From an optimization exercise on the open Yosys and OpenROAD flow, aimed at small area; shortcuts taken in it are not production practice. At most, simulation tests tie the RTL to the original design; equivalence was not proved. Not every run is shown, and edits may drop behaviour that the tests do not exercise. No functional check of the RTL was part of runs 1 to 8.

--- flow/design.v: outline only ---
// module requant_fa: 9 lines
// module requant_ha: 8 lines
// module requant_pp: 6 lines
// module requant: 1568 lines
module requant (
	clk,
	ce,
	rst,
	data_in,
	sync_in,
	gain,
	data_out,
	sync_out,
	addr,
	ovfl
);
  // ...
==> flow/run.sh <==
#!/bin/bash
# synth_recipe.tcl (not shown) runs the flow's synth.tcl, then flattens the netlist and writes it again
# the make line also repeats each setting of config.mk as NAME=value (left out here)
make -C /OpenROAD-flow-scripts/flow DESIGN_CONFIG=/design/flow/config.mk WORK_HOME=/design/flow/orfs CLKGATE_MAP_FILE= SYNTH_SCRIPT=/design/flow/synth_recipe.tcl finish
==> flow/config.mk <==
export PLATFORM = sky130hd
export DESIGN_NAME = requant
export DESIGN_NICKNAME = requant
export VERILOG_FILES = /design/flow/design.v
export SDC_FILE = /design/flow/constraint.sdc
export NUM_CORES = 4
export LEC_CHECK = 0
export CAP_MARGIN = 20
export CORE_MARGIN = 2
export CORE_UTILIZATION = 40
export SLEW_MARGIN = 20
export SYNTH_HIERARCHICAL = 1
export SYNTH_MINIMUM_KEEP_SIZE = 0
==> flow/constraint.sdc <==
create_clock -name core_clock -period 7.0 [get_ports {clk}]
set_input_delay 1.4000 -clock core_clock [delete_from_list [all_inputs] [get_ports {clk}]]
set_output_delay 1.4000 -clock core_clock [all_outputs]
set_load 0.01 [all_outputs]
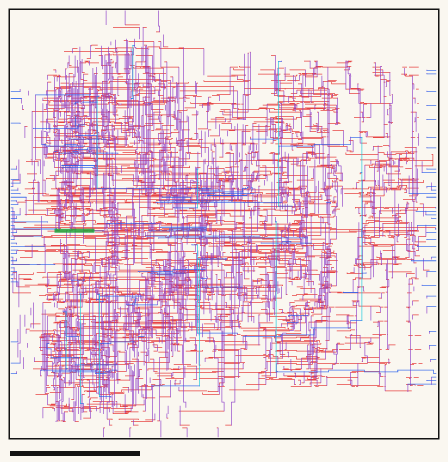
*Wiring by layer, run 1*
Bar = 50 um.
metal 5: in green, wire length 13.8 um. metal 2: in purple, wire length 11,700 um. metal 1: in red, wire length 11,300 um. metal 3: in blue, wire length 1,290 um. metal 4: in cyan, wire length 442 um.
Avg WL per Cell: 16.8 um
final WL: 24.7 mm
Tot GR Track Use: 20.0%
vias: 7,532

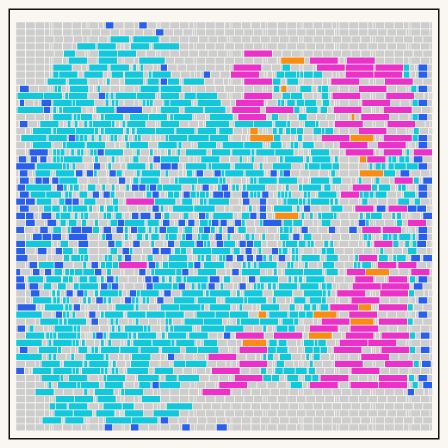
*Placement by cell class, run 1*
Fill, decap, tap and diode cells in gray.
clock drivers and dummy loads: in orange, cells 16. combinational and other logic: in cyan, cells 829. flops: in magenta, cells 90. other buffers and delay cells: in blue, cells 211.
Core Box Area: 25,300 um2
Seq area share: 18.6%
design area: 13,500 um2
Post-Route Utilization: 53.3%

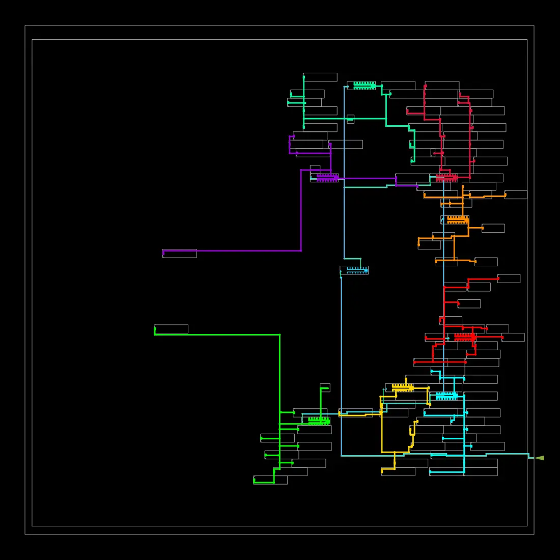
*CTS result over the die, run 1*
Root Driver: clkbuf_16
CTS buffer count: 9

==> impl_metrics.toml, run 1 <==
[status]
status = "complete, but fails checks"
so_faults = "setup timing"

[worst_setup_path]
crit_cells = 21
critPathLaunchType = "primary input"
critPathMaxStageDelay_ps = 510
path_cells = "buf_2, buf_4, xnor2_2, buf_4, nor2_2, fa_1, fa_1, fa_1, fa_1, fa_1, ha_1, fa_2, fa_2, fa_2, fa_2, fa_2, fa_2, nor4_4, nand3_2, nor4_2, nand4_1"
critPathKind = "in2reg"
cp.required_ps = 7100
cp.arrival_ps = 7280
endpoint_kind = "flip-flop"
path_delay_family = "adder cells"
crit_buf_inv = 3
r2r_slack_ps = 4300
r2r_cells = 10
cpMaxStageDelayCell = "fa_1"
cp_max_fo = 4

[logic_synthesis]
synth-simple-area-share_pct = 16.6
synth-xor-area-share_pct = 5.15
syn-num-nets = 1246
synth_most_common_cell = "nor2_1"
synth_warnings = 7
synth-edff-count = 71
synth_cells = 929
synthAdderAreaFrac_pct = 47.6
synth_compound_area_share_pct = 4.22
syn_area_um2 = 10400
synth_mux_area_share_pct = 0.796
synth_top_cell_by_area = "fa_1"
ys_ff_latch = 90
synth_ff_type = "edfxtp_1"
synth_top_family_by_area = "adder cells"
ys_top_cells_by_area = "fa_1 41%, edfxtp_1 21%, nor2_1 11%, ha_1 6.8%, dfxtp_1 3.7%"
synth-seq-area-share_pct = 24.2
ys_top_cells_by_count = "311 x nor2_1, 210 x fa_1, 71 x edfxtp_1, 56 x ha_1, 38 x xnor2_1"
avgSynthCellArea_um2 = 11.2

[global_routing]
busiest_layer = "met2"
grt_max_degree = 57
use_met1_pct = 28.1
overflow = 0
grt_pass1_vias = 8138
antenna_found_initial = 1
grt_pass1_wl_mm = 41.5
use_met2_pct = 32.6

[route]
drt_iter0_drc = 471
drc = 0
ant_nets = 0
wirelength_met1_mm = 11.3
vias_per_cell = 5.10
top_layer_used = "met5"
wl_met3_mm = 1.29

[place]
dpl_cell_area_um2 = 12800
gp_congestion = 0.875
hpwl_mm = 20.5
dp_cells = 1443
place_ws_ps = -1250

[clocking]
cts_tree = "done"
clock-sinks = 90
clk_pin_slew_ps = 70
clockBufferDepth = 2
htree_levels = 3
postCtsSetupBuffers = 13
worstSkewPairLatency_ps = 350
cts_resized = 92

[die]
die_y_um = 165
tap_cells = 330
die_w_um = 165
die_area_um2 = 27200
start_util_pct = 40.9
rows = 58
io_pins = 80

[timing]
worst_slack_ps = -178
setup_violations = 2
worst_slew_pin_slew_ps = 812
timing.final.crit_share_pct = 103
report.final.slew_viol_count = 0
hold_violations = 0
period_minus_slack_ps = 7180
setup_tns_ps = -301
slew_headroom_pct = 45.7
grt_setup_unrepaired = "yes"

[finish]
dominant_cells = "multi-input gates"
clock_area_share_pct = 2.21
antennaDiodeCount = 0
final_common_cell = "nor2_1"
design.seq.count = 90
num-clock-buffers = 12
multi_input_cells = 802
mostFrequentLayoutCells = "287 x nor2_1, 181 x fa_1, 119 x buf_4, 71 x edfxtp_1"
nNonClkInverters = 27
buf_share_pct = 13.8
drive_gt1_share_pct = 23.2
area_growth_pct = 30.3
multi_input_area_share_pct = 61.5

[flow_run]
drv_cap = 0
### Routed clock nets over the placement, run 1

Bar = 50 um.
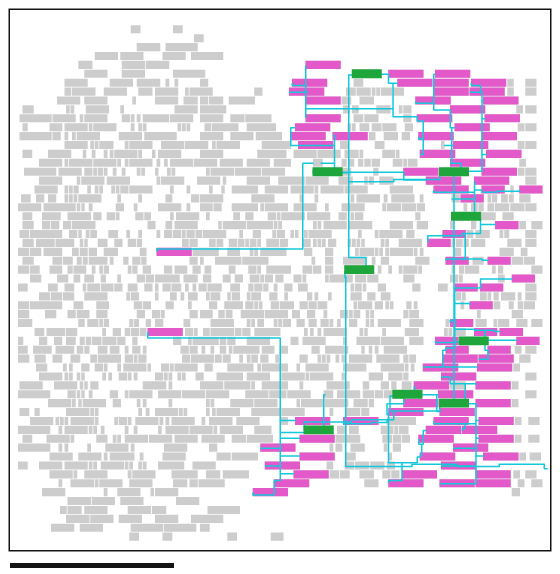

==> run 1 -> run 2 <==
--- a/flow/design.v
+++ b/flow/design.v
@@ -758,7 +758,7 @@
 	requant_ha u_re_s392 (.a(re_s239), .b(re_s241), .s(re_s392), .co(re_c393));
 	requant_fa u_re_s394 (.a(re_c242), .b(re_s261), .ci(re_c393), .s(re_s394), .co(re_c395));
 	requant_fa u_re_s396 (.a(re_c262), .b(re_s281), .ci(re_c395), .s(re_s396), .co(re_c397));
-	requant_fa u_re_s398 (.a(re_c282), .b(re_s301), .ci(re_c397), .s(re_s398), .co(re_c399));
+	requant_ha u_re_s398 (.a(re_c282), .b(re_s301), .s(re_s398), .co(re_c399));
 	requant_fa u_re_s400 (.a(re_c302), .b(re_s321), .ci(re_c399), .s(re_s400), .co(re_c401));
 	requant_fa u_re_s402 (.a(re_c322), .b(re_s341), .ci(re_c401), .s(re_s402), .co(re_c403));
 	requant_fa u_re_s404 (.a(re_c342), .b(re_s361), .ci(re_c403), .s(re_s404), .co(re_c405));
@@ -1469,7 +1469,7 @@
 	requant_ha u_im_s392 (.a(im_s239), .b(im_s241), .s(im_s392), .co(im_c393));
 	requant_fa u_im_s394 (.a(im_c242), .b(im_s261), .ci(im_c393), .s(im_s394), .co(im_c395));
 	requant_fa u_im_s396 (.a(im_c262), .b(im_s281), .ci(im_c395), .s(im_s396), .co(im_c397));
-	requant_fa u_im_s398 (.a(im_c282), .b(im_s301), .ci(im_c397), .s(im_s398), .co(im_c399));
+	requant_ha u_im_s398 (.a(im_c282), .b(im_s301), .s(im_s398), .co(im_c399));
 	requant_fa u_im_s400 (.a(im_c302), .b(im_s321), .ci(im_c399), .s(im_s400), .co(im_c401));
 	requant_fa u_im_s402 (.a(im_c322), .b(im_s341), .ci(im_c401), .s(im_s402), .co(im_c403));
 	requant_fa u_im_s404 (.a(im_c342), .b(im_s361), .ci(im_c403), .s(im_s404), .co(im_c405));
@@ -1478,6 +1478,7 @@
 	reg re_r10_0;
 	reg re_r11_0;
 	reg re_r12_0;
+	reg re_k13_r;
 	reg re_r13_0;
 	reg re_r14_0;
 	reg re_r15_0;
@@ -1488,6 +1489,7 @@
 	reg im_r10_0;
 	reg im_r11_0;
 	reg im_r12_0;
+	reg im_k13_r;
 	reg im_r13_0;
 	reg im_r14_0;
 	reg im_r15_0;
@@ -1500,6 +1502,7 @@
 			re_r10_0 <= re_s392;
 			re_r11_0 <= re_s394;
 			re_r12_0 <= re_s396;
+			re_k13_r <= re_c397;
 			re_r13_0 <= re_s398;
 			re_r14_0 <= re_s400;
 			re_r15_0 <= re_s402;
@@ -1510,6 +1513,7 @@
 			im_r10_0 <= im_s392;
 			im_r11_0 <= im_s394;
 			im_r12_0 <= im_s396;
+			im_k13_r <= im_c397;
 			im_r13_0 <= im_s398;
 			im_r14_0 <= im_s400;
 			im_r15_0 <= im_s402;
@@ -1517,8 +1521,50 @@
 			im_s_r <= im_s;
 			im_ovp_r <= im_ovp;
 		end
-	wire [8:0] re_f = finish1({re_r16_0, re_r15_0, re_r14_0, re_r13_0, re_r12_0, re_r11_0, re_r10_0}, re_cin_r, re_s_r, re_ovp_r);
-	wire [8:0] im_f = finish1({im_r16_0, im_r15_0, im_r14_0, im_r13_0, im_r12_0, im_r11_0, im_r10_0}, im_cin_r, im_s_r, im_ovp_r);
+	wire re2_s1;
+	wire re2_c2;
+	wire re2_s3;
+	wire re2_c4;
+	wire re2_s5;
+	wire re2_c6;
+	wire re2_s7;
+	wire re2_c8;
+	wire re2_s9;
+	wire re2_c10;
+	wire re2_s11;
+	wire re2_c12;
+	wire re2_s13;
+	wire re2_c14;
+	requant_ha u_re2_s1 (.a(re_cin_r), .b(re_r10_0), .s(re2_s1), .co(re2_c2));
+	requant_ha u_re2_s3 (.a(re_r11_0), .b(re2_c2), .s(re2_s3), .co(re2_c4));
+	requant_ha u_re2_s5 (.a(re_r12_0), .b(re2_c4), .s(re2_s5), .co(re2_c6));
+	requant_fa u_re2_s7 (.a(re_k13_r), .b(re_r13_0), .ci(re2_c6), .s(re2_s7), .co(re2_c8));
+	requant_ha u_re2_s9 (.a(re_r14_0), .b(re2_c8), .s(re2_s9), .co(re2_c10));
+	requant_ha u_re2_s11 (.a(re_r15_0), .b(re2_c10), .s(re2_s11), .co(re2_c12));
+	requant_ha u_re2_s13 (.a(re_r16_0), .b(re2_c12), .s(re2_s13), .co(re2_c14));
+	wire [8:0] re_f = finish2({re2_s13, re2_s11, re2_s9, re2_s7, re2_s5, re2_s3, re2_s1}, re_s_r, re_ovp_r | re2_c14);
+	wire im2_s1;
+	wire im2_c2;
+	wire im2_s3;
+	wire im2_c4;
+	wire im2_s5;
+	wire im2_c6;
+	wire im2_s7;
+	wire im2_c8;
+	wire im2_s9;
+	wire im2_c10;
+	wire im2_s11;
+	wire im2_c12;
+	wire im2_s13;
+	wire im2_c14;
+	requant_ha u_im2_s1 (.a(im_cin_r), .b(im_r10_0), .s(im2_s1), .co(im2_c2));
+	requant_ha u_im2_s3 (.a(im_r11_0), .b(im2_c2), .s(im2_s3), .co(im2_c4));
+	requant_ha u_im2_s5 (.a(im_r12_0), .b(im2_c4), .s(im2_s5), .co(im2_c6));
+	requant_fa u_im2_s7 (.a(im_k13_r), .b(im_r13_0), .ci(im2_c6), .s(im2_s7), .co(im2_c8));
+	requant_ha u_im2_s9 (.a(im_r14_0), .b(im2_c8), .s(im2_s9), .co(im2_c10));
+	requant_ha u_im2_s11 (.a(im_r15_0), .b(im2_c10), .s(im2_s11), .co(im2_c12));
+	requant_ha u_im2_s13 (.a(im_r16_0), .b(im2_c12), .s(im2_s13), .co(im2_c14));
+	wire [8:0] im_f = finish2({im2_s13, im2_s11, im2_s9, im2_s7, im2_s5, im2_s3, im2_s1}, im_s_r, im_ovp_r | im2_c14);
 	function automatic [8:0] finish1;
 		input [6:0] q0;
 		input cin, s, ovp;
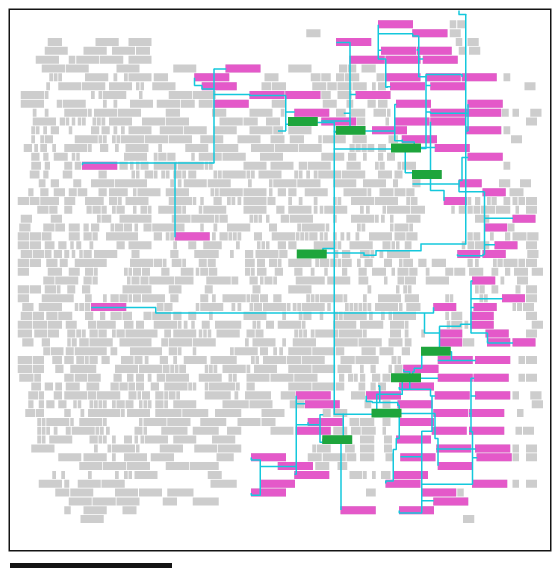
*Routed clock nets over the placement, run 2*
Bar = 50 um.
clock wires: in cyan, length 1,310 um. clock drivers: in green, count 9. flip-flops: in magenta, count 92.
There are 10 routed clock nets.
Setup Skew: 20.3 ps
Skew-Pair Late Insertion Delay: 360 ps

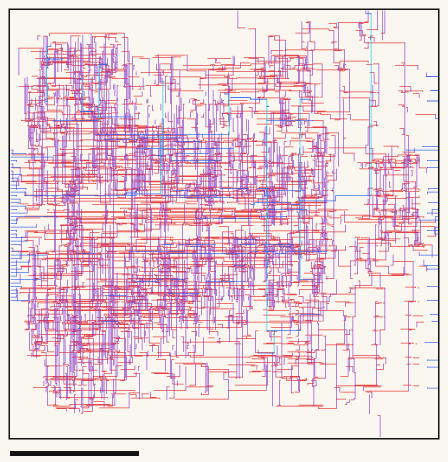
*Wiring by layer, run 2*
Bar = 50 um.
metal 1: in red, wire length 11,500 um. metal 4: in cyan, wire length 362 um. metal 3: in blue, wire length 1,050 um. metal 2: in purple, wire length 12,100 um.
vias: 7,581
Tot GR Track Use: 18.6%
final WL: 25.1 mm
Avg WL per Cell: 16.7 um

==> run 2 against run 1 <==
Effect of this change: final cell count up 1.8%; synthesized cell count up 0.43%; design area up 1.2%; the run now finishes clean; via count up 0.65%; setup slack better by 320 ps; core utilization down 0.72 points; fmax up 4.7%; sequential share of layout area up 0.21 points; flip-flop and latch count up 2; critical path depth down 3.
==> impl_metrics.toml, run 2 <==
[status]
status = "complete, no violations"

[place]
hpwl_mm = 20.1
place_ws_ps = -701
dp_cells = 1476
dpl_cell_area_um2 = 12900
gp_congestion = 0.864

[global_routing]
antenna_found_initial = 0
use_met2_pct = 30.3
use_met1_pct = 27.0
grt_pass1_vias = 7999
busiest_layer = "met2"
met3_usage_pct = 2.17
grt_max_degree = 56
grt_pass1_wl_mm = 41.3
overflow = 0

[logic_synthesis]
ys_ff_latch = 92
synth_cells = 933
synth-edff-count = 73
ys_top_cells_by_count = "308 x nor2_1, 210 x fa_1, 73 x edfxtp_1, 68 x ha_1, 38 x xnor2_1"
syn_area_um2 = 10500
avgSynthCellArea_um2 = 11.3
synth_top_family_by_area = "adder cells"
synth_compound_area_share_pct = 4.25
synthAdderAreaFrac_pct = 48.4
ys_top_cells_by_area = "fa_1 40%, edfxtp_1 21%, nor2_1 11%, ha_1 8.1%, dfxtp_1 3.6%"
synth_top_cell_by_area = "fa_1"
syn-num-nets = 1262
synth_ff_type = "edfxtp_1"
synth_top_cell_area_share_pct = 39.9
synth_most_common_cell = "nor2_1"
synth_warnings = 7
synth_mux_area_share_pct = 0.689
synth-simple-area-share_pct = 16.1
synth-xor-area-share_pct = 4.74
synth-seq-area-share_pct = 24.4

[timing]
setup_tns_ps = 0
hold_violations = 0
timing.final.crit_share_pct = 97.9
period_minus_slack_ps = 6850
slew_headroom_pct = 41.5
worst_slew_pin_slew_ps = 875
worst_slack_ps = 145
report.final.slew_viol_count = 0
setup_violations = 0

[finish]
antennaDiodeCount = 0
buf_share_pct = 15.5
clock_area_share_pct = 1.97
design.seq.count = 92
stdcell_area_um2 = 13700
multi_input_area_share_pct = 60.1
final_util_pct = 52.6
multi_input_cells = 808
mostFrequentLayoutCells = "294 x nor2_1, 193 x fa_1, 137 x buf_4, 73 x edfxtp_1"
num-clock-buffers = 10
nNonClkInverters = 22
area_growth_pct = 29.9
drive_gt1_share_pct = 20.5
final_common_cell = "nor2_1"
dominant_cells = "multi-input gates"
seq_share_pct = 18.8

[worst_setup_path]
crit_buf_inv = 2
critPathLaunchType = "primary input"
path_cells = "clkdlybuf4s50_1, xor2_2, inv_2, nor2_1, fa_1, fa_2, fa_2, fa_1, fa_1, ha_1, ha_2, fa_2, fa_2, fa_2, nor4_2, nand3_1, nor4_2, nand4_1"
crit_cells = 18
cp_max_fo = 4
cp.arrival_ps = 6960
critPathKind = "in2reg"
cp.required_ps = 7100
path_delay_family = "adder cells"
critPathMaxStageDelay_ps = 530
r2r_cells = 10
cpMostUsedCell = "fa_2"
endpoint_kind = "flip-flop"
cpMaxStageDelayCell = "clkdlybuf4s50_1"
r2r_slack_ps = 3710

[clocking]
cts_resized = 3
cts_tree = "done"
clockBufferDepth = 2
postCtsSetupBuffers = 0
htree_levels = 3
clk_pin_slew_ps = 80
cts_buffers = 9
root_buffer = "clkbuf_16"
clock-sinks = 92

[flow_run]
drv_cap = 0

[route]
drc = 0
wl_met3_mm = 1.05
drt_iter0_drc = 446
top_layer_used = "met4"
wirelength_met1_mm = 11.5
vias_per_cell = 5.05
ant_nets = 0

[die]
rows = 59
die_y_um = 166
die_w_um = 166
die_area_um2 = 27600
core_um2 = 26000
tap_cells = 335
start_util_pct = 40.5
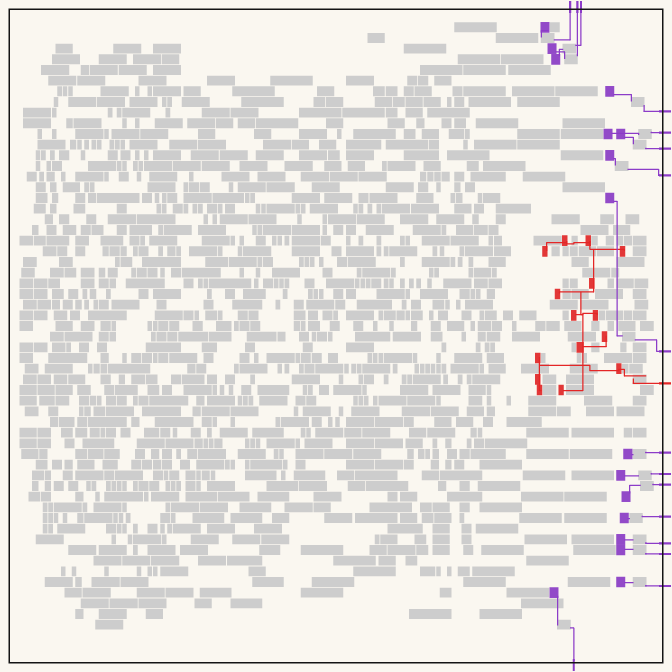
*Nets reached from selected ports, run 2*
`rst`: in red, bits 1, direction input, end cells 15, wire 139 um. `data_out`: in purple, bits 16, direction output, end cells 16, wire 191 um.
count of input and output buffers: 79
Ports: 80

### Routing view, run 2

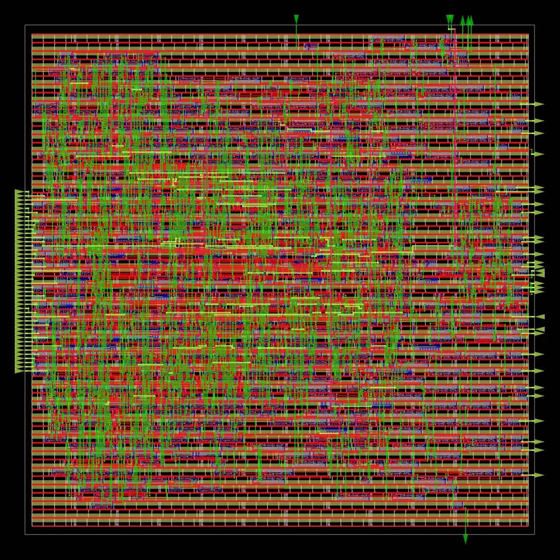

==> run 2 -> run 3 <==
--- a/flow/config.mk
+++ b/flow/config.mk
@@ -8,6 +8,7 @@
 export CAP_MARGIN = 20
 export CORE_MARGIN = 2
 export CORE_UTILIZATION = 40
+export GPL_TIMING_DRIVEN = 0
 export SLEW_MARGIN = 20
 export SYNTH_HIERARCHICAL = 1
 export SYNTH_MINIMUM_KEEP_SIZE = 0
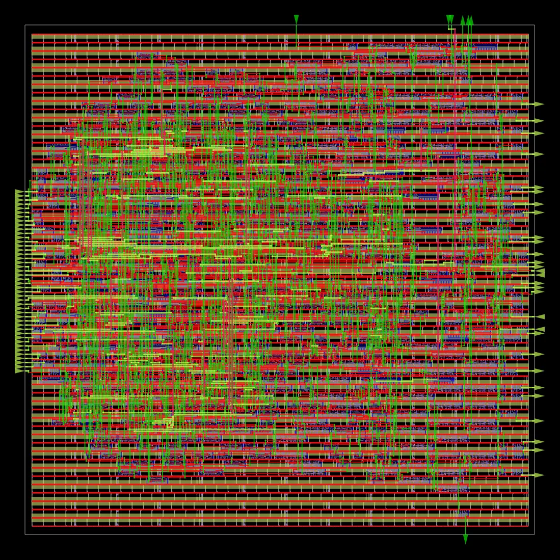
*Routing view, run 3*
final WL: 26.0 mm
vias: 7,662

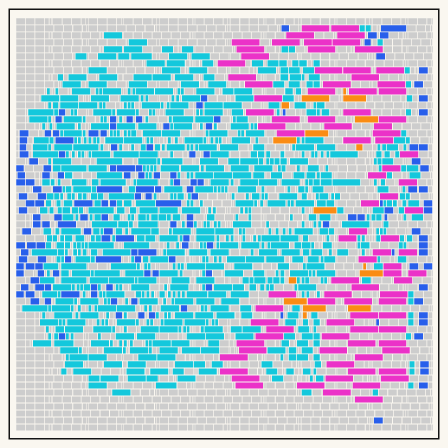
*Placement by cell class, run 3*
Fill, decap, tap and diode cells in gray.
flops: in magenta, cells 92. clock drivers and dummy loads: in orange, cells 16. other buffers and delay cells: in blue, cells 163. combinational and other logic: in cyan, cells 835.
design area: 13,400 um2
Post-Route Utilization: 51.6%
Core Box Area: 26,000 um2

==> run 3 against run 2 <==
Effect of this change: now fails the layout checks on setup timing; setup slack worse by 220 ps; final cell count shrank 4.0%; die area stayed put; largest cell class unchanged.
==> impl_metrics.toml, run 3 <==
[status]
so_faults = "setup timing"
status = "complete, but fails checks"

[finish]
final_common_cell = "nor2_1"
antennaDiodeCount = 1
nNonClkInverters = 27
mostFrequentLayoutCells = "302 x nor2_1, 203 x fa_1, 73 x edfxtp_1, 68 x buf_4, 68 x ha_1"

[worst_setup_path]
path_delay_family = "adder cells"
path_cells = "clkdlybuf4s50_1, xnor2_4, nor2_1, fa_1, fa_1, fa_1, fa_1, fa_1, ha_1, ha_1, fa_1, fa_1, fa_2, nor4_1, nand3_1, nor4_2, nand4_1"
cp_max_fo = 3
cpMaxStageDelayCell = "clkdlybuf4s50_1"
r2r_cells = 10
endpoint_kind = "flip-flop"
critPathLaunchType = "primary input"
r2r_slack_ps = 3800

[die]
start_util_pct = 40.5

[logic_synthesis]
synth_most_common_cell = "nor2_1"
synth_warnings = 7
synth-simple-area-share_pct = 16.1
syn_area_um2 = 10500
synth_compound_area_share_pct = 4.25
synthAdderAreaFrac_pct = 48.4
ys_top_cells_by_area = "fa_1 40%, edfxtp_1 21%, nor2_1 11%, ha_1 8.1%, dfxtp_1 3.6%"
synth_ff_type = "edfxtp_1"
synth_top_cell_by_area = "fa_1"
synth_top_family_by_area = "adder cells"
syn-num-nets = 1262
synth_cells = 933

[global_routing]
antenna_found_initial = 1
overflow = 0
grt_usage_pct = 19.5
grt_max_degree = 59

[clocking]
worstSkewPairLatency_ps = 330
clockBufferDepth = 2
cts_tree = "done"
clk_pin_slew_ps = 70

[timing]
worst_slew_pin_slew_ps = 784
worst_slack_ps = -72.5
setup_violations = 1
slew_headroom_pct = 47.5

[route]
wirelength_met1_mm = 11.1
wl_met3_mm = 2.13

[place]
hpwl_mm = 18.1
port_buffers = 79
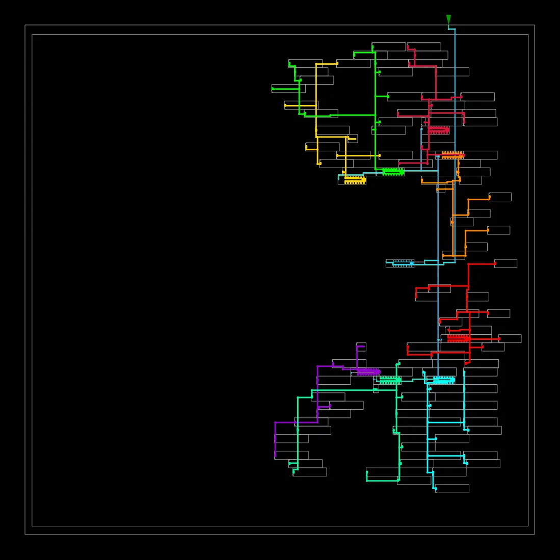
*CTS result over the die, run 3*
CTS sink cnt: 92
H-Tree Level Count: 3
Seq cells: 92

### Routed clock nets over the placement, run 3

Bar = 50 um.
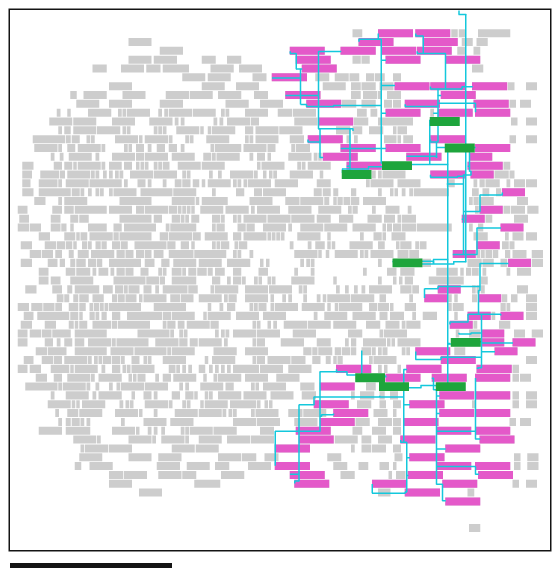

==> run 3 -> run 4 <==
--- a/flow/design.v
+++ b/flow/design.v
@@ -15,6 +15,25 @@
 	assign s = a ^ b;
 	assign co = a & b;
 endmodule
+module requant_and2 (a, b, y);
+	input wire a;
+	input wire b;
+	output wire y;
+	assign y = a & b;
+endmodule
+module requant_or2 (a, b, y);
+	input wire a;
+	input wire b;
+	output wire y;
+	assign y = a | b;
+endmodule
+module requant_ao21 (a, b, c, y);
+	input wire a;
+	input wire b;
+	input wire c;
+	output wire y;
+	assign y = (a & b) | c;
+endmodule
 module requant_pp (na, nb, p);
 	input wire na;
 	input wire nb;
@@ -436,35 +455,35 @@
 	wire re_c360;
 	wire re_s361;
 	wire re_c362;
-	wire re_g363;
-	wire re_p364;
-	wire re_g365;
-	wire re_p366;
-	wire re_g367;
-	wire re_p368;
-	wire re_g369;
-	wire re_p370;
-	wire re_g371;
-	wire re_p372;
-	wire re_g373;
-	wire re_p374;
-	wire re_g375;
-	wire re_p376;
-	wire re_g377;
-	wire re_p378;
-	wire re_g379;
-	wire re_p380;
-	wire re_g381;
-	wire re_p382;
-	wire re_g383;
-	wire re_g384;
-	wire re_g385;
-	wire re_g386;
-	wire re_g387;
-	wire re_g388;
-	wire re_g389;
-	wire re_g390;
-	wire re_g391;
+	wire re_w363;
+	wire re_w364;
+	wire re_w365;
+	wire re_w366;
+	wire re_w367;
+	wire re_w368;
+	wire re_w369;
+	wire re_w370;
+	wire re_w371;
+	wire re_w372;
+	wire re_w373;
+	wire re_w374;
+	wire re_w375;
+	wire re_w376;
+	wire re_w377;
+	wire re_w378;
+	wire re_w379;
+	wire re_w380;
+	wire re_w381;
+	wire re_w382;
+	wire re_w383;
+	wire re_w384;
+	wire re_w385;
+	wire re_w386;
+	wire re_w387;
+	wire re_w388;
+	wire re_w389;
+	wire re_w390;
+	wire re_w391;
 	wire re_s392;
 	wire re_c393;
 	wire re_s394;
@@ -479,6 +498,17 @@
 	wire re_c403;
 	wire re_s404;
 	wire re_c405;
+	wire re_w406;
+	wire re_w407;
+	wire re_w408;
+	wire re_w409;
+	wire re_w410;
+	wire re_w411;
+	wire re_w412;
+	wire re_w413;
+	wire re_w414;
+	wire re_w415;
+	wire re_w416;
 	requant_pp u_re_p1 (.na(re_an[0]), .nb(gn[0]), .p(re_p1));
 	requant_pp u_re_p2 (.na(re_an[1]), .nb(gn[0]), .p(re_p2));
 	requant_pp u_re_p3 (.na(re_an[2]), .nb(gn[0]), .p(re_p3));
@@ -726,35 +756,35 @@
 	requant_fa u_re_s357 (.a(re_c334), .b(re_s353), .ci(re_c336), .s(re_s357), .co(re_c358));
 	requant_fa u_re_s359 (.a(re_s355), .b(re_c338), .ci(re_s357), .s(re_s359), .co(re_c360));
 	requant_ha u_re_s361 (.a(re_c340), .b(re_s359), .s(re_s361), .co(re_c362));
-	assign re_g363 = re_p1 & re_c[0];
-	assign re_p364 = re_p1 | re_c[0];
-	assign re_g365 = re_s133 & re_c[1];
-	assign re_p366 = re_s133 | re_c[1];
-	assign re_g367 = re_c[2] & re_s137;
-	assign re_p368 = re_c[2] | re_s137;
-	assign re_g369 = re_s141 & re_s143;
-	assign re_p370 = re_s141 | re_s143;
-	assign re_g371 = re_s151 & re_s149;
-	assign re_p372 = re_s151 | re_s149;
-	assign re_g373 = re_s159 & re_s161;
-	assign re_p374 = re_s159 | re_s161;
-	assign re_g375 = re_s171 & re_s173;
-	assign re_p376 = re_s171 | re_s173;
-	assign re_g377 = re_s185 & re_s187;
-	assign re_p378 = re_s185 | re_s187;
-	assign re_g379 = re_s201 & re_s203;
-	assign re_p380 = re_s201 | re_s203;
-	assign re_g381 = re_c204 & re_s221;
-	assign re_p382 = re_c204 | re_s221;
-	assign re_g383 = re_g365 | (re_p366 & re_g363);
-	assign re_g384 = re_g367 | (re_p368 & re_g383);
-	assign re_g385 = re_g369 | (re_p370 & re_g384);
-	assign re_g386 = re_g371 | (re_p372 & re_g385);
-	assign re_g387 = re_g373 | (re_p374 & re_g386);
-	assign re_g388 = re_g375 | (re_p376 & re_g387);
-	assign re_g389 = re_g377 | (re_p378 & re_g388);
-	assign re_g390 = re_g379 | (re_p380 & re_g389);
-	assign re_g391 = re_g381 | (re_p382 & re_g390);
+	requant_and2 u_re_w363 (.a(re_p1), .b(re_c[0]), .y(re_w363));
+	requant_or2 u_re_w364 (.a(re_p1), .b(re_c[0]), .y(re_w364));
+	requant_and2 u_re_w365 (.a(re_s133), .b(re_c[1]), .y(re_w365));
+	requant_or2 u_re_w366 (.a(re_s133), .b(re_c[1]), .y(re_w366));
+	requant_and2 u_re_w367 (.a(re_c[2]), .b(re_s137), .y(re_w367));
+	requant_or2 u_re_w368 (.a(re_c[2]), .b(re_s137), .y(re_w368));
+	requant_and2 u_re_w369 (.a(re_s141), .b(re_s143), .y(re_w369));
+	requant_or2 u_re_w370 (.a(re_s141), .b(re_s143), .y(re_w370));
+	requant_and2 u_re_w371 (.a(re_s151), .b(re_s149), .y(re_w371));
+	requant_or2 u_re_w372 (.a(re_s151), .b(re_s149), .y(re_w372));
+	requant_and2 u_re_w373 (.a(re_s159), .b(re_s161), .y(re_w373));
+	requant_or2 u_re_w374 (.a(re_s159), .b(re_s161), .y(re_w374));
+	requant_and2 u_re_w375 (.a(re_s171), .b(re_s173), .y(re_w375));
+	requant_or2 u_re_w376 (.a(re_s171), .b(re_s173), .y(re_w376));
+	requant_and2 u_re_w377 (.a(re_s185), .b(re_s187), .y(re_w377));
+	requant_or2 u_re_w378 (.a(re_s185), .b(re_s187), .y(re_w378));
+	requant_and2 u_re_w379 (.a(re_s201), .b(re_s203), .y(re_w379));
+	requant_or2 u_re_w380 (.a(re_s201), .b(re_s203), .y(re_w380));
+	requant_and2 u_re_w381 (.a(re_c204), .b(re_s221), .y(re_w381));
+	requant_or2 u_re_w382 (.a(re_c204), .b(re_s221), .y(re_w382));
+	requant_ao21 u_re_w383 (.a(re_w366), .b(re_w363), .c(re_w365), .y(re_w383));
+	requant_ao21 u_re_w384 (.a(re_w368), .b(re_w383), .c(re_w367), .y(re_w384));
+	requant_ao21 u_re_w385 (.a(re_w370), .b(re_w384), .c(re_w369), .y(re_w385));
+	requant_ao21 u_re_w386 (.a(re_w372), .b(re_w385), .c(re_w371), .y(re_w386));
+	requant_ao21 u_re_w387 (.a(re_w374), .b(re_w386), .c(re_w373), .y(re_w387));
+	requant_ao21 u_re_w388 (.a(re_w376), .b(re_w387), .c(re_w375), .y(re_w388));
+	requant_ao21 u_re_w389 (.a(re_w378), .b(re_w388), .c(re_w377), .y(re_w389));
+	requant_ao21 u_re_w390 (.a(re_w380), .b(re_w389), .c(re_w379), .y(re_w390));
+	requant_ao21 u_re_w391 (.a(re_w382), .b(re_w390), .c(re_w381), .y(re_w391));
 	requant_ha u_re_s392 (.a(re_s239), .b(re_s241), .s(re_s392), .co(re_c393));
 	requant_fa u_re_s394 (.a(re_c242), .b(re_s261), .ci(re_c393), .s(re_s394), .co(re_c395));
 	requant_fa u_re_s396 (.a(re_c262), .b(re_s281), .ci(re_c395), .s(re_s396), .co(re_c397));
@@ -762,7 +792,19 @@
 	requant_fa u_re_s400 (.a(re_c302), .b(re_s321), .ci(re_c399), .s(re_s400), .co(re_c401));
 	requant_fa u_re_s402 (.a(re_c322), .b(re_s341), .ci(re_c401), .s(re_s402), .co(re_c403));
 	requant_fa u_re_s404 (.a(re_c342), .b(re_s361), .ci(re_c403), .s(re_s404), .co(re_c405));
-	wire re_ovp = (g[1] & re_po[16]) | (g[2] & re_po[15]) | (g[3] & re_po[14]) | (g[4] & re_po[13]) | (g[5] & re_po[12]) | (g[6] & re_po[11]) | (g[7] & re_po[10]) | (g[8] & re_po[9]) | (g[9] & re_po[8]) | (g[10] & re_po[7]) | re_c344 | re_c346 | re_c348 | re_c350 | re_c352 | re_c354 | re_c356 | re_c358 | re_c360 | re_c362 | re_c405;
+	requant_or2 u_re_w406 (.a(re_c344), .b(re_c346), .y(re_w406));
+	requant_or2 u_re_w407 (.a(re_c348), .b(re_w406), .y(re_w407));
+	requant_or2 u_re_w408 (.a(re_ovhi), .b(re_c350), .y(re_w408));
+	requant_or2 u_re_w409 (.a(re_w407), .b(re_c352), .y(re_w409));
+	requant_or2 u_re_w410 (.a(re_w408), .b(re_w409), .y(re_w410));
+	requant_or2 u_re_w411 (.a(re_c354), .b(re_w410), .y(re_w411));
+	requant_or2 u_re_w412 (.a(re_c356), .b(re_w411), .y(re_w412));
+	requant_or2 u_re_w413 (.a(re_w412), .b(re_c358), .y(re_w413));
+	requant_or2 u_re_w414 (.a(re_w413), .b(re_c360), .y(re_w414));
+	requant_or2 u_re_w415 (.a(re_w414), .b(re_c362), .y(re_w415));
+	requant_or2 u_re_w416 (.a(re_w415), .b(re_c405), .y(re_w416));
+	wire re_ovhi = (g[1] & re_po[16]) | (g[2] & re_po[15]) | (g[3] & re_po[14]) | (g[4] & re_po[13]) | (g[5] & re_po[12]) | (g[6] & re_po[11]) | (g[7] & re_po[10]) | (g[8] & re_po[9]) | (g[9] & re_po[8]) | (g[10] & re_po[7]);
+	wire re_ovp = re_w416;
 	wire im_s = data_in[17];
 	wire [16:0] im_an = ~(data_in[16:0] ^ {17{im_s}});    
 	wire [16:0] im_a = ~im_an;
@@ -1147,35 +1189,35 @@
 	wire im_c360;
 	wire im_s361;
 	wire im_c362;
-	wire im_g363;
-	wire im_p364;
-	wire im_g365;
-	wire im_p366;
-	wire im_g367;
-	wire im_p368;
-	wire im_g369;
-	wire im_p370;
-	wire im_g371;
-	wire im_p372;
-	wire im_g373;
-	wire im_p374;
-	wire im_g375;
-	wire im_p376;
-	wire im_g377;
-	wire im_p378;
-	wire im_g379;
-	wire im_p380;
-	wire im_g381;
-	wire im_p382;
-	wire im_g383;
-	wire im_g384;
-	wire im_g385;
-	wire im_g386;
-	wire im_g387;
-	wire im_g388;
-	wire im_g389;
-	wire im_g390;
-	wire im_g391;
+	wire im_w363;
+	wire im_w364;
+	wire im_w365;
+	wire im_w366;
+	wire im_w367;
+	wire im_w368;
+	wire im_w369;
+	wire im_w370;
+	wire im_w371;
+	wire im_w372;
+	wire im_w373;
+	wire im_w374;
+	wire im_w375;
+	wire im_w376;
+	wire im_w377;
+	wire im_w378;
+	wire im_w379;
+	wire im_w380;
+	wire im_w381;
+	wire im_w382;
+	wire im_w383;
+	wire im_w384;
+	wire im_w385;
+	wire im_w386;
+	wire im_w387;
+	wire im_w388;
+	wire im_w389;
+	wire im_w390;
+	wire im_w391;
 	wire im_s392;
 	wire im_c393;
 	wire im_s394;
@@ -1190,6 +1232,17 @@
 	wire im_c403;
 	wire im_s404;
 	wire im_c405;
+	wire im_w406;
+	wire im_w407;
+	wire im_w408;
+	wire im_w409;
+	wire im_w410;
+	wire im_w411;
+	wire im_w412;
+	wire im_w413;
+	wire im_w414;
+	wire im_w415;
+	wire im_w416;
 	requant_pp u_im_p1 (.na(im_an[0]), .nb(gn[0]), .p(im_p1));
 	requant_pp u_im_p2 (.na(im_an[1]), .nb(gn[0]), .p(im_p2));
 	requant_pp u_im_p3 (.na(im_an[2]), .nb(gn[0]), .p(im_p3));
@@ -1437,35 +1490,35 @@
 	requant_fa u_im_s357 (.a(im_c334), .b(im_s353), .ci(im_c336), .s(im_s357), .co(im_c358));
 	requant_fa u_im_s359 (.a(im_s355), .b(im_c338), .ci(im_s357), .s(im_s359), .co(im_c360));
 	requant_ha u_im_s361 (.a(im_c340), .b(im_s359), .s(im_s361), .co(im_c362));
-	assign im_g363 = im_p1 & im_c[0];
-	assign im_p364 = im_p1 | im_c[0];
-	assign im_g365 = im_s133 & im_c[1];
-	assign im_p366 = im_s133 | im_c[1];
-	assign im_g367 = im_c[2] & im_s137;
-	assign im_p368 = im_c[2] | im_s137;
-	assign im_g369 = im_s141 & im_s143;
-	assign im_p370 = im_s141 | im_s143;
-	assign im_g371 = im_s151 & im_s149;
-	assign im_p372 = im_s151 | im_s149;
-	assign im_g373 = im_s159 & im_s161;
-	assign im_p374 = im_s159 | im_s161;
-	assign im_g375 = im_s171 & im_s173;
-	assign im_p376 = im_s171 | im_s173;
-	assign im_g377 = im_s185 & im_s187;
-	assign im_p378 = im_s185 | im_s187;
-	assign im_g379 = im_s201 & im_s203;
-	assign im_p380 = im_s201 | im_s203;
-	assign im_g381 = im_c204 & im_s221;
-	assign im_p382 = im_c204 | im_s221;
-	assign im_g383 = im_g365 | (im_p366 & im_g363);
-	assign im_g384 = im_g367 | (im_p368 & im_g383);
-	assign im_g385 = im_g369 | (im_p370 & im_g384);
-	assign im_g386 = im_g371 | (im_p372 & im_g385);
-	assign im_g387 = im_g373 | (im_p374 & im_g386);
-	assign im_g388 = im_g375 | (im_p376 & im_g387);
-	assign im_g389 = im_g377 | (im_p378 & im_g388);
-	assign im_g390 = im_g379 | (im_p380 & im_g389);
-	assign im_g391 = im_g381 | (im_p382 & im_g390);
+	requant_and2 u_im_w363 (.a(im_p1), .b(im_c[0]), .y(im_w363));
+	requant_or2 u_im_w364 (.a(im_p1), .b(im_c[0]), .y(im_w364));
+	requant_and2 u_im_w365 (.a(im_s133), .b(im_c[1]), .y(im_w365));
+	requant_or2 u_im_w366 (.a(im_s133), .b(im_c[1]), .y(im_w366));
+	requant_and2 u_im_w367 (.a(im_c[2]), .b(im_s137), .y(im_w367));
+	requant_or2 u_im_w368 (.a(im_c[2]), .b(im_s137), .y(im_w368));
+	requant_and2 u_im_w369 (.a(im_s141), .b(im_s143), .y(im_w369));
+	requant_or2 u_im_w370 (.a(im_s141), .b(im_s143), .y(im_w370));
+	requant_and2 u_im_w371 (.a(im_s151), .b(im_s149), .y(im_w371));
+	requant_or2 u_im_w372 (.a(im_s151), .b(im_s149), .y(im_w372));
+	requant_and2 u_im_w373 (.a(im_s159), .b(im_s161), .y(im_w373));
+	requant_or2 u_im_w374 (.a(im_s159), .b(im_s161), .y(im_w374));
+	requant_and2 u_im_w375 (.a(im_s171), .b(im_s173), .y(im_w375));
+	requant_or2 u_im_w376 (.a(im_s171), .b(im_s173), .y(im_w376));
+	requant_and2 u_im_w377 (.a(im_s185), .b(im_s187), .y(im_w377));
+	requant_or2 u_im_w378 (.a(im_s185), .b(im_s187), .y(im_w378));
+	requant_and2 u_im_w379 (.a(im_s201), .b(im_s203), .y(im_w379));
+	requant_or2 u_im_w380 (.a(im_s201), .b(im_s203), .y(im_w380));
+	requant_and2 u_im_w381 (.a(im_c204), .b(im_s221), .y(im_w381));
+	requant_or2 u_im_w382 (.a(im_c204), .b(im_s221), .y(im_w382));
+	requant_ao21 u_im_w383 (.a(im_w366), .b(im_w363), .c(im_w365), .y(im_w383));
+	requant_ao21 u_im_w384 (.a(im_w368), .b(im_w383), .c(im_w367), .y(im_w384));
+	requant_ao21 u_im_w385 (.a(im_w370), .b(im_w384), .c(im_w369), .y(im_w385));
+	requant_ao21 u_im_w386 (.a(im_w372), .b(im_w385), .c(im_w371), .y(im_w386));
+	requant_ao21 u_im_w387 (.a(im_w374), .b(im_w386), .c(im_w373), .y(im_w387));
+	requant_ao21 u_im_w388 (.a(im_w376), .b(im_w387), .c(im_w375), .y(im_w388));
+	requant_ao21 u_im_w389 (.a(im_w378), .b(im_w388), .c(im_w377), .y(im_w389));
+	requant_ao21 u_im_w390 (.a(im_w380), .b(im_w389), .c(im_w379), .y(im_w390));
+	requant_ao21 u_im_w391 (.a(im_w382), .b(im_w390), .c(im_w381), .y(im_w391));
 	requant_ha u_im_s392 (.a(im_s239), .b(im_s241), .s(im_s392), .co(im_c393));
 	requant_fa u_im_s394 (.a(im_c242), .b(im_s261), .ci(im_c393), .s(im_s394), .co(im_c395));
 	requant_fa u_im_s396 (.a(im_c262), .b(im_s281), .ci(im_c395), .s(im_s396), .co(im_c397));
@@ -1473,7 +1526,19 @@
 	requant_fa u_im_s400 (.a(im_c302), .b(im_s321), .ci(im_c399), .s(im_s400), .co(im_c401));
 	requant_fa u_im_s402 (.a(im_c322), .b(im_s341), .ci(im_c401), .s(im_s402), .co(im_c403));
 	requant_fa u_im_s404 (.a(im_c342), .b(im_s361), .ci(im_c403), .s(im_s404), .co(im_c405));
-	wire im_ovp = (g[1] & im_po[16]) | (g[2] & im_po[15]) | (g[3] & im_po[14]) | (g[4] & im_po[13]) | (g[5] & im_po[12]) | (g[6] & im_po[11]) | (g[7] & im_po[10]) | (g[8] & im_po[9]) | (g[9] & im_po[8]) | (g[10] & im_po[7]) | im_c344 | im_c346 | im_c348 | im_c350 | im_c352 | im_c354 | im_c356 | im_c358 | im_c360 | im_c362 | im_c405;
+	requant_or2 u_im_w406 (.a(im_c344), .b(im_c346), .y(im_w406));
+	requant_or2 u_im_w407 (.a(im_c348), .b(im_w406), .y(im_w407));
+	requant_or2 u_im_w408 (.a(im_ovhi), .b(im_c350), .y(im_w408));
+	requant_or2 u_im_w409 (.a(im_w407), .b(im_c352), .y(im_w409));
+	requant_or2 u_im_w410 (.a(im_w408), .b(im_w409), .y(im_w410));
+	requant_or2 u_im_w411 (.a(im_c354), .b(im_w410), .y(im_w411));
+	requant_or2 u_im_w412 (.a(im_c356), .b(im_w411), .y(im_w412));
+	requant_or2 u_im_w413 (.a(im_w412), .b(im_c358), .y(im_w413));
+	requant_or2 u_im_w414 (.a(im_w413), .b(im_c360), .y(im_w414));
+	requant_or2 u_im_w415 (.a(im_w414), .b(im_c362), .y(im_w415));
+	requant_or2 u_im_w416 (.a(im_w415), .b(im_c405), .y(im_w416));
+	wire im_ovhi = (g[1] & im_po[16]) | (g[2] & im_po[15]) | (g[3] & im_po[14]) | (g[4] & im_po[13]) | (g[5] & im_po[12]) | (g[6] & im_po[11]) | (g[7] & im_po[10]) | (g[8] & im_po[9]) | (g[9] & im_po[8]) | (g[10] & im_po[7]);
+	wire im_ovp = im_w416;
 	reg re_cin_r;
 	reg re_r10_0;
 	reg re_r11_0;
@@ -1498,7 +1563,7 @@
 	reg im_ovp_r;
 	always @(posedge clk)
 		if (ce) begin
-			re_cin_r <= re_g391;
+			re_cin_r <= re_w391;
 			re_r10_0 <= re_s392;
 			re_r11_0 <= re_s394;
 			re_r12_0 <= re_s396;
@@ -1509,7 +1574,7 @@
 			re_r16_0 <= re_s404;
 			re_s_r <= re_s;
 			re_ovp_r <= re_ovp;
-			im_cin_r <= im_g391;
+			im_cin_r <= im_w391;
 			im_r10_0 <= im_s392;
 			im_r11_0 <= im_s394;
 			im_r12_0 <= im_s396;
==> flow/flow/run.sh (new file) <==
#!/bin/bash
# Standard ORFS layout, with plain buf_1 cells as the port buffers.
set -euo pipefail
bash standard.sh "BUFFER_PORTS_ARGS=-buffer_cell sky130_fd_sc_hd__buf_1" finish > make_finish.log 2>&1
==> flow/standard.sh (new file) <==
#!/bin/bash
# synth_recipe.tcl (not shown) runs the flow's synth.tcl, then flattens the netlist and writes it again
# the make line also repeats each setting of config.mk as NAME=value (left out here)
make -C /OpenROAD-flow-scripts/flow DESIGN_CONFIG=/design/flow/config.mk WORK_HOME=/design/flow/orfs CLKGATE_MAP_FILE= SYNTH_SCRIPT=/design/flow/synth_recipe.tcl "${@:-finish}"
removed: flow/run.sh
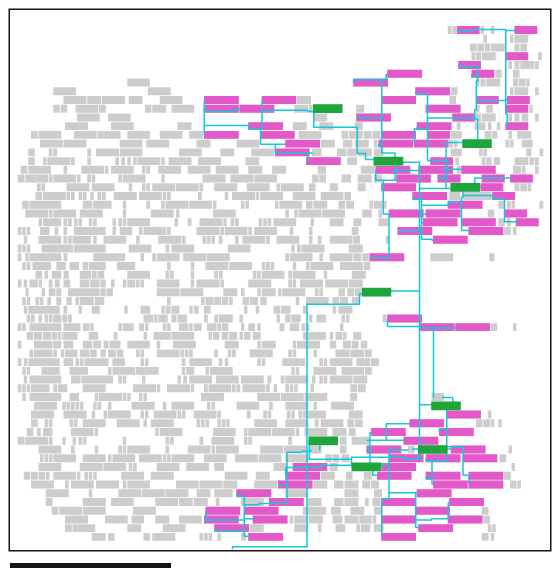
*Routed clock nets over the placement, run 4*
Bar = 50 um.
clock drivers: in green, count 9. flip-flops: in magenta, count 92. clock wires: in cyan, length 1,180 um.
There are 10 routed clock nets.
Setup Skew: 8.34 ps
Skew-Pair Late Insertion Delay: 350 ps

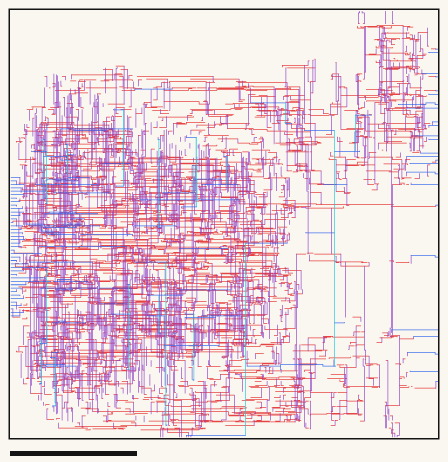
*Wiring by layer, run 4*
Bar = 50 um.
metal 4: in cyan, wire length 562 um. metal 1: in red, wire length 10,500 um. metal 2: in purple, wire length 11,500 um. metal 3: in blue, wire length 1,240 um.

==> run 4 against run 3 <==
Effect of this change: the run now finishes clean; final cell count down 2.4%; flip-flop and latch count unchanged; non-clock buffer count shrank 64; via count is 4.4% lower; sequential share of layout area rose by 1.9 points; hold slack hardly changed; synthesized cell count rose by 3.6%; clock skew grew 2.2 ps; global-route usage is 2.0 points lower; synthesized area rose by 2.3%.
==> impl_metrics.toml, run 4 <==
[timing]
worst_slack_ps = 181
setup_tns_ps = 0
period_minus_slack_ps = 6820
timing.final.crit_share_pct = 97.4
setup_violations = 0
slew_headroom_pct = 29.8
worst_slew_pin_slew_ps = 1050

[status]
status = "complete, no violations"

[finish]
layout.nets = 1391
stdcell_area_um2 = 12200
mostFrequentLayoutCells = "312 x nor2_1, 210 x fa_1, 77 x buf_1, 73 x edfxtp_1, 68 x ha_1"
final_common_cell = "nor2_1"
nNonClkInverters = 11
num-nonclk-buffers = 99
final_util_pct = 45.7
antennaDiodeCount = 0
design.seq.count = 92

[logic_synthesis]
syn-num-nets = 1296
synth_cells = 967
synth-simple-area-share_pct = 18.9
syn_area_um2 = 10800
synthAdderAreaFrac_pct = 46.9
ys_top_cells_by_area = "fa_1 39%, edfxtp_1 20%, nor2_1 11%, ha_1 7.9%, xnor2_1 3.7%"
synth_warnings = 7
synth_top_cell_by_area = "fa_1"
synth_most_common_cell = "nor2_1"
synth_compound_area_share_pct = 3.95

[global_routing]
use_met2_pct = 29.6
overflow = 0
grt_max_degree = 36
grt_usage_pct = 17.6
antenna_found_initial = 0

[route]
wl_met3_mm = 1.24

[die]
start_util_pct = 40.3
die_area_um2 = 28200
core_um2 = 26700
tap_cells = 341

[clocking]
cts_tree = "done"
clockBufferDepth = 2
htree_levels = 3
clock-sinks = 92

[worst_setup_path]
r2r_cells = 10
cpMaxStageDelayCell = "fa_1"
r2r_slack_ps = 3890
path_delay_family = "adder cells"
cp_max_fo = 11
endpoint_kind = "flip-flop"
critPathLaunchType = "primary input"

[place]
dp_cells = 1392
gp_congestion = 0.824
port_buffers = 79
hpwl_mm = 17.6
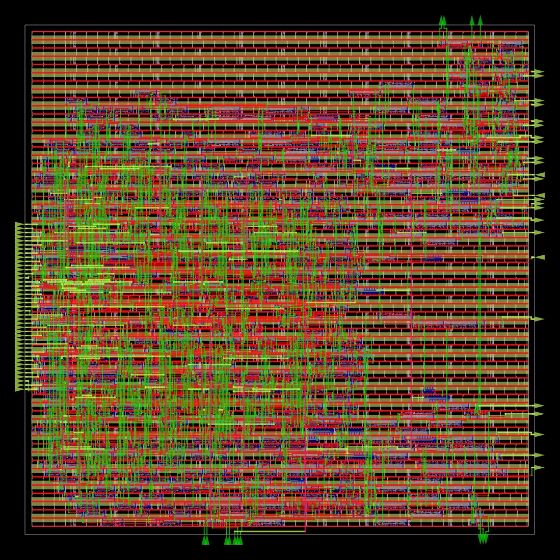
*Routing view, run 4*
final WL: 23.7 mm
met2 WL: 11.5 mm
top routing layer in use: met4
routed length on met1: 10.5 mm
vias: 7,324

### Placement by cell class, run 4

Fill, decap, tap and diode cells in gray.
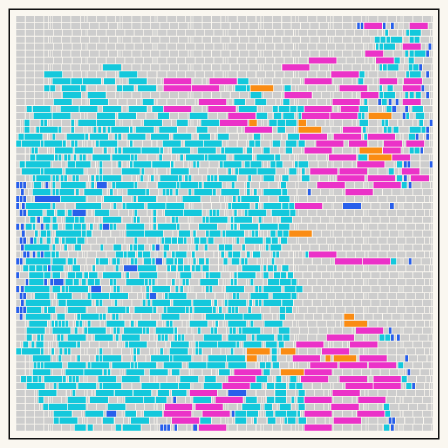

==> run 4 -> run 5 <==
--- a/flow/config.mk
+++ b/flow/config.mk
@@ -8,7 +8,6 @@
 export CAP_MARGIN = 20
 export CORE_MARGIN = 2
 export CORE_UTILIZATION = 40
-export GPL_TIMING_DRIVEN = 0
 export SLEW_MARGIN = 20
 export SYNTH_HIERARCHICAL = 1
 export SYNTH_MINIMUM_KEEP_SIZE = 0
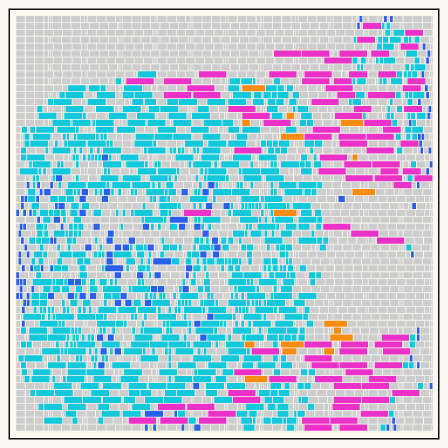
*Placement by cell class, run 5*
Fill, decap, tap and diode cells in gray.
combinational and other logic: in cyan, cells 860. clock drivers and dummy loads: in orange, cells 16. other buffers and delay cells: in blue, cells 143. flops: in magenta, cells 92.
Post-Route Utilization: 45.8%
design area: 12,200 um2
Core Box Area: 26,700 um2

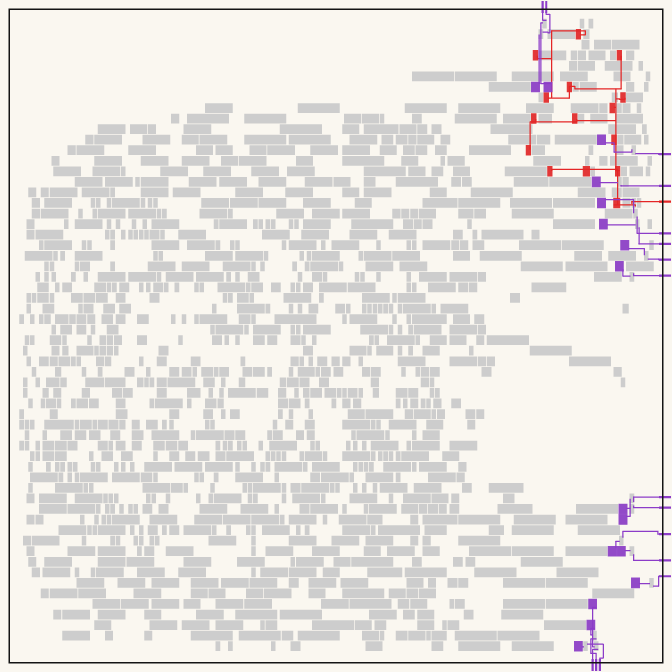
*Nets reached from selected ports, run 5*
`rst`: in red, bits 1, direction input, end cells 15, wire 160 um. `data_out`: in purple, bits 16, direction output, end cells 16, wire 226 um.

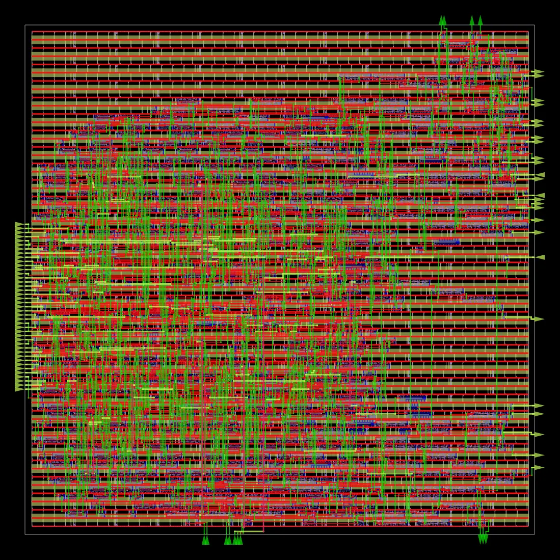
*Routing view, run 5*
vias: 7,381
Avg WL per Cell: 16.5 um
routed length on met1: 11.3 mm
WL met3: 1.08 mm
met2 WL: 11.2 mm

==> run 5 against run 4 <==
Effect of this change: synthesized area stayed put; clock-buffer cell count is 1 lower; design area is 0.11% higher; highest routed layer unchanged.
==> impl_metrics.toml, run 5 <==
[die]
start_util_pct = 40.3
tap_cells = 341
die_y_um = 168
die_area_um2 = 28200

[logic_synthesis]
synth_top_family_by_area = "adder cells"
synth_ff_type = "edfxtp_1"
synth_most_common_cell = "nor2_1"
synth.distinct_cells = 46
synth_mux_area_share_pct = 0.488
synth_compound_area_share_pct = 3.95
syn_area_um2 = 10800
ys_ff_latch = 92
ys_top_cells_by_count = "312 x nor2_1, 210 x fa_1, 73 x edfxtp_1, 68 x ha_1, 45 x xnor2_1"
synth_top_cell_area_share_pct = 39.0
synth_top_cell_by_area = "fa_1"
synth-edff-count = 73
synthArstFlopShare_pct = 0
ys_top_cells_by_area = "fa_1 39%, edfxtp_1 20%, nor2_1 11%, ha_1 7.9%, xnor2_1 3.7%"
synth_warnings = 7
synth-xor-area-share_pct = 4.64
syn-num-nets = 1296
synth_cells = 967
synthAdderAreaFrac_pct = 46.9
synth-simple-area-share_pct = 18.9

[place]
hpwl_mm = 19.6
dp_cells = 1436
gp_congestion = 0.882
dpl_cell_area_um2 = 11900
port_buffers = 79
place_ws_ps = 25.9

[timing]
fmax_mhz = 152
skew_ps = 8.69
hold_violations = 0
setup_violations = 0
worst_slack_ps = 402
report.final.slew_viol_count = 0
hold-worst-slack_ps = 330
worst_slew_pin_slew_ps = 904
slew_headroom_pct = 39.3
period_minus_slack_ps = 6600
setup_tns_ps = 0
timing.final.crit_share_pct = 94.3

[worst_setup_path]
r2r_cells = 10
cpMaxStageDelayCell = "xnor2_1"
path_cells = "clkbuf_2, xnor2_1, nor2_1, fa_1, fa_1, fa_1, fa_1, fa_1, ha_1, ha_1, fa_1, fa_1, fa_1, or2_1"
path_delay_family = "adder cells"
r2r_slack_ps = 3910
crit_cells = 14
endpoint_kind = "flip-flop"
critPathLaunchType = "primary input"
cpMostUsedCell = "fa_1"
critPathKind = "in2reg"
cp_max_fo = 9
critPathMaxStageDelay_ps = 810

[route]
drc = 0
drt_iter0_drc = 523
ant_nets = 0
top_layer_used = "met4"
drt_pass1_iterations = 5
totalWireLength_mm = 24.0

[clocking]
cts_tree = "done"
htree_levels = 3
root_buffer = "clkbuf_16"
worstSkewPairLatency_ps = 350
cts_hold_buf = 0
clockBufferDepth = 2
clk_pin_slew_ps = 80
cts_resized = 0
clock-sinks = 92

[finish]
fin_cells = 1453
num-clock-buffers = 9
multi_input_area_um2 = 8070
final_common_cell = "nor2_1"
multi_input_area_share_pct = 65.9
num-nonclk-buffers = 143
design.seq.count = 92
mostFrequentLayoutCells = "312 x nor2_1, 210 x fa_1, 77 x buf_1, 73 x edfxtp_1, 68 x ha_1"
layout.nets = 1435
seq_area_um2 = 2570
drive_gt1_share_pct = 8.10
nNonClkInverters = 11
antennaDiodeCount = 1
fillers = 2550
clock_area_share_pct = 2.42

[hold_path]
hold_class = "reg2reg"
hold_depth = 0

[status]
status = "complete, no violations"

[global_routing]
met3_usage_pct = 2.07
grt_pass1_vias = 7758
grt_usage_pct = 18.2
use_met2_pct = 29.0
antenna_found_initial = 1
use_met1_pct = 26.5
busiest_layer = "met2"
overflow = 0
grt_max_degree = 61
### Routed clock nets over the placement, run 5

Bar = 50 um.
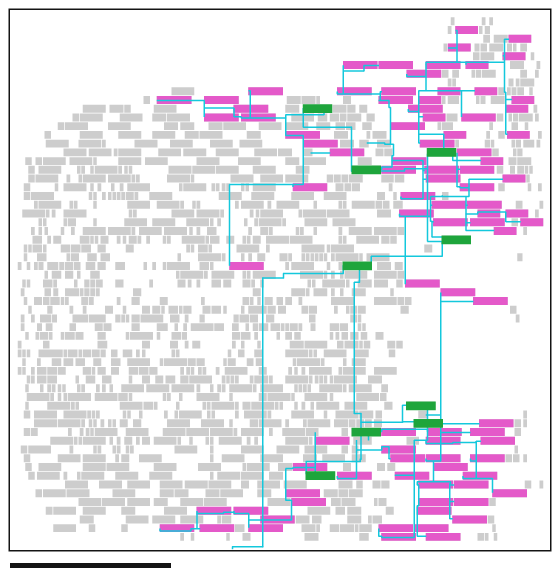

==> run 5 -> run 6 <==
--- a/flow/config.mk
+++ b/flow/config.mk
@@ -5,9 +5,11 @@
 export SDC_FILE = /design/flow/constraint.sdc
 export NUM_CORES = 4
 export LEC_CHECK = 0
+export ABC_AREA = 1
 export CAP_MARGIN = 20
 export CORE_MARGIN = 2
 export CORE_UTILIZATION = 40
+export GPL_TIMING_DRIVEN = 0
 export SLEW_MARGIN = 20
 export SYNTH_HIERARCHICAL = 1
 export SYNTH_MINIMUM_KEEP_SIZE = 0
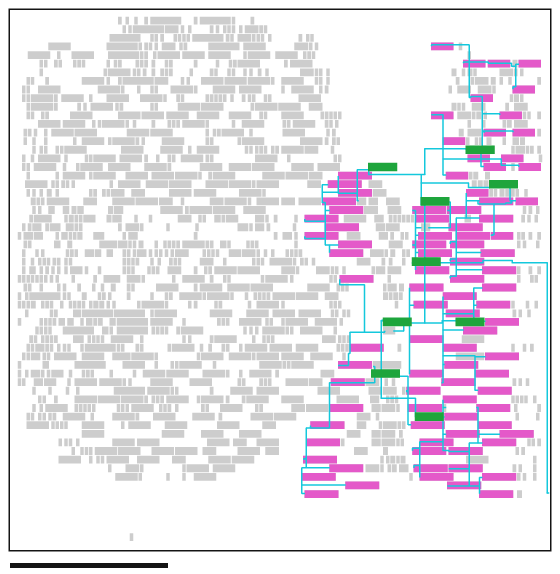
*Routed clock nets over the placement, run 6*
Bar = 50 um.
clock drivers: in green, count 9. clock wires: in cyan, length 1,070 um. flip-flops: in magenta, count 92.
There are 10 routed clock nets.

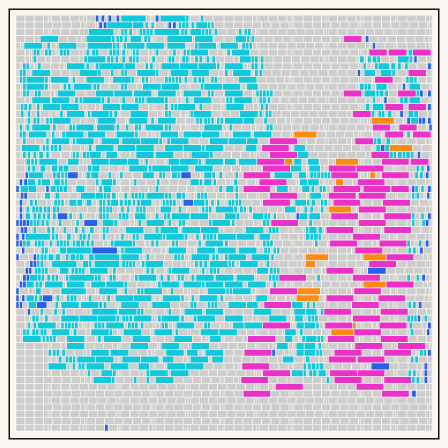
*Placement by cell class, run 6*
Fill, decap, tap and diode cells in gray.
clock drivers and dummy loads: in orange, cells 16. combinational and other logic: in cyan, cells 1,079. flops: in magenta, cells 92. other buffers and delay cells: in blue, cells 96.

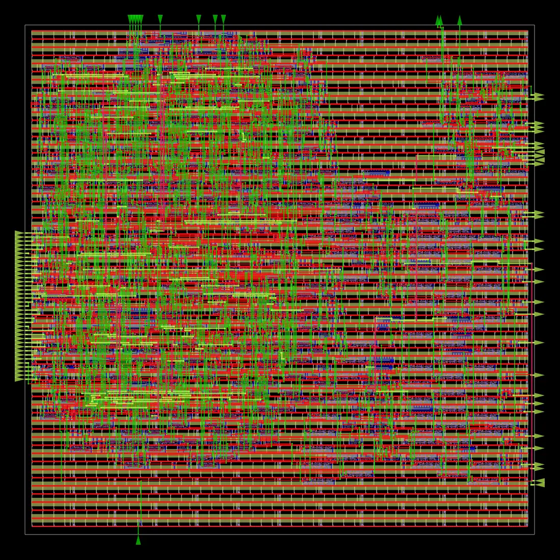
*Routing view, run 6*
Avg WL per Cell: 14.7 um
final WL: 24.4 mm
Tot GR Track Use: 17.4%

==> run 6 against run 5 <==
Effect of this change: still clean; synthesized area grew 3.2%; register-to-register slack gained 90 ps; core utilization is essentially flat; sequential share of layout area shrank 0.65 points; highest routed layer unchanged.
==> impl_metrics.toml, run 6 <==
[timing]
fmax_mhz = 148
period_minus_slack_ps = 6750
setup_tns_ps = 0
worst_slew_pin_slew_ps = 1120
timing.final.crit_share_pct = 96.4
hold-worst-slack_ps = 327
skew_ps = 8.28
worst_slack_ps = 253
slew_headroom_pct = 25.0
hold_violations = 0

[logic_synthesis]
ys_ff_latch = 92
ys_top_cells_by_area = "fa_1 38%, edfxtp_1 20%, nor2_1 10%, ha_1 7.7%, nand2_1 7.2%"
synthArstFlopShare_pct = 0
syn-num-nets = 1513
synth_compound_area_share_pct = 1.49
synth-edff-count = 73
synth_top_cell_by_area = "fa_1"
synth-xor-area-share_pct = 3.71
synth_most_common_cell = "nor2_1"
synth-simple-area-share_pct = 19.7
synth_warnings = 7
synth_mux_area_share_pct = 0
synth_top_family_by_area = "adder cells"

[global_routing]
use_met2_pct = 29.8
met3_usage_pct = 2.17
antenna_found_initial = 0
grt_pass1_vias = 7970
overflow = 0

[route]
drc = 0
wl_met3_mm = 1.40
top_layer_used = "met4"
wirelength_met1_mm = 10.5
drt_pass1_iterations = 5
drt_iter0_drc = 435

[clocking]
cts_hold_buf = 0
cts_resized = 16
worstSkewPairLatency_ps = 330
htree_levels = 3
root_buffer = "clkbuf_16"
clock-sinks = 92
clk_pin_slew_ps = 70
cts_tree = "done"

[worst_setup_path]
r2r_cells = 11
cpMostUsedCell = "fa_1"
critPathMaxStageDelay_ps = 770
crit_cells = 16
cp_max_fo = 10
path_cells = "buf_1, buf_6, xnor2_1, nor2_1, fa_1, fa_1, fa_1, fa_1, fa_1, ha_1, ha_1, fa_1, fa_1, fa_1, inv_1, nand2_1"
critPathKind = "in2reg"
endpoint_kind = "flip-flop"
path_delay_family = "adder cells"

[finish]
mostFrequentLayoutCells = "306 x nor2_1, 214 x nand2_1, 210 x fa_1, 167 x inv_1, 78 x buf_1"
layout.nets = 1607
clock_area_share_pct = 2.49
final_common_cell = "nor2_1"
multi_input_area_um2 = 8150
multi_input_area_share_pct = 64.5
final_util_pct = 45.8
num-clock-buffers = 12
stdcell_area_um2 = 12600
num-nonclk-buffers = 96
drive_gt1_share_pct = 5.07
design.seq.count = 92

[place]
dp_cells = 1645
gp_congestion = 0.831
port_buffers = 79

[status]
status = "complete, no violations"

[hold_path]
hold_class = "reg2reg"
hold_depth = 0

[die]
start_util_pct = 40.3
core_um2 = 27600
die_area_um2 = 29100
### Nets reached from selected ports, run 6

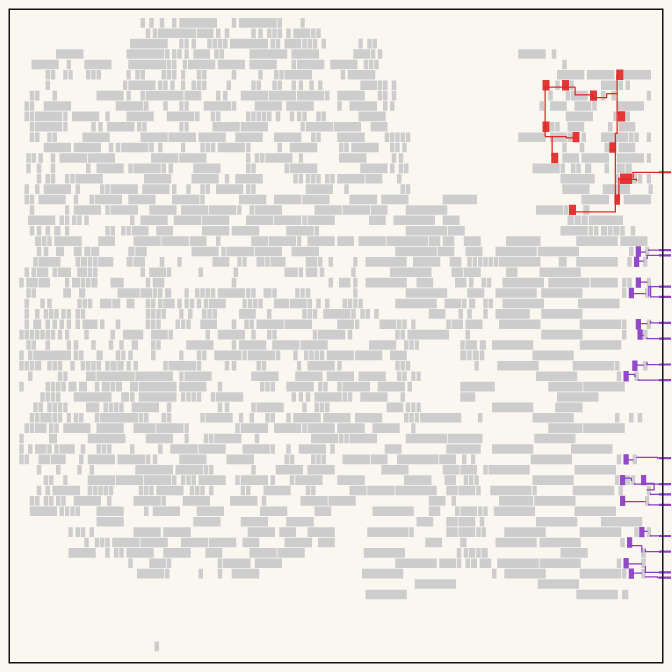

==> run 6 -> run 7 <==
--- a/flow/config.mk
+++ b/flow/config.mk
@@ -5,10 +5,10 @@
 export SDC_FILE = /design/flow/constraint.sdc
 export NUM_CORES = 4
 export LEC_CHECK = 0
-export ABC_AREA = 1
 export CAP_MARGIN = 20
 export CORE_MARGIN = 2
 export CORE_UTILIZATION = 40
+export CTS_BUF_LIST = sky130_fd_sc_hd__clkbuf_8
 export GPL_TIMING_DRIVEN = 0
 export SLEW_MARGIN = 20
 export SYNTH_HIERARCHICAL = 1
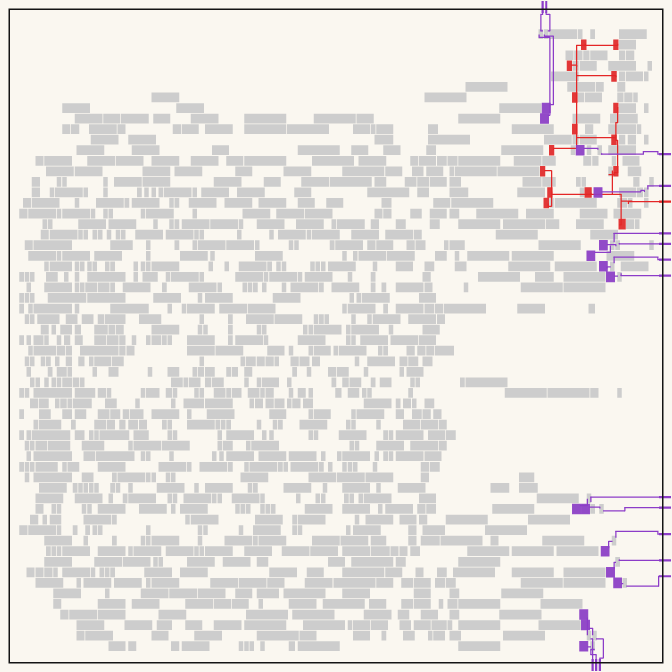
*Nets reached from selected ports, run 7*
`data_out`: in purple, bits 16, direction output, end cells 16, wire 267 um. `rst`: in red, bits 1, direction input, end cells 15, wire 145 um.

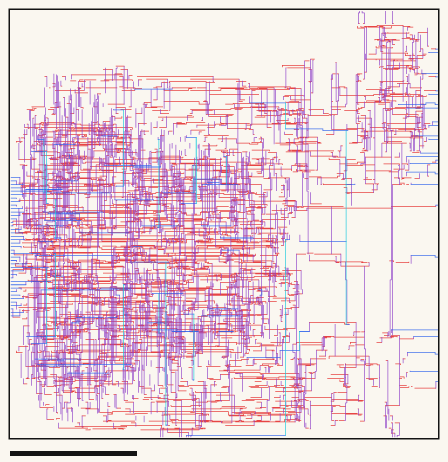
*Wiring by layer, run 7*
Bar = 50 um.
metal 3: in blue, wire length 1,120 um. metal 1: in red, wire length 10,600 um. metal 4: in cyan, wire length 540 um. metal 2: in purple, wire length 11,400 um.

==> run 7 against run 6 <==
Effect of this change: still clean on timing, DRC and antenna; wire length down 2.7%; non-clock buffer count increased by 3; highest routed layer unchanged; design area fell by 4.2%; largest cell class unchanged; global-route usage rose by 0.076 points; first-iteration DRC count down 9.0%; critical path depth stayed put; via count fell by 8.5%; critical path type unchanged; register-to-register slack got worse by 120 ps; sequential share of layout area rose by 0.89 points; clock skew grew 3.6 ps.
==> impl_metrics.toml, run 7 <==
[worst_setup_path]
critPathMaxStageDelay_ps = 670
cpMostUsedCell = "fa_1"
cp_max_fo = 11
endpoint_kind = "flip-flop"
crit_cells = 16
r2r_cells = 10
critPathKind = "in2reg"

[clocking]
root_buffer = "clkbuf_8"
cts_tree = "done"
worstSkewPairLatency_ps = 370
cts_hold_buf = 0
htree_levels = 3
clk_pin_slew_ps = 90
cts_resized = 13

[route]
drc = 0
totalWireLength_mm = 23.7
drt_pass1_iterations = 5
wire_per_inst_um = 16.8
wirelength_met1_mm = 10.6

[global_routing]
met3_usage_pct = 2.33
grt_usage_pct = 17.4
grt_pass1_vias = 7801

[status]
status = "complete, no violations"

[logic_synthesis]
synth_warnings = 7
synth_top_family_by_area = "adder cells"
syn-num-nets = 1296
synth_top_cell_by_area = "fa_1"
synth_compound_area_share_pct = 3.95
synth_most_common_cell = "nor2_1"
synthArstFlopShare_pct = 0
synth_mux_area_share_pct = 0.488

[timing]
fmax_mhz = 146
worst_slew_pin_slew_ps = 1070
worst_slack_ps = 137
hold_violations = 0
period_minus_slack_ps = 6860
setup_tns_ps = 0
skew_ps = 11.9

[finish]
layout.nets = 1391
num-nonclk-buffers = 99
stdcell_area_um2 = 12100
mostFrequentLayoutCells = "312 x nor2_1, 210 x fa_1, 77 x buf_1, 73 x edfxtp_1, 68 x ha_1"
clock_area_share_pct = 1.79
final_common_cell = "nor2_1"
design.seq.count = 92
final_util_pct = 45.3

[place]
dp_cells = 1392

[die]
die_area_um2 = 28200
start_util_pct = 40.3
core_um2 = 26700

[hold_path]
hold_depth = 0
hold_class = "reg2reg"
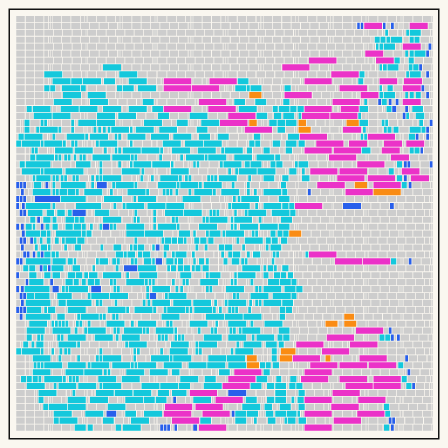
*Placement by cell class, run 7*
Fill, decap, tap and diode cells in gray.
combinational and other logic: in cyan, cells 860. clock drivers and dummy loads: in orange, cells 16. other buffers and delay cells: in blue, cells 99. flops: in magenta, cells 92.

### CTS result over the die, run 7

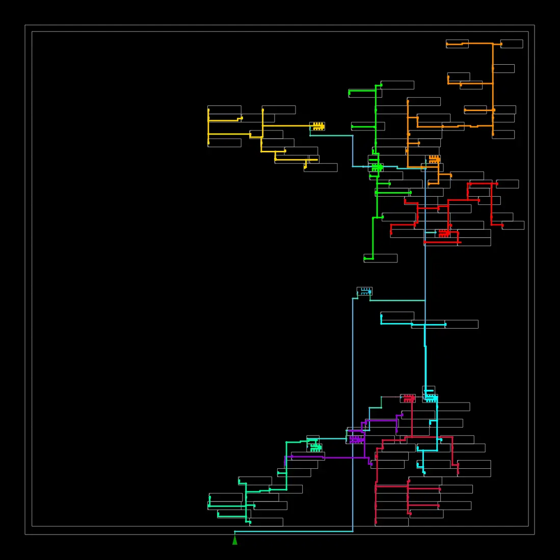

==> run 8: too many edits to list; what changed since run 7 <==
flow/design.v: 1702 -> 1633 lines; modules unchanged: 6
  requant_maj: new, 7 lines
  requant: edited, 1660 -> 1584 lines
==> module requant_maj as of run 8 <==
module requant_maj (a, b, ci, y);
	input wire a;
	input wire b;
	input wire ci;
	output wire y;
	assign y = (a & b) | (a & ci) | (b & ci);
endmodule
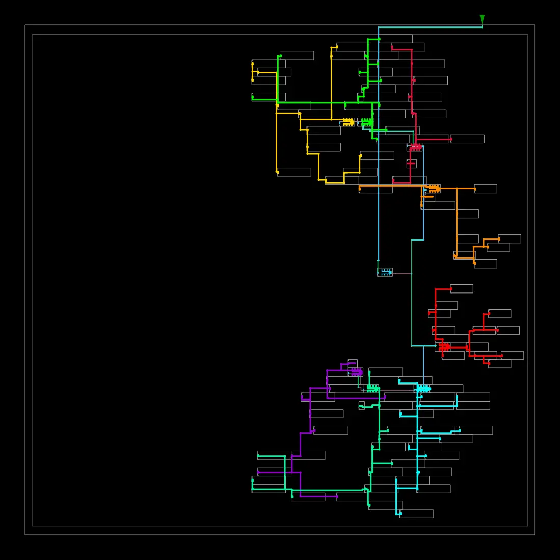
*CTS result over the die, run 8*
Root Driver: clkbuf_8

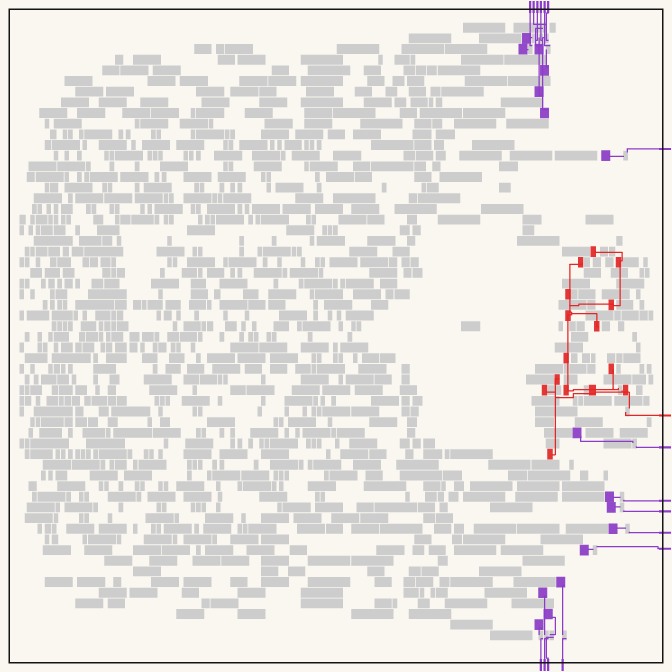
*Nets reached from selected ports, run 8*
`rst`: in red, bits 1, direction input, end cells 15, wire 160 um. `data_out`: in purple, bits 16, direction output, end cells 16, wire 246 um.

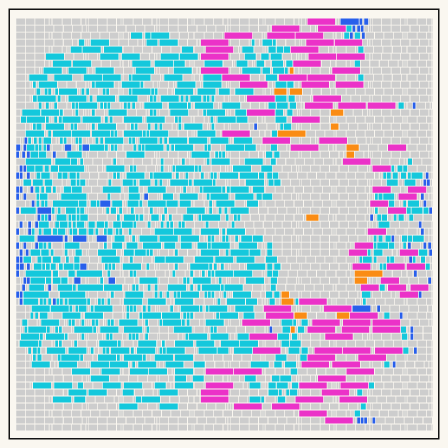
*Placement by cell class, run 8*
Fill, decap, tap and diode cells in gray.
combinational and other logic: in cyan, cells 829. clock drivers and dummy loads: in orange, cells 16. other buffers and delay cells: in blue, cells 98. flops: in magenta, cells 92.

==> run 8 against run 7 <==
Effect of this change: highest routed layer unchanged; die area decreased by 2.0%; fmax grew 0.17%; still clean; core utilization grew 0.36 points; clock skew about the same; flip-flop and latch count is the same; largest cell class unchanged; synthesized area shrank 2.1%; first-iteration DRC count grew 1.5%.
==> impl_metrics.toml, run 8 <==
[clocking]
clock-sinks = 92
worstSkewPairLatency_ps = 350
htree_levels = 3
clk_pin_slew_ps = 90
postCtsSetupBuffers = 0
cts_tree = "done"
cts_resized = 18
cts_hold_buf = 0

[worst_setup_path]
cp.required_ps = 7100
crit_buf_inv = 2
crit_cells = 15
endpoint_kind = "flip-flop"
r2r_cells = 10
critPathKind = "in2reg"
critPathMaxStageDelay_ps = 790
cpMostUsedCell = "fa_1"
cp_max_fo = 10

[finish]
fin_cells = 1370
design.seq.count = 92
num-nonclk-buffers = 98
seq_area_um2 = 2570
num-clock-buffers = 9
final_common_cell = "nor2_1"
fillers = 2469
stdcell_area_um2 = 11900
final_util_pct = 45.6
mostFrequentLayoutCells = "322 x nor2_1, 210 x fa_1, 76 x buf_1, 73 x edfxtp_1, 68 x ha_1"
multi_input_area_um2 = 8110
layout.nets = 1359
drive_gt1_share_pct = 7.34
clock_area_share_pct = 1.86
antennaDiodeCount = 0

[route]
totalWireLength_mm = 23.0
ant_nets = 0
wl_met3_mm = 1.16
wirelength_met1_mm = 10.2
wire_per_inst_um = 16.8
drt_iter0_drc = 402
drt_pass1_iterations = 5
drc = 0

[logic_synthesis]
synthArstFlopShare_pct = 0
synth_ff_type = "edfxtp_1"
synth_warnings = 7
synth_most_common_cell = "nor2_1"
synth_top_cell_by_area = "fa_1"
synth_top_cell_area_share_pct = 39.9
synth-seq-area-share_pct = 24.4
ys_top_cells_by_area = "fa_1 40%, edfxtp_1 21%, nor2_1 11%, ha_1 8.1%, xnor2_1 3.7%"
synth_compound_area_share_pct = 2.92
synth_mux_area_share_pct = 0.498
synth_top_family_by_area = "adder cells"
synth-simple-area-share_pct = 17.3
syn-num-nets = 1262
synth_cells = 933

[place]
hpwl_mm = 17.5
place_ws_ps = -798
dp_cells = 1349

[hold_path]
hold_depth = 0
hold_class = "reg2reg"

[die]
core_um2 = 26000
die_area_um2 = 27700
die_y_um = 166
start_util_pct = 40.6
tap_cells = 335
die_w_um = 166

[timing]
hold_violations = 0
setup_tns_ps = 0
period_minus_slack_ps = 6850
worst_slew_pin_slew_ps = 951
fmax_mhz = 146
worst_slack_ps = 149
skew_ps = 11.9
slew_headroom_pct = 36.2
setup_violations = 0

[global_routing]
antenna_found_initial = 0
grt_max_degree = 36
met3_usage_pct = 2.74
busiest_layer = "met2"
grt_usage_pct = 17.5
grt_pass1_vias = 7859

[status]
status = "complete, no violations"

[flow_run]
drv_cap = 0
### Wiring by layer, run 8

Bar = 50 um.
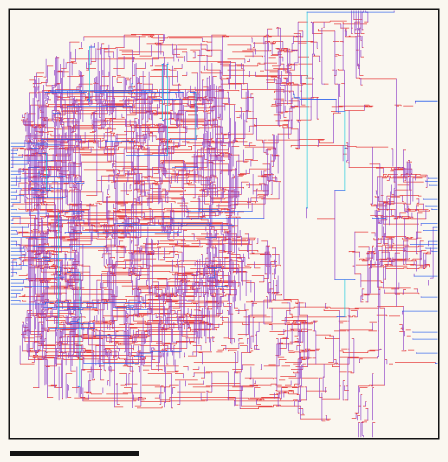

==> run 8 -> run 9 <==
--- a/flow/design.v
+++ b/flow/design.v
@@ -479,25 +479,22 @@
 	wire re_w375;
 	wire re_w376;
 	wire re_w377;
-	wire re_w378;
-	wire re_w379;
-	wire re_w380;
-	wire re_s381;
-	wire re_c382;
-	wire re_s383;
-	wire re_c384;
-	wire re_s385;
-	wire re_c386;
-	wire re_s387;
-	wire re_c388;
-	wire re_s389;
-	wire re_c390;
-	wire re_s391;
-	wire re_c392;
-	wire re_s393;
-	wire re_c394;
-	wire re_w395;
-	wire re_w396;
+	wire re_s378;
+	wire re_c379;
+	wire re_s380;
+	wire re_c381;
+	wire re_s382;
+	wire re_c383;
+	wire re_s384;
+	wire re_c385;
+	wire re_s386;
+	wire re_c387;
+	wire re_s388;
+	wire re_c389;
+	wire re_s390;
+	wire re_c391;
+	wire re_w392;
+	wire re_w393;
 	requant_pp u_re_p1 (.na(re_an[0]), .nb(gn[0]), .p(re_p1));
 	requant_pp u_re_p2 (.na(re_an[1]), .nb(gn[0]), .p(re_p2));
 	requant_pp u_re_p3 (.na(re_an[2]), .nb(gn[0]), .p(re_p3));
@@ -752,28 +749,25 @@
 	requant_maj u_re_w367 (.a(re_s151), .b(re_s149), .ci(re_w366), .y(re_w367));
 	requant_maj u_re_w368 (.a(re_s161), .b(re_s159), .ci(re_w367), .y(re_w368));
 	requant_maj u_re_w369 (.a(re_s171), .b(re_s173), .ci(re_w368), .y(re_w369));
-	requant_and2 u_re_w370 (.a(re_s185), .b(re_s187), .y(re_w370));
-	requant_or2 u_re_w371 (.a(re_s185), .b(re_s187), .y(re_w371));
-	requant_and2 u_re_w372 (.a(re_s201), .b(re_s203), .y(re_w372));
-	requant_or2 u_re_w373 (.a(re_s201), .b(re_s203), .y(re_w373));
-	requant_and2 u_re_w374 (.a(re_c204), .b(re_s221), .y(re_w374));
-	requant_or2 u_re_w375 (.a(re_c204), .b(re_s221), .y(re_w375));
-	requant_ao21 u_re_w376 (.a(re_w373), .b(re_w370), .c(re_w372), .y(re_w376));
-	requant_and2 u_re_w377 (.a(re_w373), .b(re_w371), .y(re_w377));
-	requant_ao21 u_re_w378 (.a(re_w375), .b(re_w376), .c(re_w374), .y(re_w378));
-	requant_and2 u_re_w379 (.a(re_w375), .b(re_w377), .y(re_w379));
-	requant_ao21 u_re_w380 (.a(re_w379), .b(re_w369), .c(re_w378), .y(re_w380));
-	requant_ha u_re_s381 (.a(re_c222), .b(re_s241), .s(re_s381), .co(re_c382));
-	requant_fa u_re_s383 (.a(re_c242), .b(re_s261), .ci(re_c382), .s(re_s383), .co(re_c384));
-	requant_fa u_re_s385 (.a(re_c262), .b(re_s281), .ci(re_c384), .s(re_s385), .co(re_c386));
-	requant_ha u_re_s387 (.a(re_c282), .b(re_s301), .s(re_s387), .co(re_c388));
-	requant_fa u_re_s389 (.a(re_c302), .b(re_s321), .ci(re_c388), .s(re_s389), .co(re_c390));
-	requant_fa u_re_s391 (.a(re_c322), .b(re_s341), .ci(re_c390), .s(re_s391), .co(re_c392));
-	requant_fa u_re_s393 (.a(re_c342), .b(re_s361), .ci(re_c392), .s(re_s393), .co(re_c394));
+	requant_maj u_re_w370 (.a(re_s185), .b(re_s187), .ci(re_w369), .y(re_w370));
+	requant_and2 u_re_w371 (.a(re_s201), .b(re_s203), .y(re_w371));
+	requant_or2 u_re_w372 (.a(re_s201), .b(re_s203), .y(re_w372));
+	requant_and2 u_re_w373 (.a(re_c204), .b(re_s221), .y(re_w373));
+	requant_or2 u_re_w374 (.a(re_c204), .b(re_s221), .y(re_w374));
+	requant_ao21 u_re_w375 (.a(re_w374), .b(re_w371), .c(re_w373), .y(re_w375));
+	requant_and2 u_re_w376 (.a(re_w374), .b(re_w372), .y(re_w376));
+	requant_ao21 u_re_w377 (.a(re_w376), .b(re_w370), .c(re_w375), .y(re_w377));
+	requant_ha u_re_s378 (.a(re_c222), .b(re_s241), .s(re_s378), .co(re_c379));
+	requant_fa u_re_s380 (.a(re_c242), .b(re_s261), .ci(re_c379), .s(re_s380), .co(re_c381));
+	requant_fa u_re_s382 (.a(re_c262), .b(re_s281), .ci(re_c381), .s(re_s382), .co(re_c383));
+	requant_ha u_re_s384 (.a(re_c282), .b(re_s301), .s(re_s384), .co(re_c385));
+	requant_fa u_re_s386 (.a(re_c302), .b(re_s321), .ci(re_c385), .s(re_s386), .co(re_c387));
+	requant_fa u_re_s388 (.a(re_c322), .b(re_s341), .ci(re_c387), .s(re_s388), .co(re_c389));
+	requant_fa u_re_s390 (.a(re_c342), .b(re_s361), .ci(re_c389), .s(re_s390), .co(re_c391));
 	assign re_ovearly = re_ovhi | re_c344 | re_c346 | re_c348 | re_c350 | re_c352 | re_c354 | re_c356 | re_c358 | re_c360;
-	requant_or2 u_re_w395 (.a(re_ovearly), .b(re_c362), .y(re_w395));
-	requant_or2 u_re_w396 (.a(re_w395), .b(re_c394), .y(re_w396));
-	wire re_ovp = re_w396;
+	requant_or2 u_re_w392 (.a(re_ovearly), .b(re_c362), .y(re_w392));
+	requant_or2 u_re_w393 (.a(re_w392), .b(re_c391), .y(re_w393));
+	wire re_ovp = re_w393;
 	wire im_s = data_in[17];
 	wire [16:0] im_an = ~(data_in[16:0] ^ {17{im_s}});    
 	wire [16:0] im_a = ~im_an;
@@ -1175,25 +1169,22 @@
 	wire im_w375;
 	wire im_w376;
 	wire im_w377;
-	wire im_w378;
-	wire im_w379;
-	wire im_w380;
-	wire im_s381;
-	wire im_c382;
-	wire im_s383;
-	wire im_c384;
-	wire im_s385;
-	wire im_c386;
-	wire im_s387;
-	wire im_c388;
-	wire im_s389;
-	wire im_c390;
-	wire im_s391;
-	wire im_c392;
-	wire im_s393;
-	wire im_c394;
-	wire im_w395;
-	wire im_w396;
+	wire im_s378;
+	wire im_c379;
+	wire im_s380;
+	wire im_c381;
+	wire im_s382;
+	wire im_c383;
+	wire im_s384;
+	wire im_c385;
+	wire im_s386;
+	wire im_c387;
+	wire im_s388;
+	wire im_c389;
+	wire im_s390;
+	wire im_c391;
+	wire im_w392;
+	wire im_w393;
 	requant_pp u_im_p1 (.na(im_an[0]), .nb(gn[0]), .p(im_p1));
 	requant_pp u_im_p2 (.na(im_an[1]), .nb(gn[0]), .p(im_p2));
 	requant_pp u_im_p3 (.na(im_an[2]), .nb(gn[0]), .p(im_p3));
@@ -1448,28 +1439,25 @@
 	requant_maj u_im_w367 (.a(im_s151), .b(im_s149), .ci(im_w366), .y(im_w367));
 	requant_maj u_im_w368 (.a(im_s161), .b(im_s159), .ci(im_w367), .y(im_w368));
 	requant_maj u_im_w369 (.a(im_s171), .b(im_s173), .ci(im_w368), .y(im_w369));
-	requant_and2 u_im_w370 (.a(im_s185), .b(im_s187), .y(im_w370));
-	requant_or2 u_im_w371 (.a(im_s185), .b(im_s187), .y(im_w371));
-	requant_and2 u_im_w372 (.a(im_s201), .b(im_s203), .y(im_w372));
-	requant_or2 u_im_w373 (.a(im_s201), .b(im_s203), .y(im_w373));
-	requant_and2 u_im_w374 (.a(im_c204), .b(im_s221), .y(im_w374));
-	requant_or2 u_im_w375 (.a(im_c204), .b(im_s221), .y(im_w375));
-	requant_ao21 u_im_w376 (.a(im_w373), .b(im_w370), .c(im_w372), .y(im_w376));
-	requant_and2 u_im_w377 (.a(im_w373), .b(im_w371), .y(im_w377));
-	requant_ao21 u_im_w378 (.a(im_w375), .b(im_w376), .c(im_w374), .y(im_w378));
-	requant_and2 u_im_w379 (.a(im_w375), .b(im_w377), .y(im_w379));
-	requant_ao21 u_im_w380 (.a(im_w379), .b(im_w369), .c(im_w378), .y(im_w380));
-	requant_ha u_im_s381 (.a(im_c222), .b(im_s241), .s(im_s381), .co(im_c382));
-	requant_fa u_im_s383 (.a(im_c242), .b(im_s261), .ci(im_c382), .s(im_s383), .co(im_c384));
-	requant_fa u_im_s385 (.a(im_c262), .b(im_s281), .ci(im_c384), .s(im_s385), .co(im_c386));
-	requant_ha u_im_s387 (.a(im_c282), .b(im_s301), .s(im_s387), .co(im_c388));
-	requant_fa u_im_s389 (.a(im_c302), .b(im_s321), .ci(im_c388), .s(im_s389), .co(im_c390));
-	requant_fa u_im_s391 (.a(im_c322), .b(im_s341), .ci(im_c390), .s(im_s391), .co(im_c392));
-	requant_fa u_im_s393 (.a(im_c342), .b(im_s361), .ci(im_c392), .s(im_s393), .co(im_c394));
+	requant_maj u_im_w370 (.a(im_s185), .b(im_s187), .ci(im_w369), .y(im_w370));
+	requant_and2 u_im_w371 (.a(im_s201), .b(im_s203), .y(im_w371));
+	requant_or2 u_im_w372 (.a(im_s201), .b(im_s203), .y(im_w372));
+	requant_and2 u_im_w373 (.a(im_c204), .b(im_s221), .y(im_w373));
+	requant_or2 u_im_w374 (.a(im_c204), .b(im_s221), .y(im_w374));
+	requant_ao21 u_im_w375 (.a(im_w374), .b(im_w371), .c(im_w373), .y(im_w375));
+	requant_and2 u_im_w376 (.a(im_w374), .b(im_w372), .y(im_w376));
+	requant_ao21 u_im_w377 (.a(im_w376), .b(im_w370), .c(im_w375), .y(im_w377));
+	requant_ha u_im_s378 (.a(im_c222), .b(im_s241), .s(im_s378), .co(im_c379));
+	requant_fa u_im_s380 (.a(im_c242), .b(im_s261), .ci(im_c379), .s(im_s380), .co(im_c381));
+	requant_fa u_im_s382 (.a(im_c262), .b(im_s281), .ci(im_c381), .s(im_s382), .co(im_c383));
+	requant_ha u_im_s384 (.a(im_c282), .b(im_s301), .s(im_s384), .co(im_c385));
+	requant_fa u_im_s386 (.a(im_c302), .b(im_s321), .ci(im_c385), .s(im_s386), .co(im_c387));
+	requant_fa u_im_s388 (.a(im_c322), .b(im_s341), .ci(im_c387), .s(im_s388), .co(im_c389));
+	requant_fa u_im_s390 (.a(im_c342), .b(im_s361), .ci(im_c389), .s(im_s390), .co(im_c391));
 	assign im_ovearly = im_ovhi | im_c344 | im_c346 | im_c348 | im_c350 | im_c352 | im_c354 | im_c356 | im_c358 | im_c360;
-	requant_or2 u_im_w395 (.a(im_ovearly), .b(im_c362), .y(im_w395));
-	requant_or2 u_im_w396 (.a(im_w395), .b(im_c394), .y(im_w396));
-	wire im_ovp = im_w396;
+	requant_or2 u_im_w392 (.a(im_ovearly), .b(im_c362), .y(im_w392));
+	requant_or2 u_im_w393 (.a(im_w392), .b(im_c391), .y(im_w393));
+	wire im_ovp = im_w393;
 	reg re_cin_r;
 	reg re_r10_0;
 	reg re_r11_0;
@@ -1494,26 +1482,26 @@
 	reg im_ovp_r;
 	always @(posedge clk)
 		if (ce) begin
-			re_cin_r <= re_w380;
-			re_r10_0 <= re_s381;
-			re_r11_0 <= re_s383;
-			re_r12_0 <= re_s385;
-			re_k13_r <= re_c386;
-			re_r13_0 <= re_s387;
-			re_r14_0 <= re_s389;
-			re_r15_0 <= re_s391;
-			re_r16_0 <= re_s393;
+			re_cin_r <= re_w377;
+			re_r10_0 <= re_s378;
+			re_r11_0 <= re_s380;
+			re_r12_0 <= re_s382;
+			re_k13_r <= re_c383;
+			re_r13_0 <= re_s384;
+			re_r14_0 <= re_s386;
+			re_r15_0 <= re_s388;
+			re_r16_0 <= re_s390;
 			re_s_r <= re_s;
 			re_ovp_r <= re_ovp;
-			im_cin_r <= im_w380;
-			im_r10_0 <= im_s381;
-			im_r11_0 <= im_s383;
-			im_r12_0 <= im_s385;
-			im_k13_r <= im_c386;
-			im_r13_0 <= im_s387;
-			im_r14_0 <= im_s389;
-			im_r15_0 <= im_s391;
-			im_r16_0 <= im_s393;
+			im_cin_r <= im_w377;
+			im_r10_0 <= im_s378;
+			im_r11_0 <= im_s380;
+			im_r12_0 <= im_s382;
+			im_k13_r <= im_c383;
+			im_r13_0 <= im_s384;
+			im_r14_0 <= im_s386;
+			im_r15_0 <= im_s388;
+			im_r16_0 <= im_s390;
 			im_s_r <= im_s;
 			im_ovp_r <= im_ovp;
 		end
--- a/flow/config.mk
+++ b/flow/config.mk
@@ -7,9 +7,10 @@
 export LEC_CHECK = 0
 export CAP_MARGIN = 20
 export CORE_MARGIN = 2
-export CORE_UTILIZATION = 40
+export CORE_UTILIZATION = 65
 export CTS_BUF_LIST = sky130_fd_sc_hd__clkbuf_8
 export GPL_TIMING_DRIVEN = 0
+export PLACE_DENSITY = 0.75
 export SLEW_MARGIN = 20
 export SYNTH_HIERARCHICAL = 1
 export SYNTH_MINIMUM_KEEP_SIZE = 0
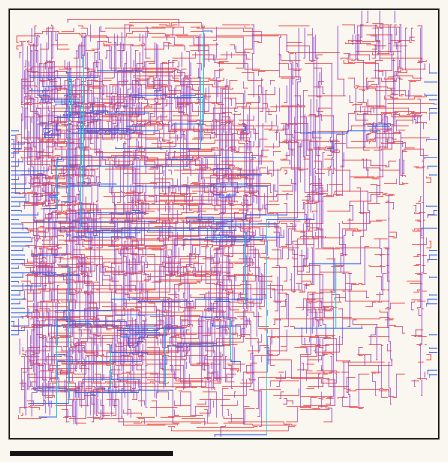
*Wiring by layer, run 9*
Bar = 50 um.
metal 4: in cyan, wire length 415 um. metal 2: in purple, wire length 10,800 um. metal 3: in blue, wire length 1,640 um. metal 1: in red, wire length 9,180 um.
Tot GR Track Use: 26.5%
final WL: 22.0 mm
vias: 7,254
Avg WL per Cell: 17.7 um

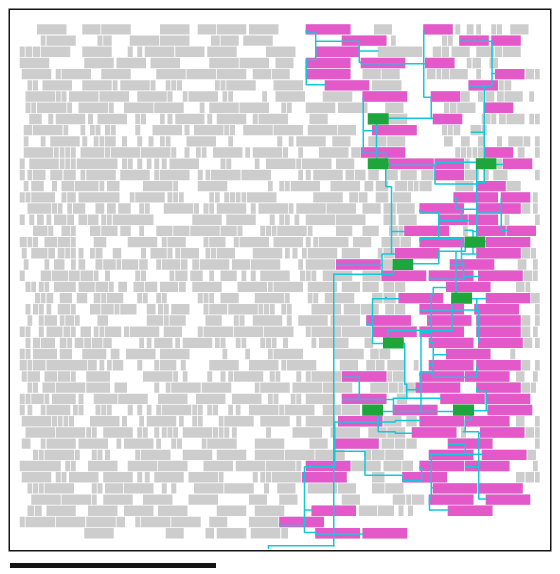
*Routed clock nets over the placement, run 9*
Bar = 50 um.
clock drivers: in green, count 9. clock wires: in cyan, length 970 um. flip-flops: in magenta, count 92.
There are 10 routed clock nets.

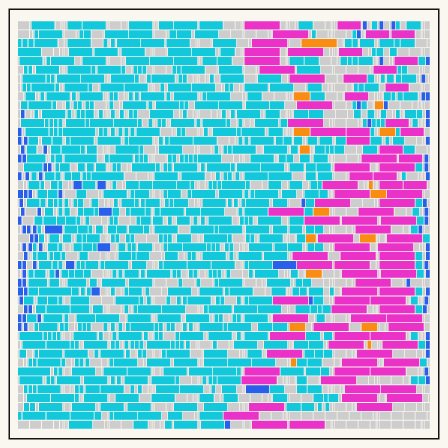
*Placement by cell class, run 9*
Fill, decap, tap and diode cells in gray.
flops: in magenta, cells 92. combinational and other logic: in cyan, cells 825. other buffers and delay cells: in blue, cells 94. clock drivers and dummy loads: in orange, cells 16.
Seq area share: 22.3%
Post-Route Utilization: 73.0%
design area: 11,500 um2
Core Box Area: 15,800 um2

==> run 9 against run 8 <==
Effect of this change: still clean; synthesized cell count fell by 0.64%; setup slack got worse by 8.5 ps; die area fell by 38%; sequential share of layout area is 0.57 points higher; largest cell class unchanged.
==> impl_metrics.toml, run 9 <==
[status]
status = "complete, no violations"

[place]
place_ws_ps = -881
hpwl_mm = 16.4
dp_cells = 1225

[logic_synthesis]
ys_top_cells_by_area = "fa_1 40%, edfxtp_1 21%, nor2_1 11%, ha_1 8.1%, xnor2_1 3.7%"
synth-seq-area-share_pct = 24.5
synth_mux_area_share_pct = 0.500
synth_ff_type = "edfxtp_1"
synth_top_family_by_area = "adder cells"
synth-simple-area-share_pct = 16.9
synth_compound_area_share_pct = 2.78
synth_top_cell_area_share_pct = 40.0
synth_top_cell_by_area = "fa_1"
synth_most_common_cell = "nor2_1"

[die]
die_w_um = 131
tap_cells = 216
start_util_pct = 66.4

[timing]
hold_violations = 0
worst_slew_pin_slew_ps = 1140
worst_slack_ps = 141
period_minus_slack_ps = 6860
setup_tns_ps = 0
slew_headroom_pct = 24.2
skew_ps = 9.35
fmax_mhz = 146

[worst_setup_path]
endpoint_kind = "flip-flop"
cp.required_ps = 7090
r2r_cells = 10
crit_cells = 16
cpMostUsedCell = "fa_1"

[clocking]
cts_tree = "done"
root_buffer = "clkbuf_8"
clk_pin_slew_ps = 90
postCtsSetupBuffers = 0
htree_levels = 3
cts_hold_buf = 0

[route]
wl_met3_mm = 1.64
drt_pass1_iterations = 5
ant_nets = 0
drc = 0
drt_iter0_drc = 553
wirelength_met1_mm = 9.18

[finish]
num-nonclk-buffers = 94
mostFrequentLayoutCells = "322 x nor2_1, 210 x fa_1, 76 x buf_1, 73 x edfxtp_1, 68 x ha_1"
fin_cells = 1243
num-clock-buffers = 9
design.seq.count = 92
clock_area_share_pct = 1.66
final_common_cell = "nor2_1"

[hold_path]
hold_class = "reg2reg"

[global_routing]
grt_pass1_vias = 7641
grt_max_degree = 36
antenna_found_initial = 0
### Nets reached from selected ports, run 9

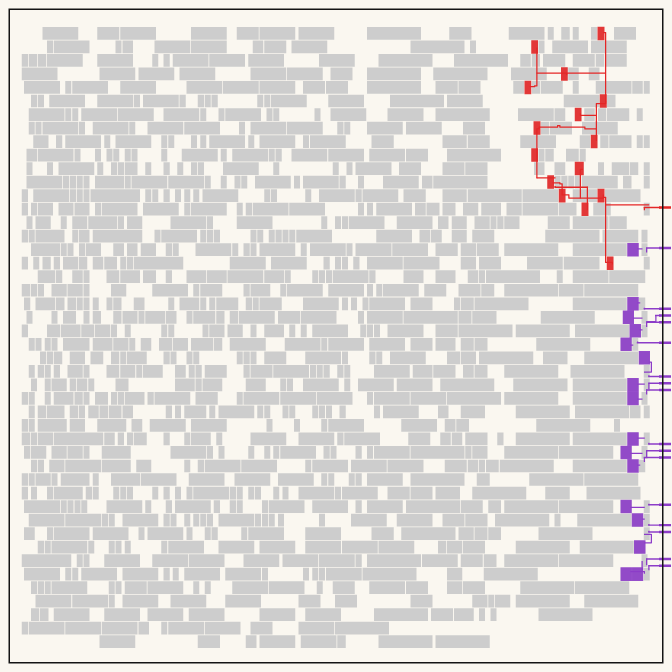

==> run 9 -> run 10 <==
--- a/flow/config.mk
+++ b/flow/config.mk
@@ -7,10 +7,10 @@
 export LEC_CHECK = 0
 export CAP_MARGIN = 20
 export CORE_MARGIN = 2
-export CORE_UTILIZATION = 65
+export CORE_UTILIZATION = 80
 export CTS_BUF_LIST = sky130_fd_sc_hd__clkbuf_8
 export GPL_TIMING_DRIVEN = 0
-export PLACE_DENSITY = 0.75
+export PLACE_DENSITY = 0.88
 export SLEW_MARGIN = 20
 export SYNTH_HIERARCHICAL = 1
 export SYNTH_MINIMUM_KEEP_SIZE = 0
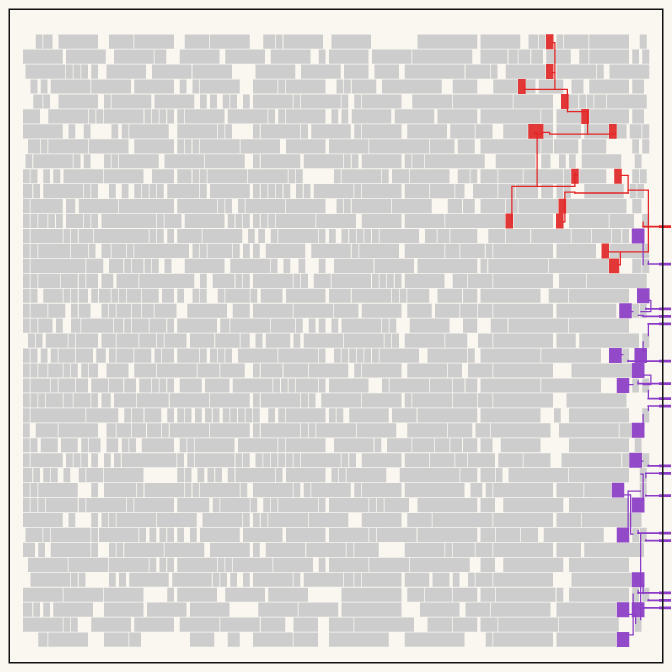
*Nets reached from selected ports, run 10*
`rst`: in red, bits 1, direction input, end cells 15, wire 128 um. `data_out`: in purple, bits 16, direction output, end cells 16, wire 128 um.

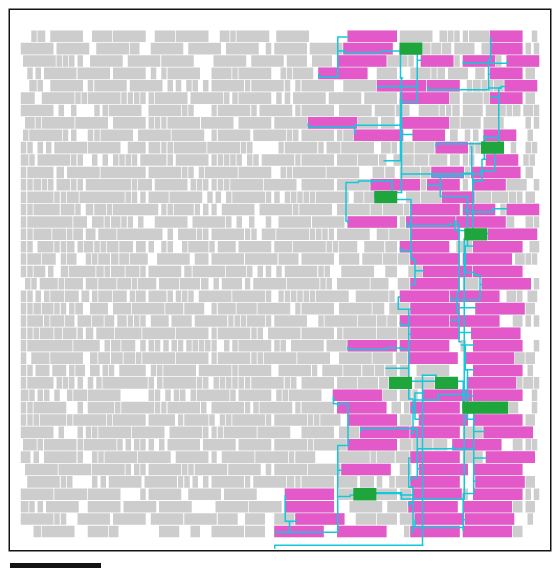
*Routed clock nets over the placement, run 10*
Bar = 20 um.
clock wires: in cyan, length 951 um. flip-flops: in magenta, count 92. clock drivers: in green, count 9.
There are 10 routed clock nets.
Setup Skew: 10.1 ps
Skew-Pair Late Insertion Delay: 360 ps

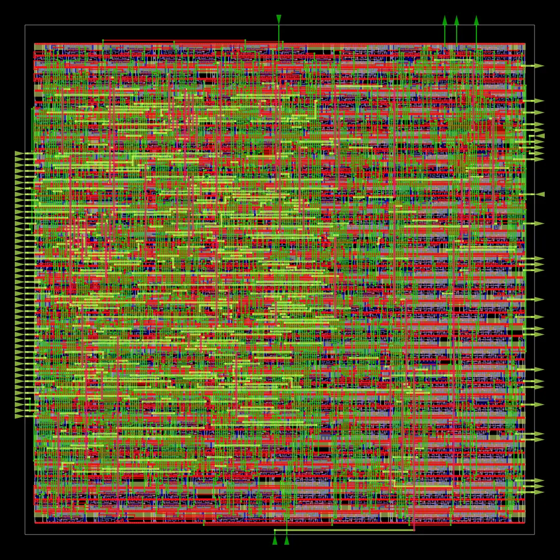
*Routing view, run 10*
routed length on met1: 8.85 mm
met2 WL: 12.7 mm

==> run 10 against run 9 <==
Effect of this change: design area decreased by 0.17%; synthesized area unchanged; highest routed layer unchanged; non-clock buffer count up 1; still clean; final cell count shrank 3.5%.
==> impl_metrics.toml, run 10 <==
[logic_synthesis]
ys_ff_latch = 92
synth_compound_area_share_pct = 2.78
synth_top_cell_area_share_pct = 40.0
synth_top_family_by_area = "adder cells"
synth_top_cell_by_area = "fa_1"
synth-simple-area-share_pct = 16.9
syn-num-nets = 1256
synth_mux_area_share_pct = 0.500
synth-seq-area-share_pct = 24.5

[route]
wl_met3_mm = 2.66
vias = 7876
drt_iter0_drc = 1020
drc = 0
drt_pass1_iterations = 7
wire_per_inst_um = 21.0

[status]
status = "complete, no violations"

[die]
die_w_um = 119
start_util_pct = 82.7
tap_cells = 172

[worst_setup_path]
endpoint_kind = "flip-flop"
cp.required_ps = 7120
cpMostUsedCell = "fa_1"
critPathLaunchType = "primary input"
crit_cells = 17
r2r_slack_ps = 3830

[global_routing]
grt_usage_pct = 36.9
antenna_found_initial = 0
grt_pass1_vias = 8224
grt_max_degree = 36

[clocking]
cts_hold_buf = 0
postCtsSetupBuffers = 0
htree_levels = 3
root_buffer = "clkbuf_8"
clk_pin_slew_ps = 90
cts_tree = "done"

[finish]
mostFrequentLayoutCells = "322 x nor2_1, 210 x fa_1, 76 x buf_1, 73 x edfxtp_1, 68 x ha_1"
final_util_pct = 90.6
stdcell_area_um2 = 11500
num-clock-buffers = 9
design.seq.count = 92
final_common_cell = "nor2_1"
fin_cells = 1199
clock_area_share_pct = 1.39
seq_share_pct = 22.3
fillers = 531

[hold_path]
hold_class = "reg2reg"

[timing]
hold_violations = 0
setup_tns_ps = 0
worst_slack_ps = 125
worst_slew_pin_slew_ps = 1120
period_minus_slack_ps = 6870
slew_headroom_pct = 25.6

[place]
hpwl_mm = 17.5
dp_cells = 1180
### CTS result over the die, run 10

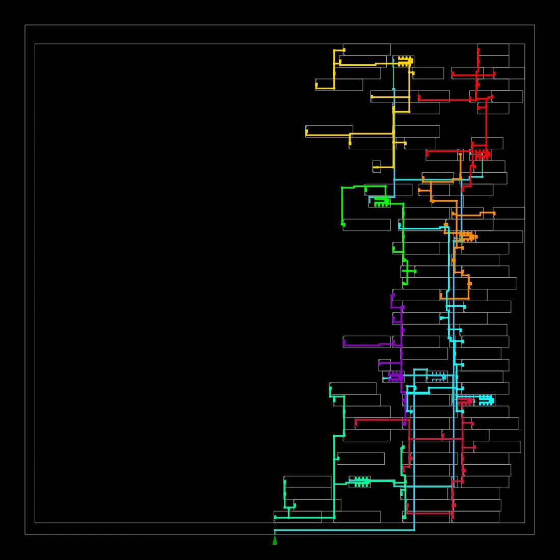

==> run 10 -> run 11 <==
--- a/flow/config.mk
+++ b/flow/config.mk
@@ -7,10 +7,9 @@
 export LEC_CHECK = 0
 export CAP_MARGIN = 20
 export CORE_MARGIN = 2
-export CORE_UTILIZATION = 80
+export CORE_UTILIZATION = 40
 export CTS_BUF_LIST = sky130_fd_sc_hd__clkbuf_8
 export GPL_TIMING_DRIVEN = 0
-export PLACE_DENSITY = 0.88
 export SLEW_MARGIN = 20
 export SYNTH_HIERARCHICAL = 1
 export SYNTH_MINIMUM_KEEP_SIZE = 0
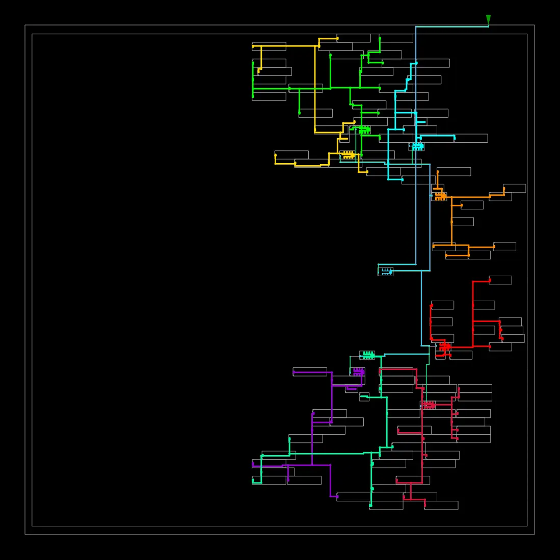
*CTS result over the die, run 11*

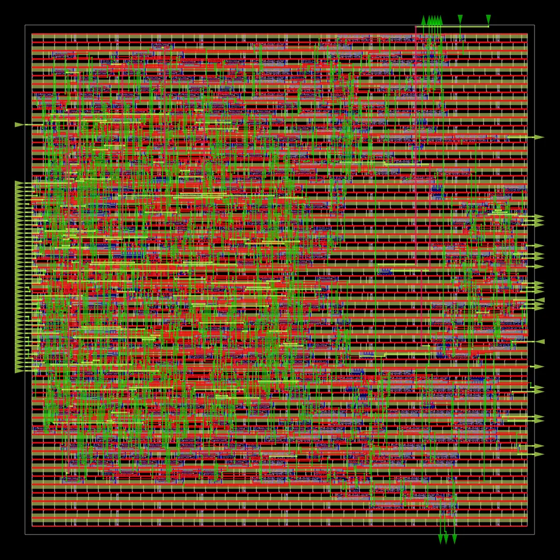
*Routing view, run 11*
vias: 7,058
WL met3: 1.33 mm
final WL: 23.4 mm
met2 WL: 11.0 mm
Tot GR Track Use: 17.4%

==> run 11 against run 10 <==
Effect of this change: die area grew 96%; setup slack lost 14 ps; synthesized cell count is the same; still clean on timing, DRC and antenna; clock-buffer cell count is the same.
==> impl_metrics.toml, run 11 <==
[status]
status = "complete, no violations"

[route]
drc = 0
drt_pass1_iterations = 5
top_layer_used = "met4"
wire_per_inst_um = 17.1
wirelength_met1_mm = 10.5
drt_iter0_drc = 460

[finish]
drive_gt1_share_pct = 7.59
fin_cells = 1362
mostFrequentLayoutCells = "322 x nor2_1, 210 x fa_1, 76 x buf_1, 73 x edfxtp_1, 68 x ha_1"
final_common_cell = "nor2_1"
buf_share_pct = 3.95
fillers = 2385
nNonClkInverters = 12
seq_share_pct = 21.7
clock_area_share_pct = 1.60
multi_input_area_um2 = 8130
num-clock-buffers = 9
multi_input_cells = 812
design.seq.count = 92

[clocking]
root_buffer = "clkbuf_8"
postCtsSetupBuffers = 0
worstSkewPairLatency_ps = 360
clock-sinks = 92
cts_resized = 18
htree_levels = 3
cts_tree = "done"
cts_hold_buf = 0
cts_buffers = 9
clk_pin_slew_ps = 100

[timing]
grt_setup_unrepaired = "no"
report.final.slew_viol_count = 0
slew_headroom_pct = 21.9
period_minus_slack_ps = 6890
worst_slew_pin_slew_ps = 1160
skew_ps = 8.75
setup_tns_ps = 0
worst_slack_ps = 111
hold-worst-slack_ps = 336
hold_violations = 0

[logic_synthesis]
synth-xor-area-share_pct = 4.75
synth-seq-area-share_pct = 24.5
synth_ff_type = "edfxtp_1"
synthAdderAreaFrac_pct = 49.6
synth_mux_area_share_pct = 0.500
synth_top_cell_by_area = "fa_1"
synth_top_cell_area_share_pct = 40.0
synth_compound_area_share_pct = 2.78
synth_cells = 927
ys_top_cells_by_area = "fa_1 40%, edfxtp_1 21%, nor2_1 11%, ha_1 8.1%, xnor2_1 3.7%"
ys_ff_latch = 92
synth_top_family_by_area = "adder cells"
synth-simple-area-share_pct = 16.9
syn-num-nets = 1256

[global_routing]
grt_pass1_vias = 7747
grt_pass1_wl_mm = 38.9
grt_max_degree = 36
antenna_found_initial = 0

[worst_setup_path]
cpMaxStageDelayCell = "xnor2_1"
cp.arrival_ps = 7000
critPathMaxStageDelay_ps = 830
crit_cells = 15
r2r_slack_ps = 3860
path_delay_family = "adder cells"
endpoint_kind = "flip-flop"
r2r_cells = 10
crit_buf_inv = 2
critPathLaunchType = "primary input"
cp.required_ps = 7110
cpMostUsedCell = "fa_1"

[die]
start_util_pct = 40.6
io_pins = 80
tap_cells = 335
die_w_um = 166
die_area_um2 = 27600

[hold_path]
hold_depth = 0
hold_class = "reg2reg"

[place]
dp_cells = 1344
hpwl_mm = 17.6
place_ws_ps = -855
port_buffers = 79
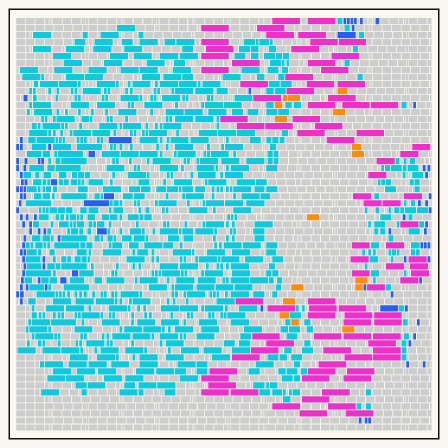
*Placement by cell class, run 11*
Fill, decap, tap and diode cells in gray.
other buffers and delay cells: in blue, cells 95. flops: in magenta, cells 92. combinational and other logic: in cyan, cells 824. clock drivers and dummy loads: in orange, cells 16.
design area: 11,800 um2
row count: 59
Post-Route Utilization: 45.7%
Core Box Area: 25,900 um2

### Routed clock nets over the placement, run 11

Bar = 50 um.
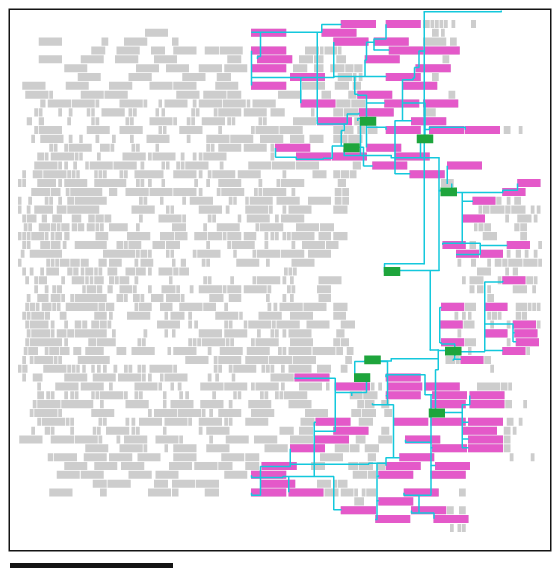

==> run 12: too many edits to list; what changed since run 11 <==
flow/design.v: 1621 -> 1625 lines; modules unchanged: 7
  requant: edited, 1572 -> 1576 lines
--- a/flow/config.mk
+++ b/flow/config.mk
@@ -6,9 +6,11 @@
 export NUM_CORES = 4
 export LEC_CHECK = 0
+export ABC_CLOCK_PERIOD_IN_PS = 20000
 export CAP_MARGIN = 20
 export CORE_MARGIN = 2
-export CORE_UTILIZATION = 40
+export CORE_UTILIZATION = 65
 export CTS_BUF_LIST = sky130_fd_sc_hd__clkbuf_8
 export GPL_TIMING_DRIVEN = 0
+export PLACE_DENSITY = 0.75
 export SLEW_MARGIN = 20
 export SYNTH_HIERARCHICAL = 1
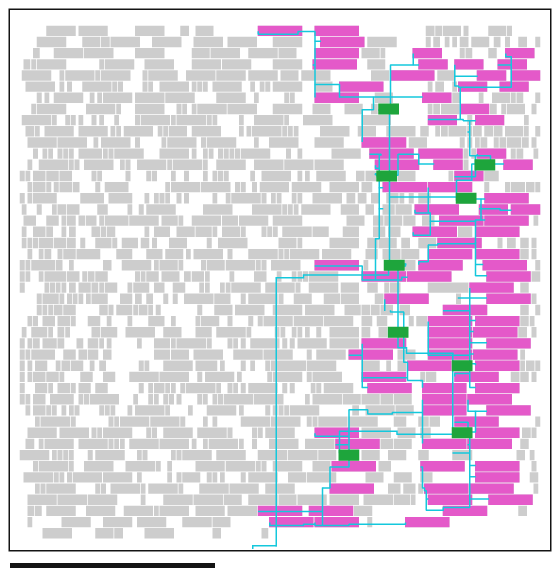
*Routed clock nets over the placement, run 12*
Bar = 50 um.
clock drivers: in green, count 9. flip-flops: in magenta, count 94. clock wires: in cyan, length 961 um.
There are 10 routed clock nets.

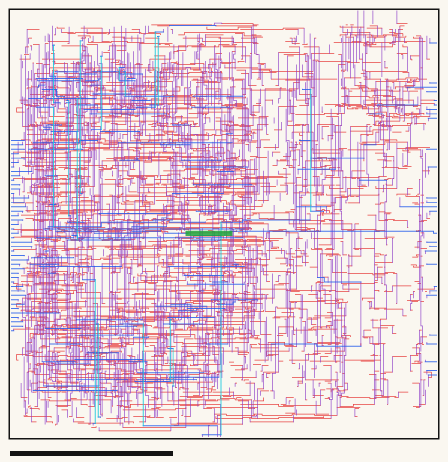
*Wiring by layer, run 12*
Bar = 50 um.
metal 4: in cyan, wire length 496 um. metal 3: in blue, wire length 1,680 um. metal 5: in green, wire length 12.9 um. metal 1: in red, wire length 9,150 um. metal 2: in purple, wire length 10,800 um.
Tot GR Track Use: 27.3%
vias: 7,284

==> run 12 against run 11 <==
Effect of this change: still clean on timing, DRC and antenna; flip-flop and latch count rose by 2; die area fell by 37%; global-route usage rose by 9.9 points; final cell count fell by 8.7%; non-clock buffer count fell by 1; fmax rose by 3.6%; via count rose by 3.2%; clock skew rose by 6.9 ps; first-iteration DRC count rose by 12%; core utilization rose by 27 points; highest routed layer is now met5.
==> impl_metrics.toml, run 12 <==
[logic_synthesis]
syn-num-nets = 1258
synth-simple-area-share_pct = 16.8
synth_top_cell_area_share_pct = 39.8
synth_cells = 929
ys_top_cells_by_area = "fa_1 40%, edfxtp_1 21%, nor2_1 11%, ha_1 8.0%, xnor2_1 3.7%"
ys_ff_latch = 94
synth_ff_type = "edfxtp_1"
synth_top_family_by_area = "adder cells"
synth_top_cell_by_area = "fa_1"
synth-edff-count = 75
synth_compound_area_share_pct = 2.77
synth_mux_area_share_pct = 0.497
synth-xor-area-share_pct = 4.72

[die]
rows = 46
tap_cells = 216
start_util_pct = 66.6
die_area_um2 = 17300
die_w_um = 132
io_pins = 80
die_y_um = 132

[finish]
multi_input_area_um2 = 7910
fin_cells = 1243
final_util_pct = 72.2
design.seq.count = 94
clock_area_share_pct = 1.51
seq_area_um2 = 2630
multi_input_cells = 812
nNonClkInverters = 11
multi_input_area_share_pct = 69.0
fillers = 1169
num-clock-buffers = 10
stdcell_area_um2 = 11500
drive_gt1_share_pct = 5.65
final_common_cell = "nor2_1"
buf_share_pct = 3.80

[clocking]
root_buffer = "clkbuf_8"
clock-sinks = 94
cts_resized = 0
clk_pin_slew_ps = 90
cts_buffers = 9
postCtsSetupBuffers = 0
htree_levels = 3
cts_hold_buf = 0
worstSkewPairLatency_ps = 350

[worst_setup_path]
cp.arrival_ps = 6750
r2r_slack_ps = 3680
critPathMaxStageDelay_ps = 530
critPathLaunchType = "primary input"
cp.required_ps = 7100
cpMostUsedCell = "fa_1"
r2r_cells = 10
crit_cells = 14
path_cells = "buf_1, buf_2, clkbuf_2, xnor2_2, nor2_1, fa_1, fa_1, fa_1, fa_1, fa_1, ha_1, ha_1, fa_1, fa_1"
path_delay_family = "adder cells"
endpoint_kind = "flip-flop"
crit_buf_inv = 3

[timing]
worst_slew_pin_slew_ps = 1140
skew_ps = 15.7
slew_headroom_pct = 23.6
report.final.slew_viol_count = 0
period_minus_slack_ps = 6650
worst_slack_ps = 347
setup_tns_ps = 0
hold_violations = 0
hold-worst-slack_ps = 331
grt_setup_unrepaired = "no"

[route]
wirelength_met1_mm = 9.15
drc = 0
wire_per_inst_um = 17.8
met2_length_mm = 10.8
wl_met3_mm = 1.68
drt_pass1_iterations = 5
totalWireLength_mm = 22.1
drt_iter0_drc = 513
top_layer_used = "met5"

[place]
port_buffers = 79
hpwl_mm = 16.9
gp_congestion = 0.846
dp_cells = 1227
place_ws_ps = -308

[status]
status = "complete, no violations"

[global_routing]
grt_pass1_wl_mm = 37.5
grt_pass1_vias = 7582
grt_max_degree = 36
antenna_found_initial = 1

[hold_path]
hold_depth = 0
hold_class = "reg2reg"
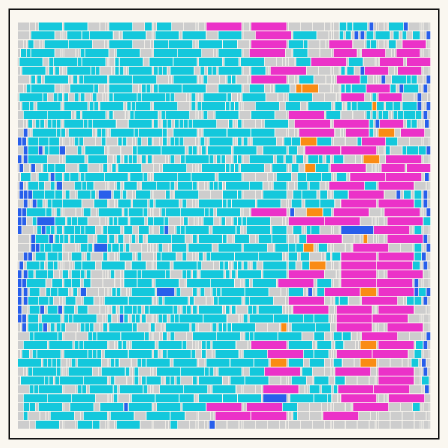
*Placement by cell class, run 12*
Fill, decap, tap and diode cells in gray.
combinational and other logic: in cyan, cells 823. flops: in magenta, cells 94. other buffers and delay cells: in blue, cells 94. clock drivers and dummy loads: in orange, cells 16.


==> screenshots <==
Routing view.
shot_01.png
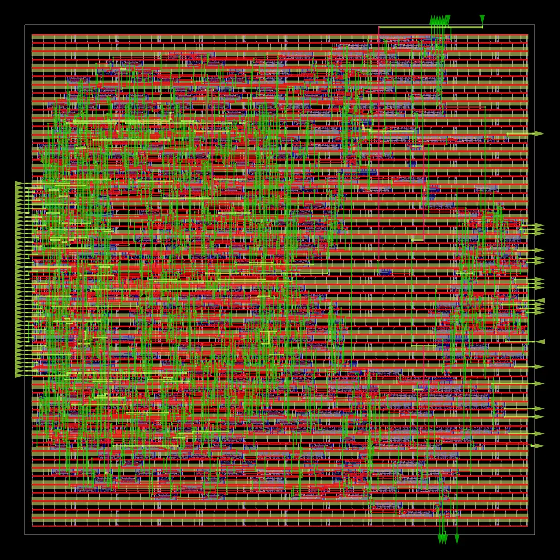
shot_02.png
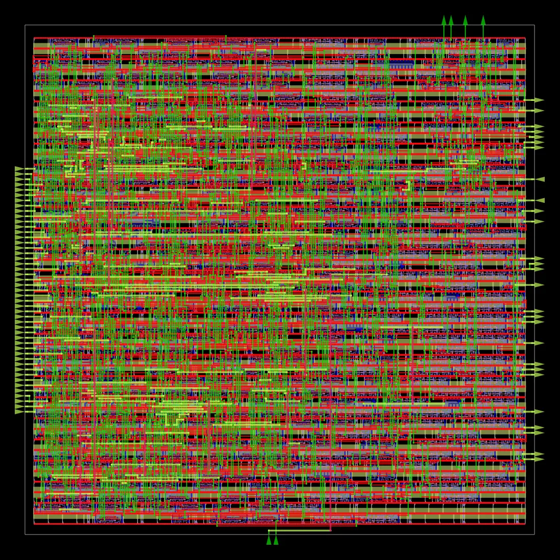
shot_03.png
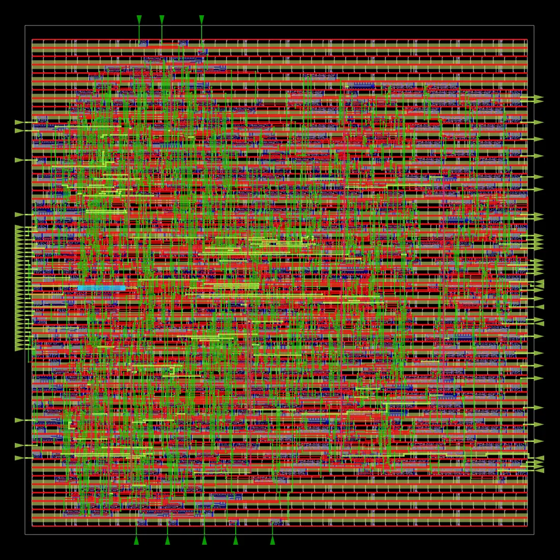
- highest track usage: shot_02.png
Run 1 is shot_03.png.
Run 8 is shot_01.png.
Run 9 is shot_02.png.


## Gallery

Wiring by layer.
Plate I
Bar = 50 um.
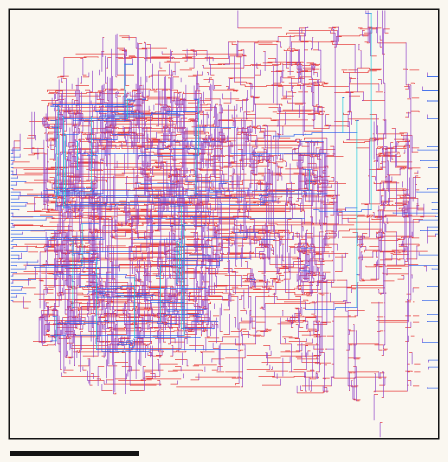
Plate II
Bar = 50 um.
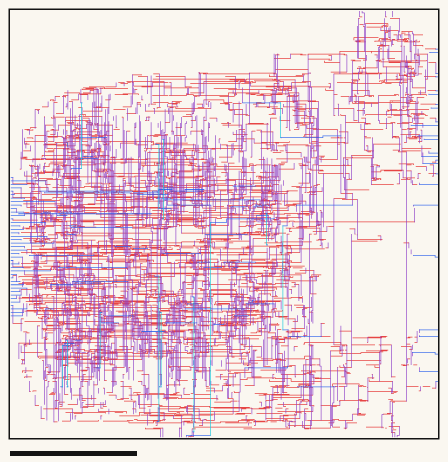
Plate III
Bar = 50 um.
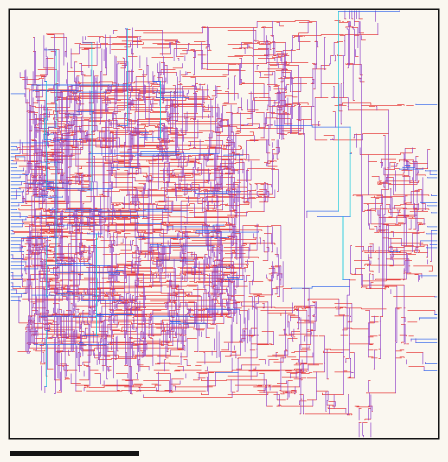
Plate IV
Bar = 20 um.
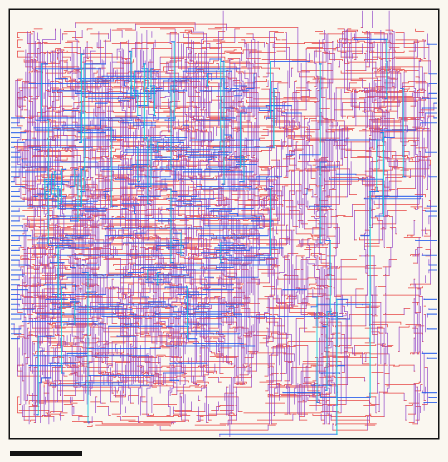
- smallest die: Plate IV
For run 5, see Plate II.
For run 10, see Plate IV.
For run 11, see Plate III.
For run 3, see Plate I.

Key to Plate III:
metal 4: in cyan, wire length 453 um. metal 2: in purple, wire length 11,000 um. metal 3: in blue, wire length 1,330 um. metal 1: in red, wire length 10,500 um.

-- re-timing with driven ports --
The results above use ideal ports. As a check the final layouts listed here were re-extracted and re-timed, cells and wires unchanged. Step 1 (the two cells are an assumption about what drives the block):
set clk [get_ports {clk}]
set_driving_cell -lib_cell sky130_fd_sc_hd__clkbuf_16 $clk
set_driving_cell -lib_cell sky130_fd_sc_hd__buf_2 [delete_from_list [all_inputs] $clk]
Step 2, shift: input delay + t, output delay - t, t = (earliest + latest rising clock arrival at the registers) / 2. This alone moves slack from input paths to output paths. Three values: ideal, step 1, step 2; two values: the first two.
run	shift t [ns]	setup slack, ns	latest minus earliest clock arrival (ns)	worst slew at a driven data input, ns	cell pins on the clock port's net
run 1	0.391	-0.178 / -0.153 / -0.543	0.013 / 0.013	0.06	1
run 2	0.392	0.145 / 0.166 / -0.226	0.021 / 0.022	0.05	1
run 3	0.367	-0.072 / -0.067 / -0.434	0.008 / 0.008	0.06	1
run 4	0.385	0.181 / 0.196 / -0.189	0.010 / 0.010	0.03	1
run 5	0.386	0.402 / 0.422 / 0.036	0.014 / 0.014	0.08	1
run 6	0.368	0.253 / 0.271 / -0.097	0.014 / 0.014	0.03	1
run 7	0.398	0.137 / 0.144 / -0.254	0.014 / 0.014	0.04	1
run 8	0.378	0.149 / 0.162 / -0.216	0.017 / 0.017	0.04	1
run 9	0.377	0.141 / 0.154 / -0.223	0.011 / 0.011	0.04	1
run 10	0.389	0.125 / 0.130 / -0.259	0.011 / 0.011	0.04	1
run 11	0.385	0.111 / 0.123 / -0.262	0.010 / 0.010	0.04	1
run 12	0.384	0.347 / 0.361 / -0.022	0.016 / 0.015	0.08	1
Met with ideal ports but missed after step 2: setup timing in 9 of these runs. For run 7, which loses most, drivers alone change the setup slack by +0.007 ns; drivers and shift together by -0.391 ns.
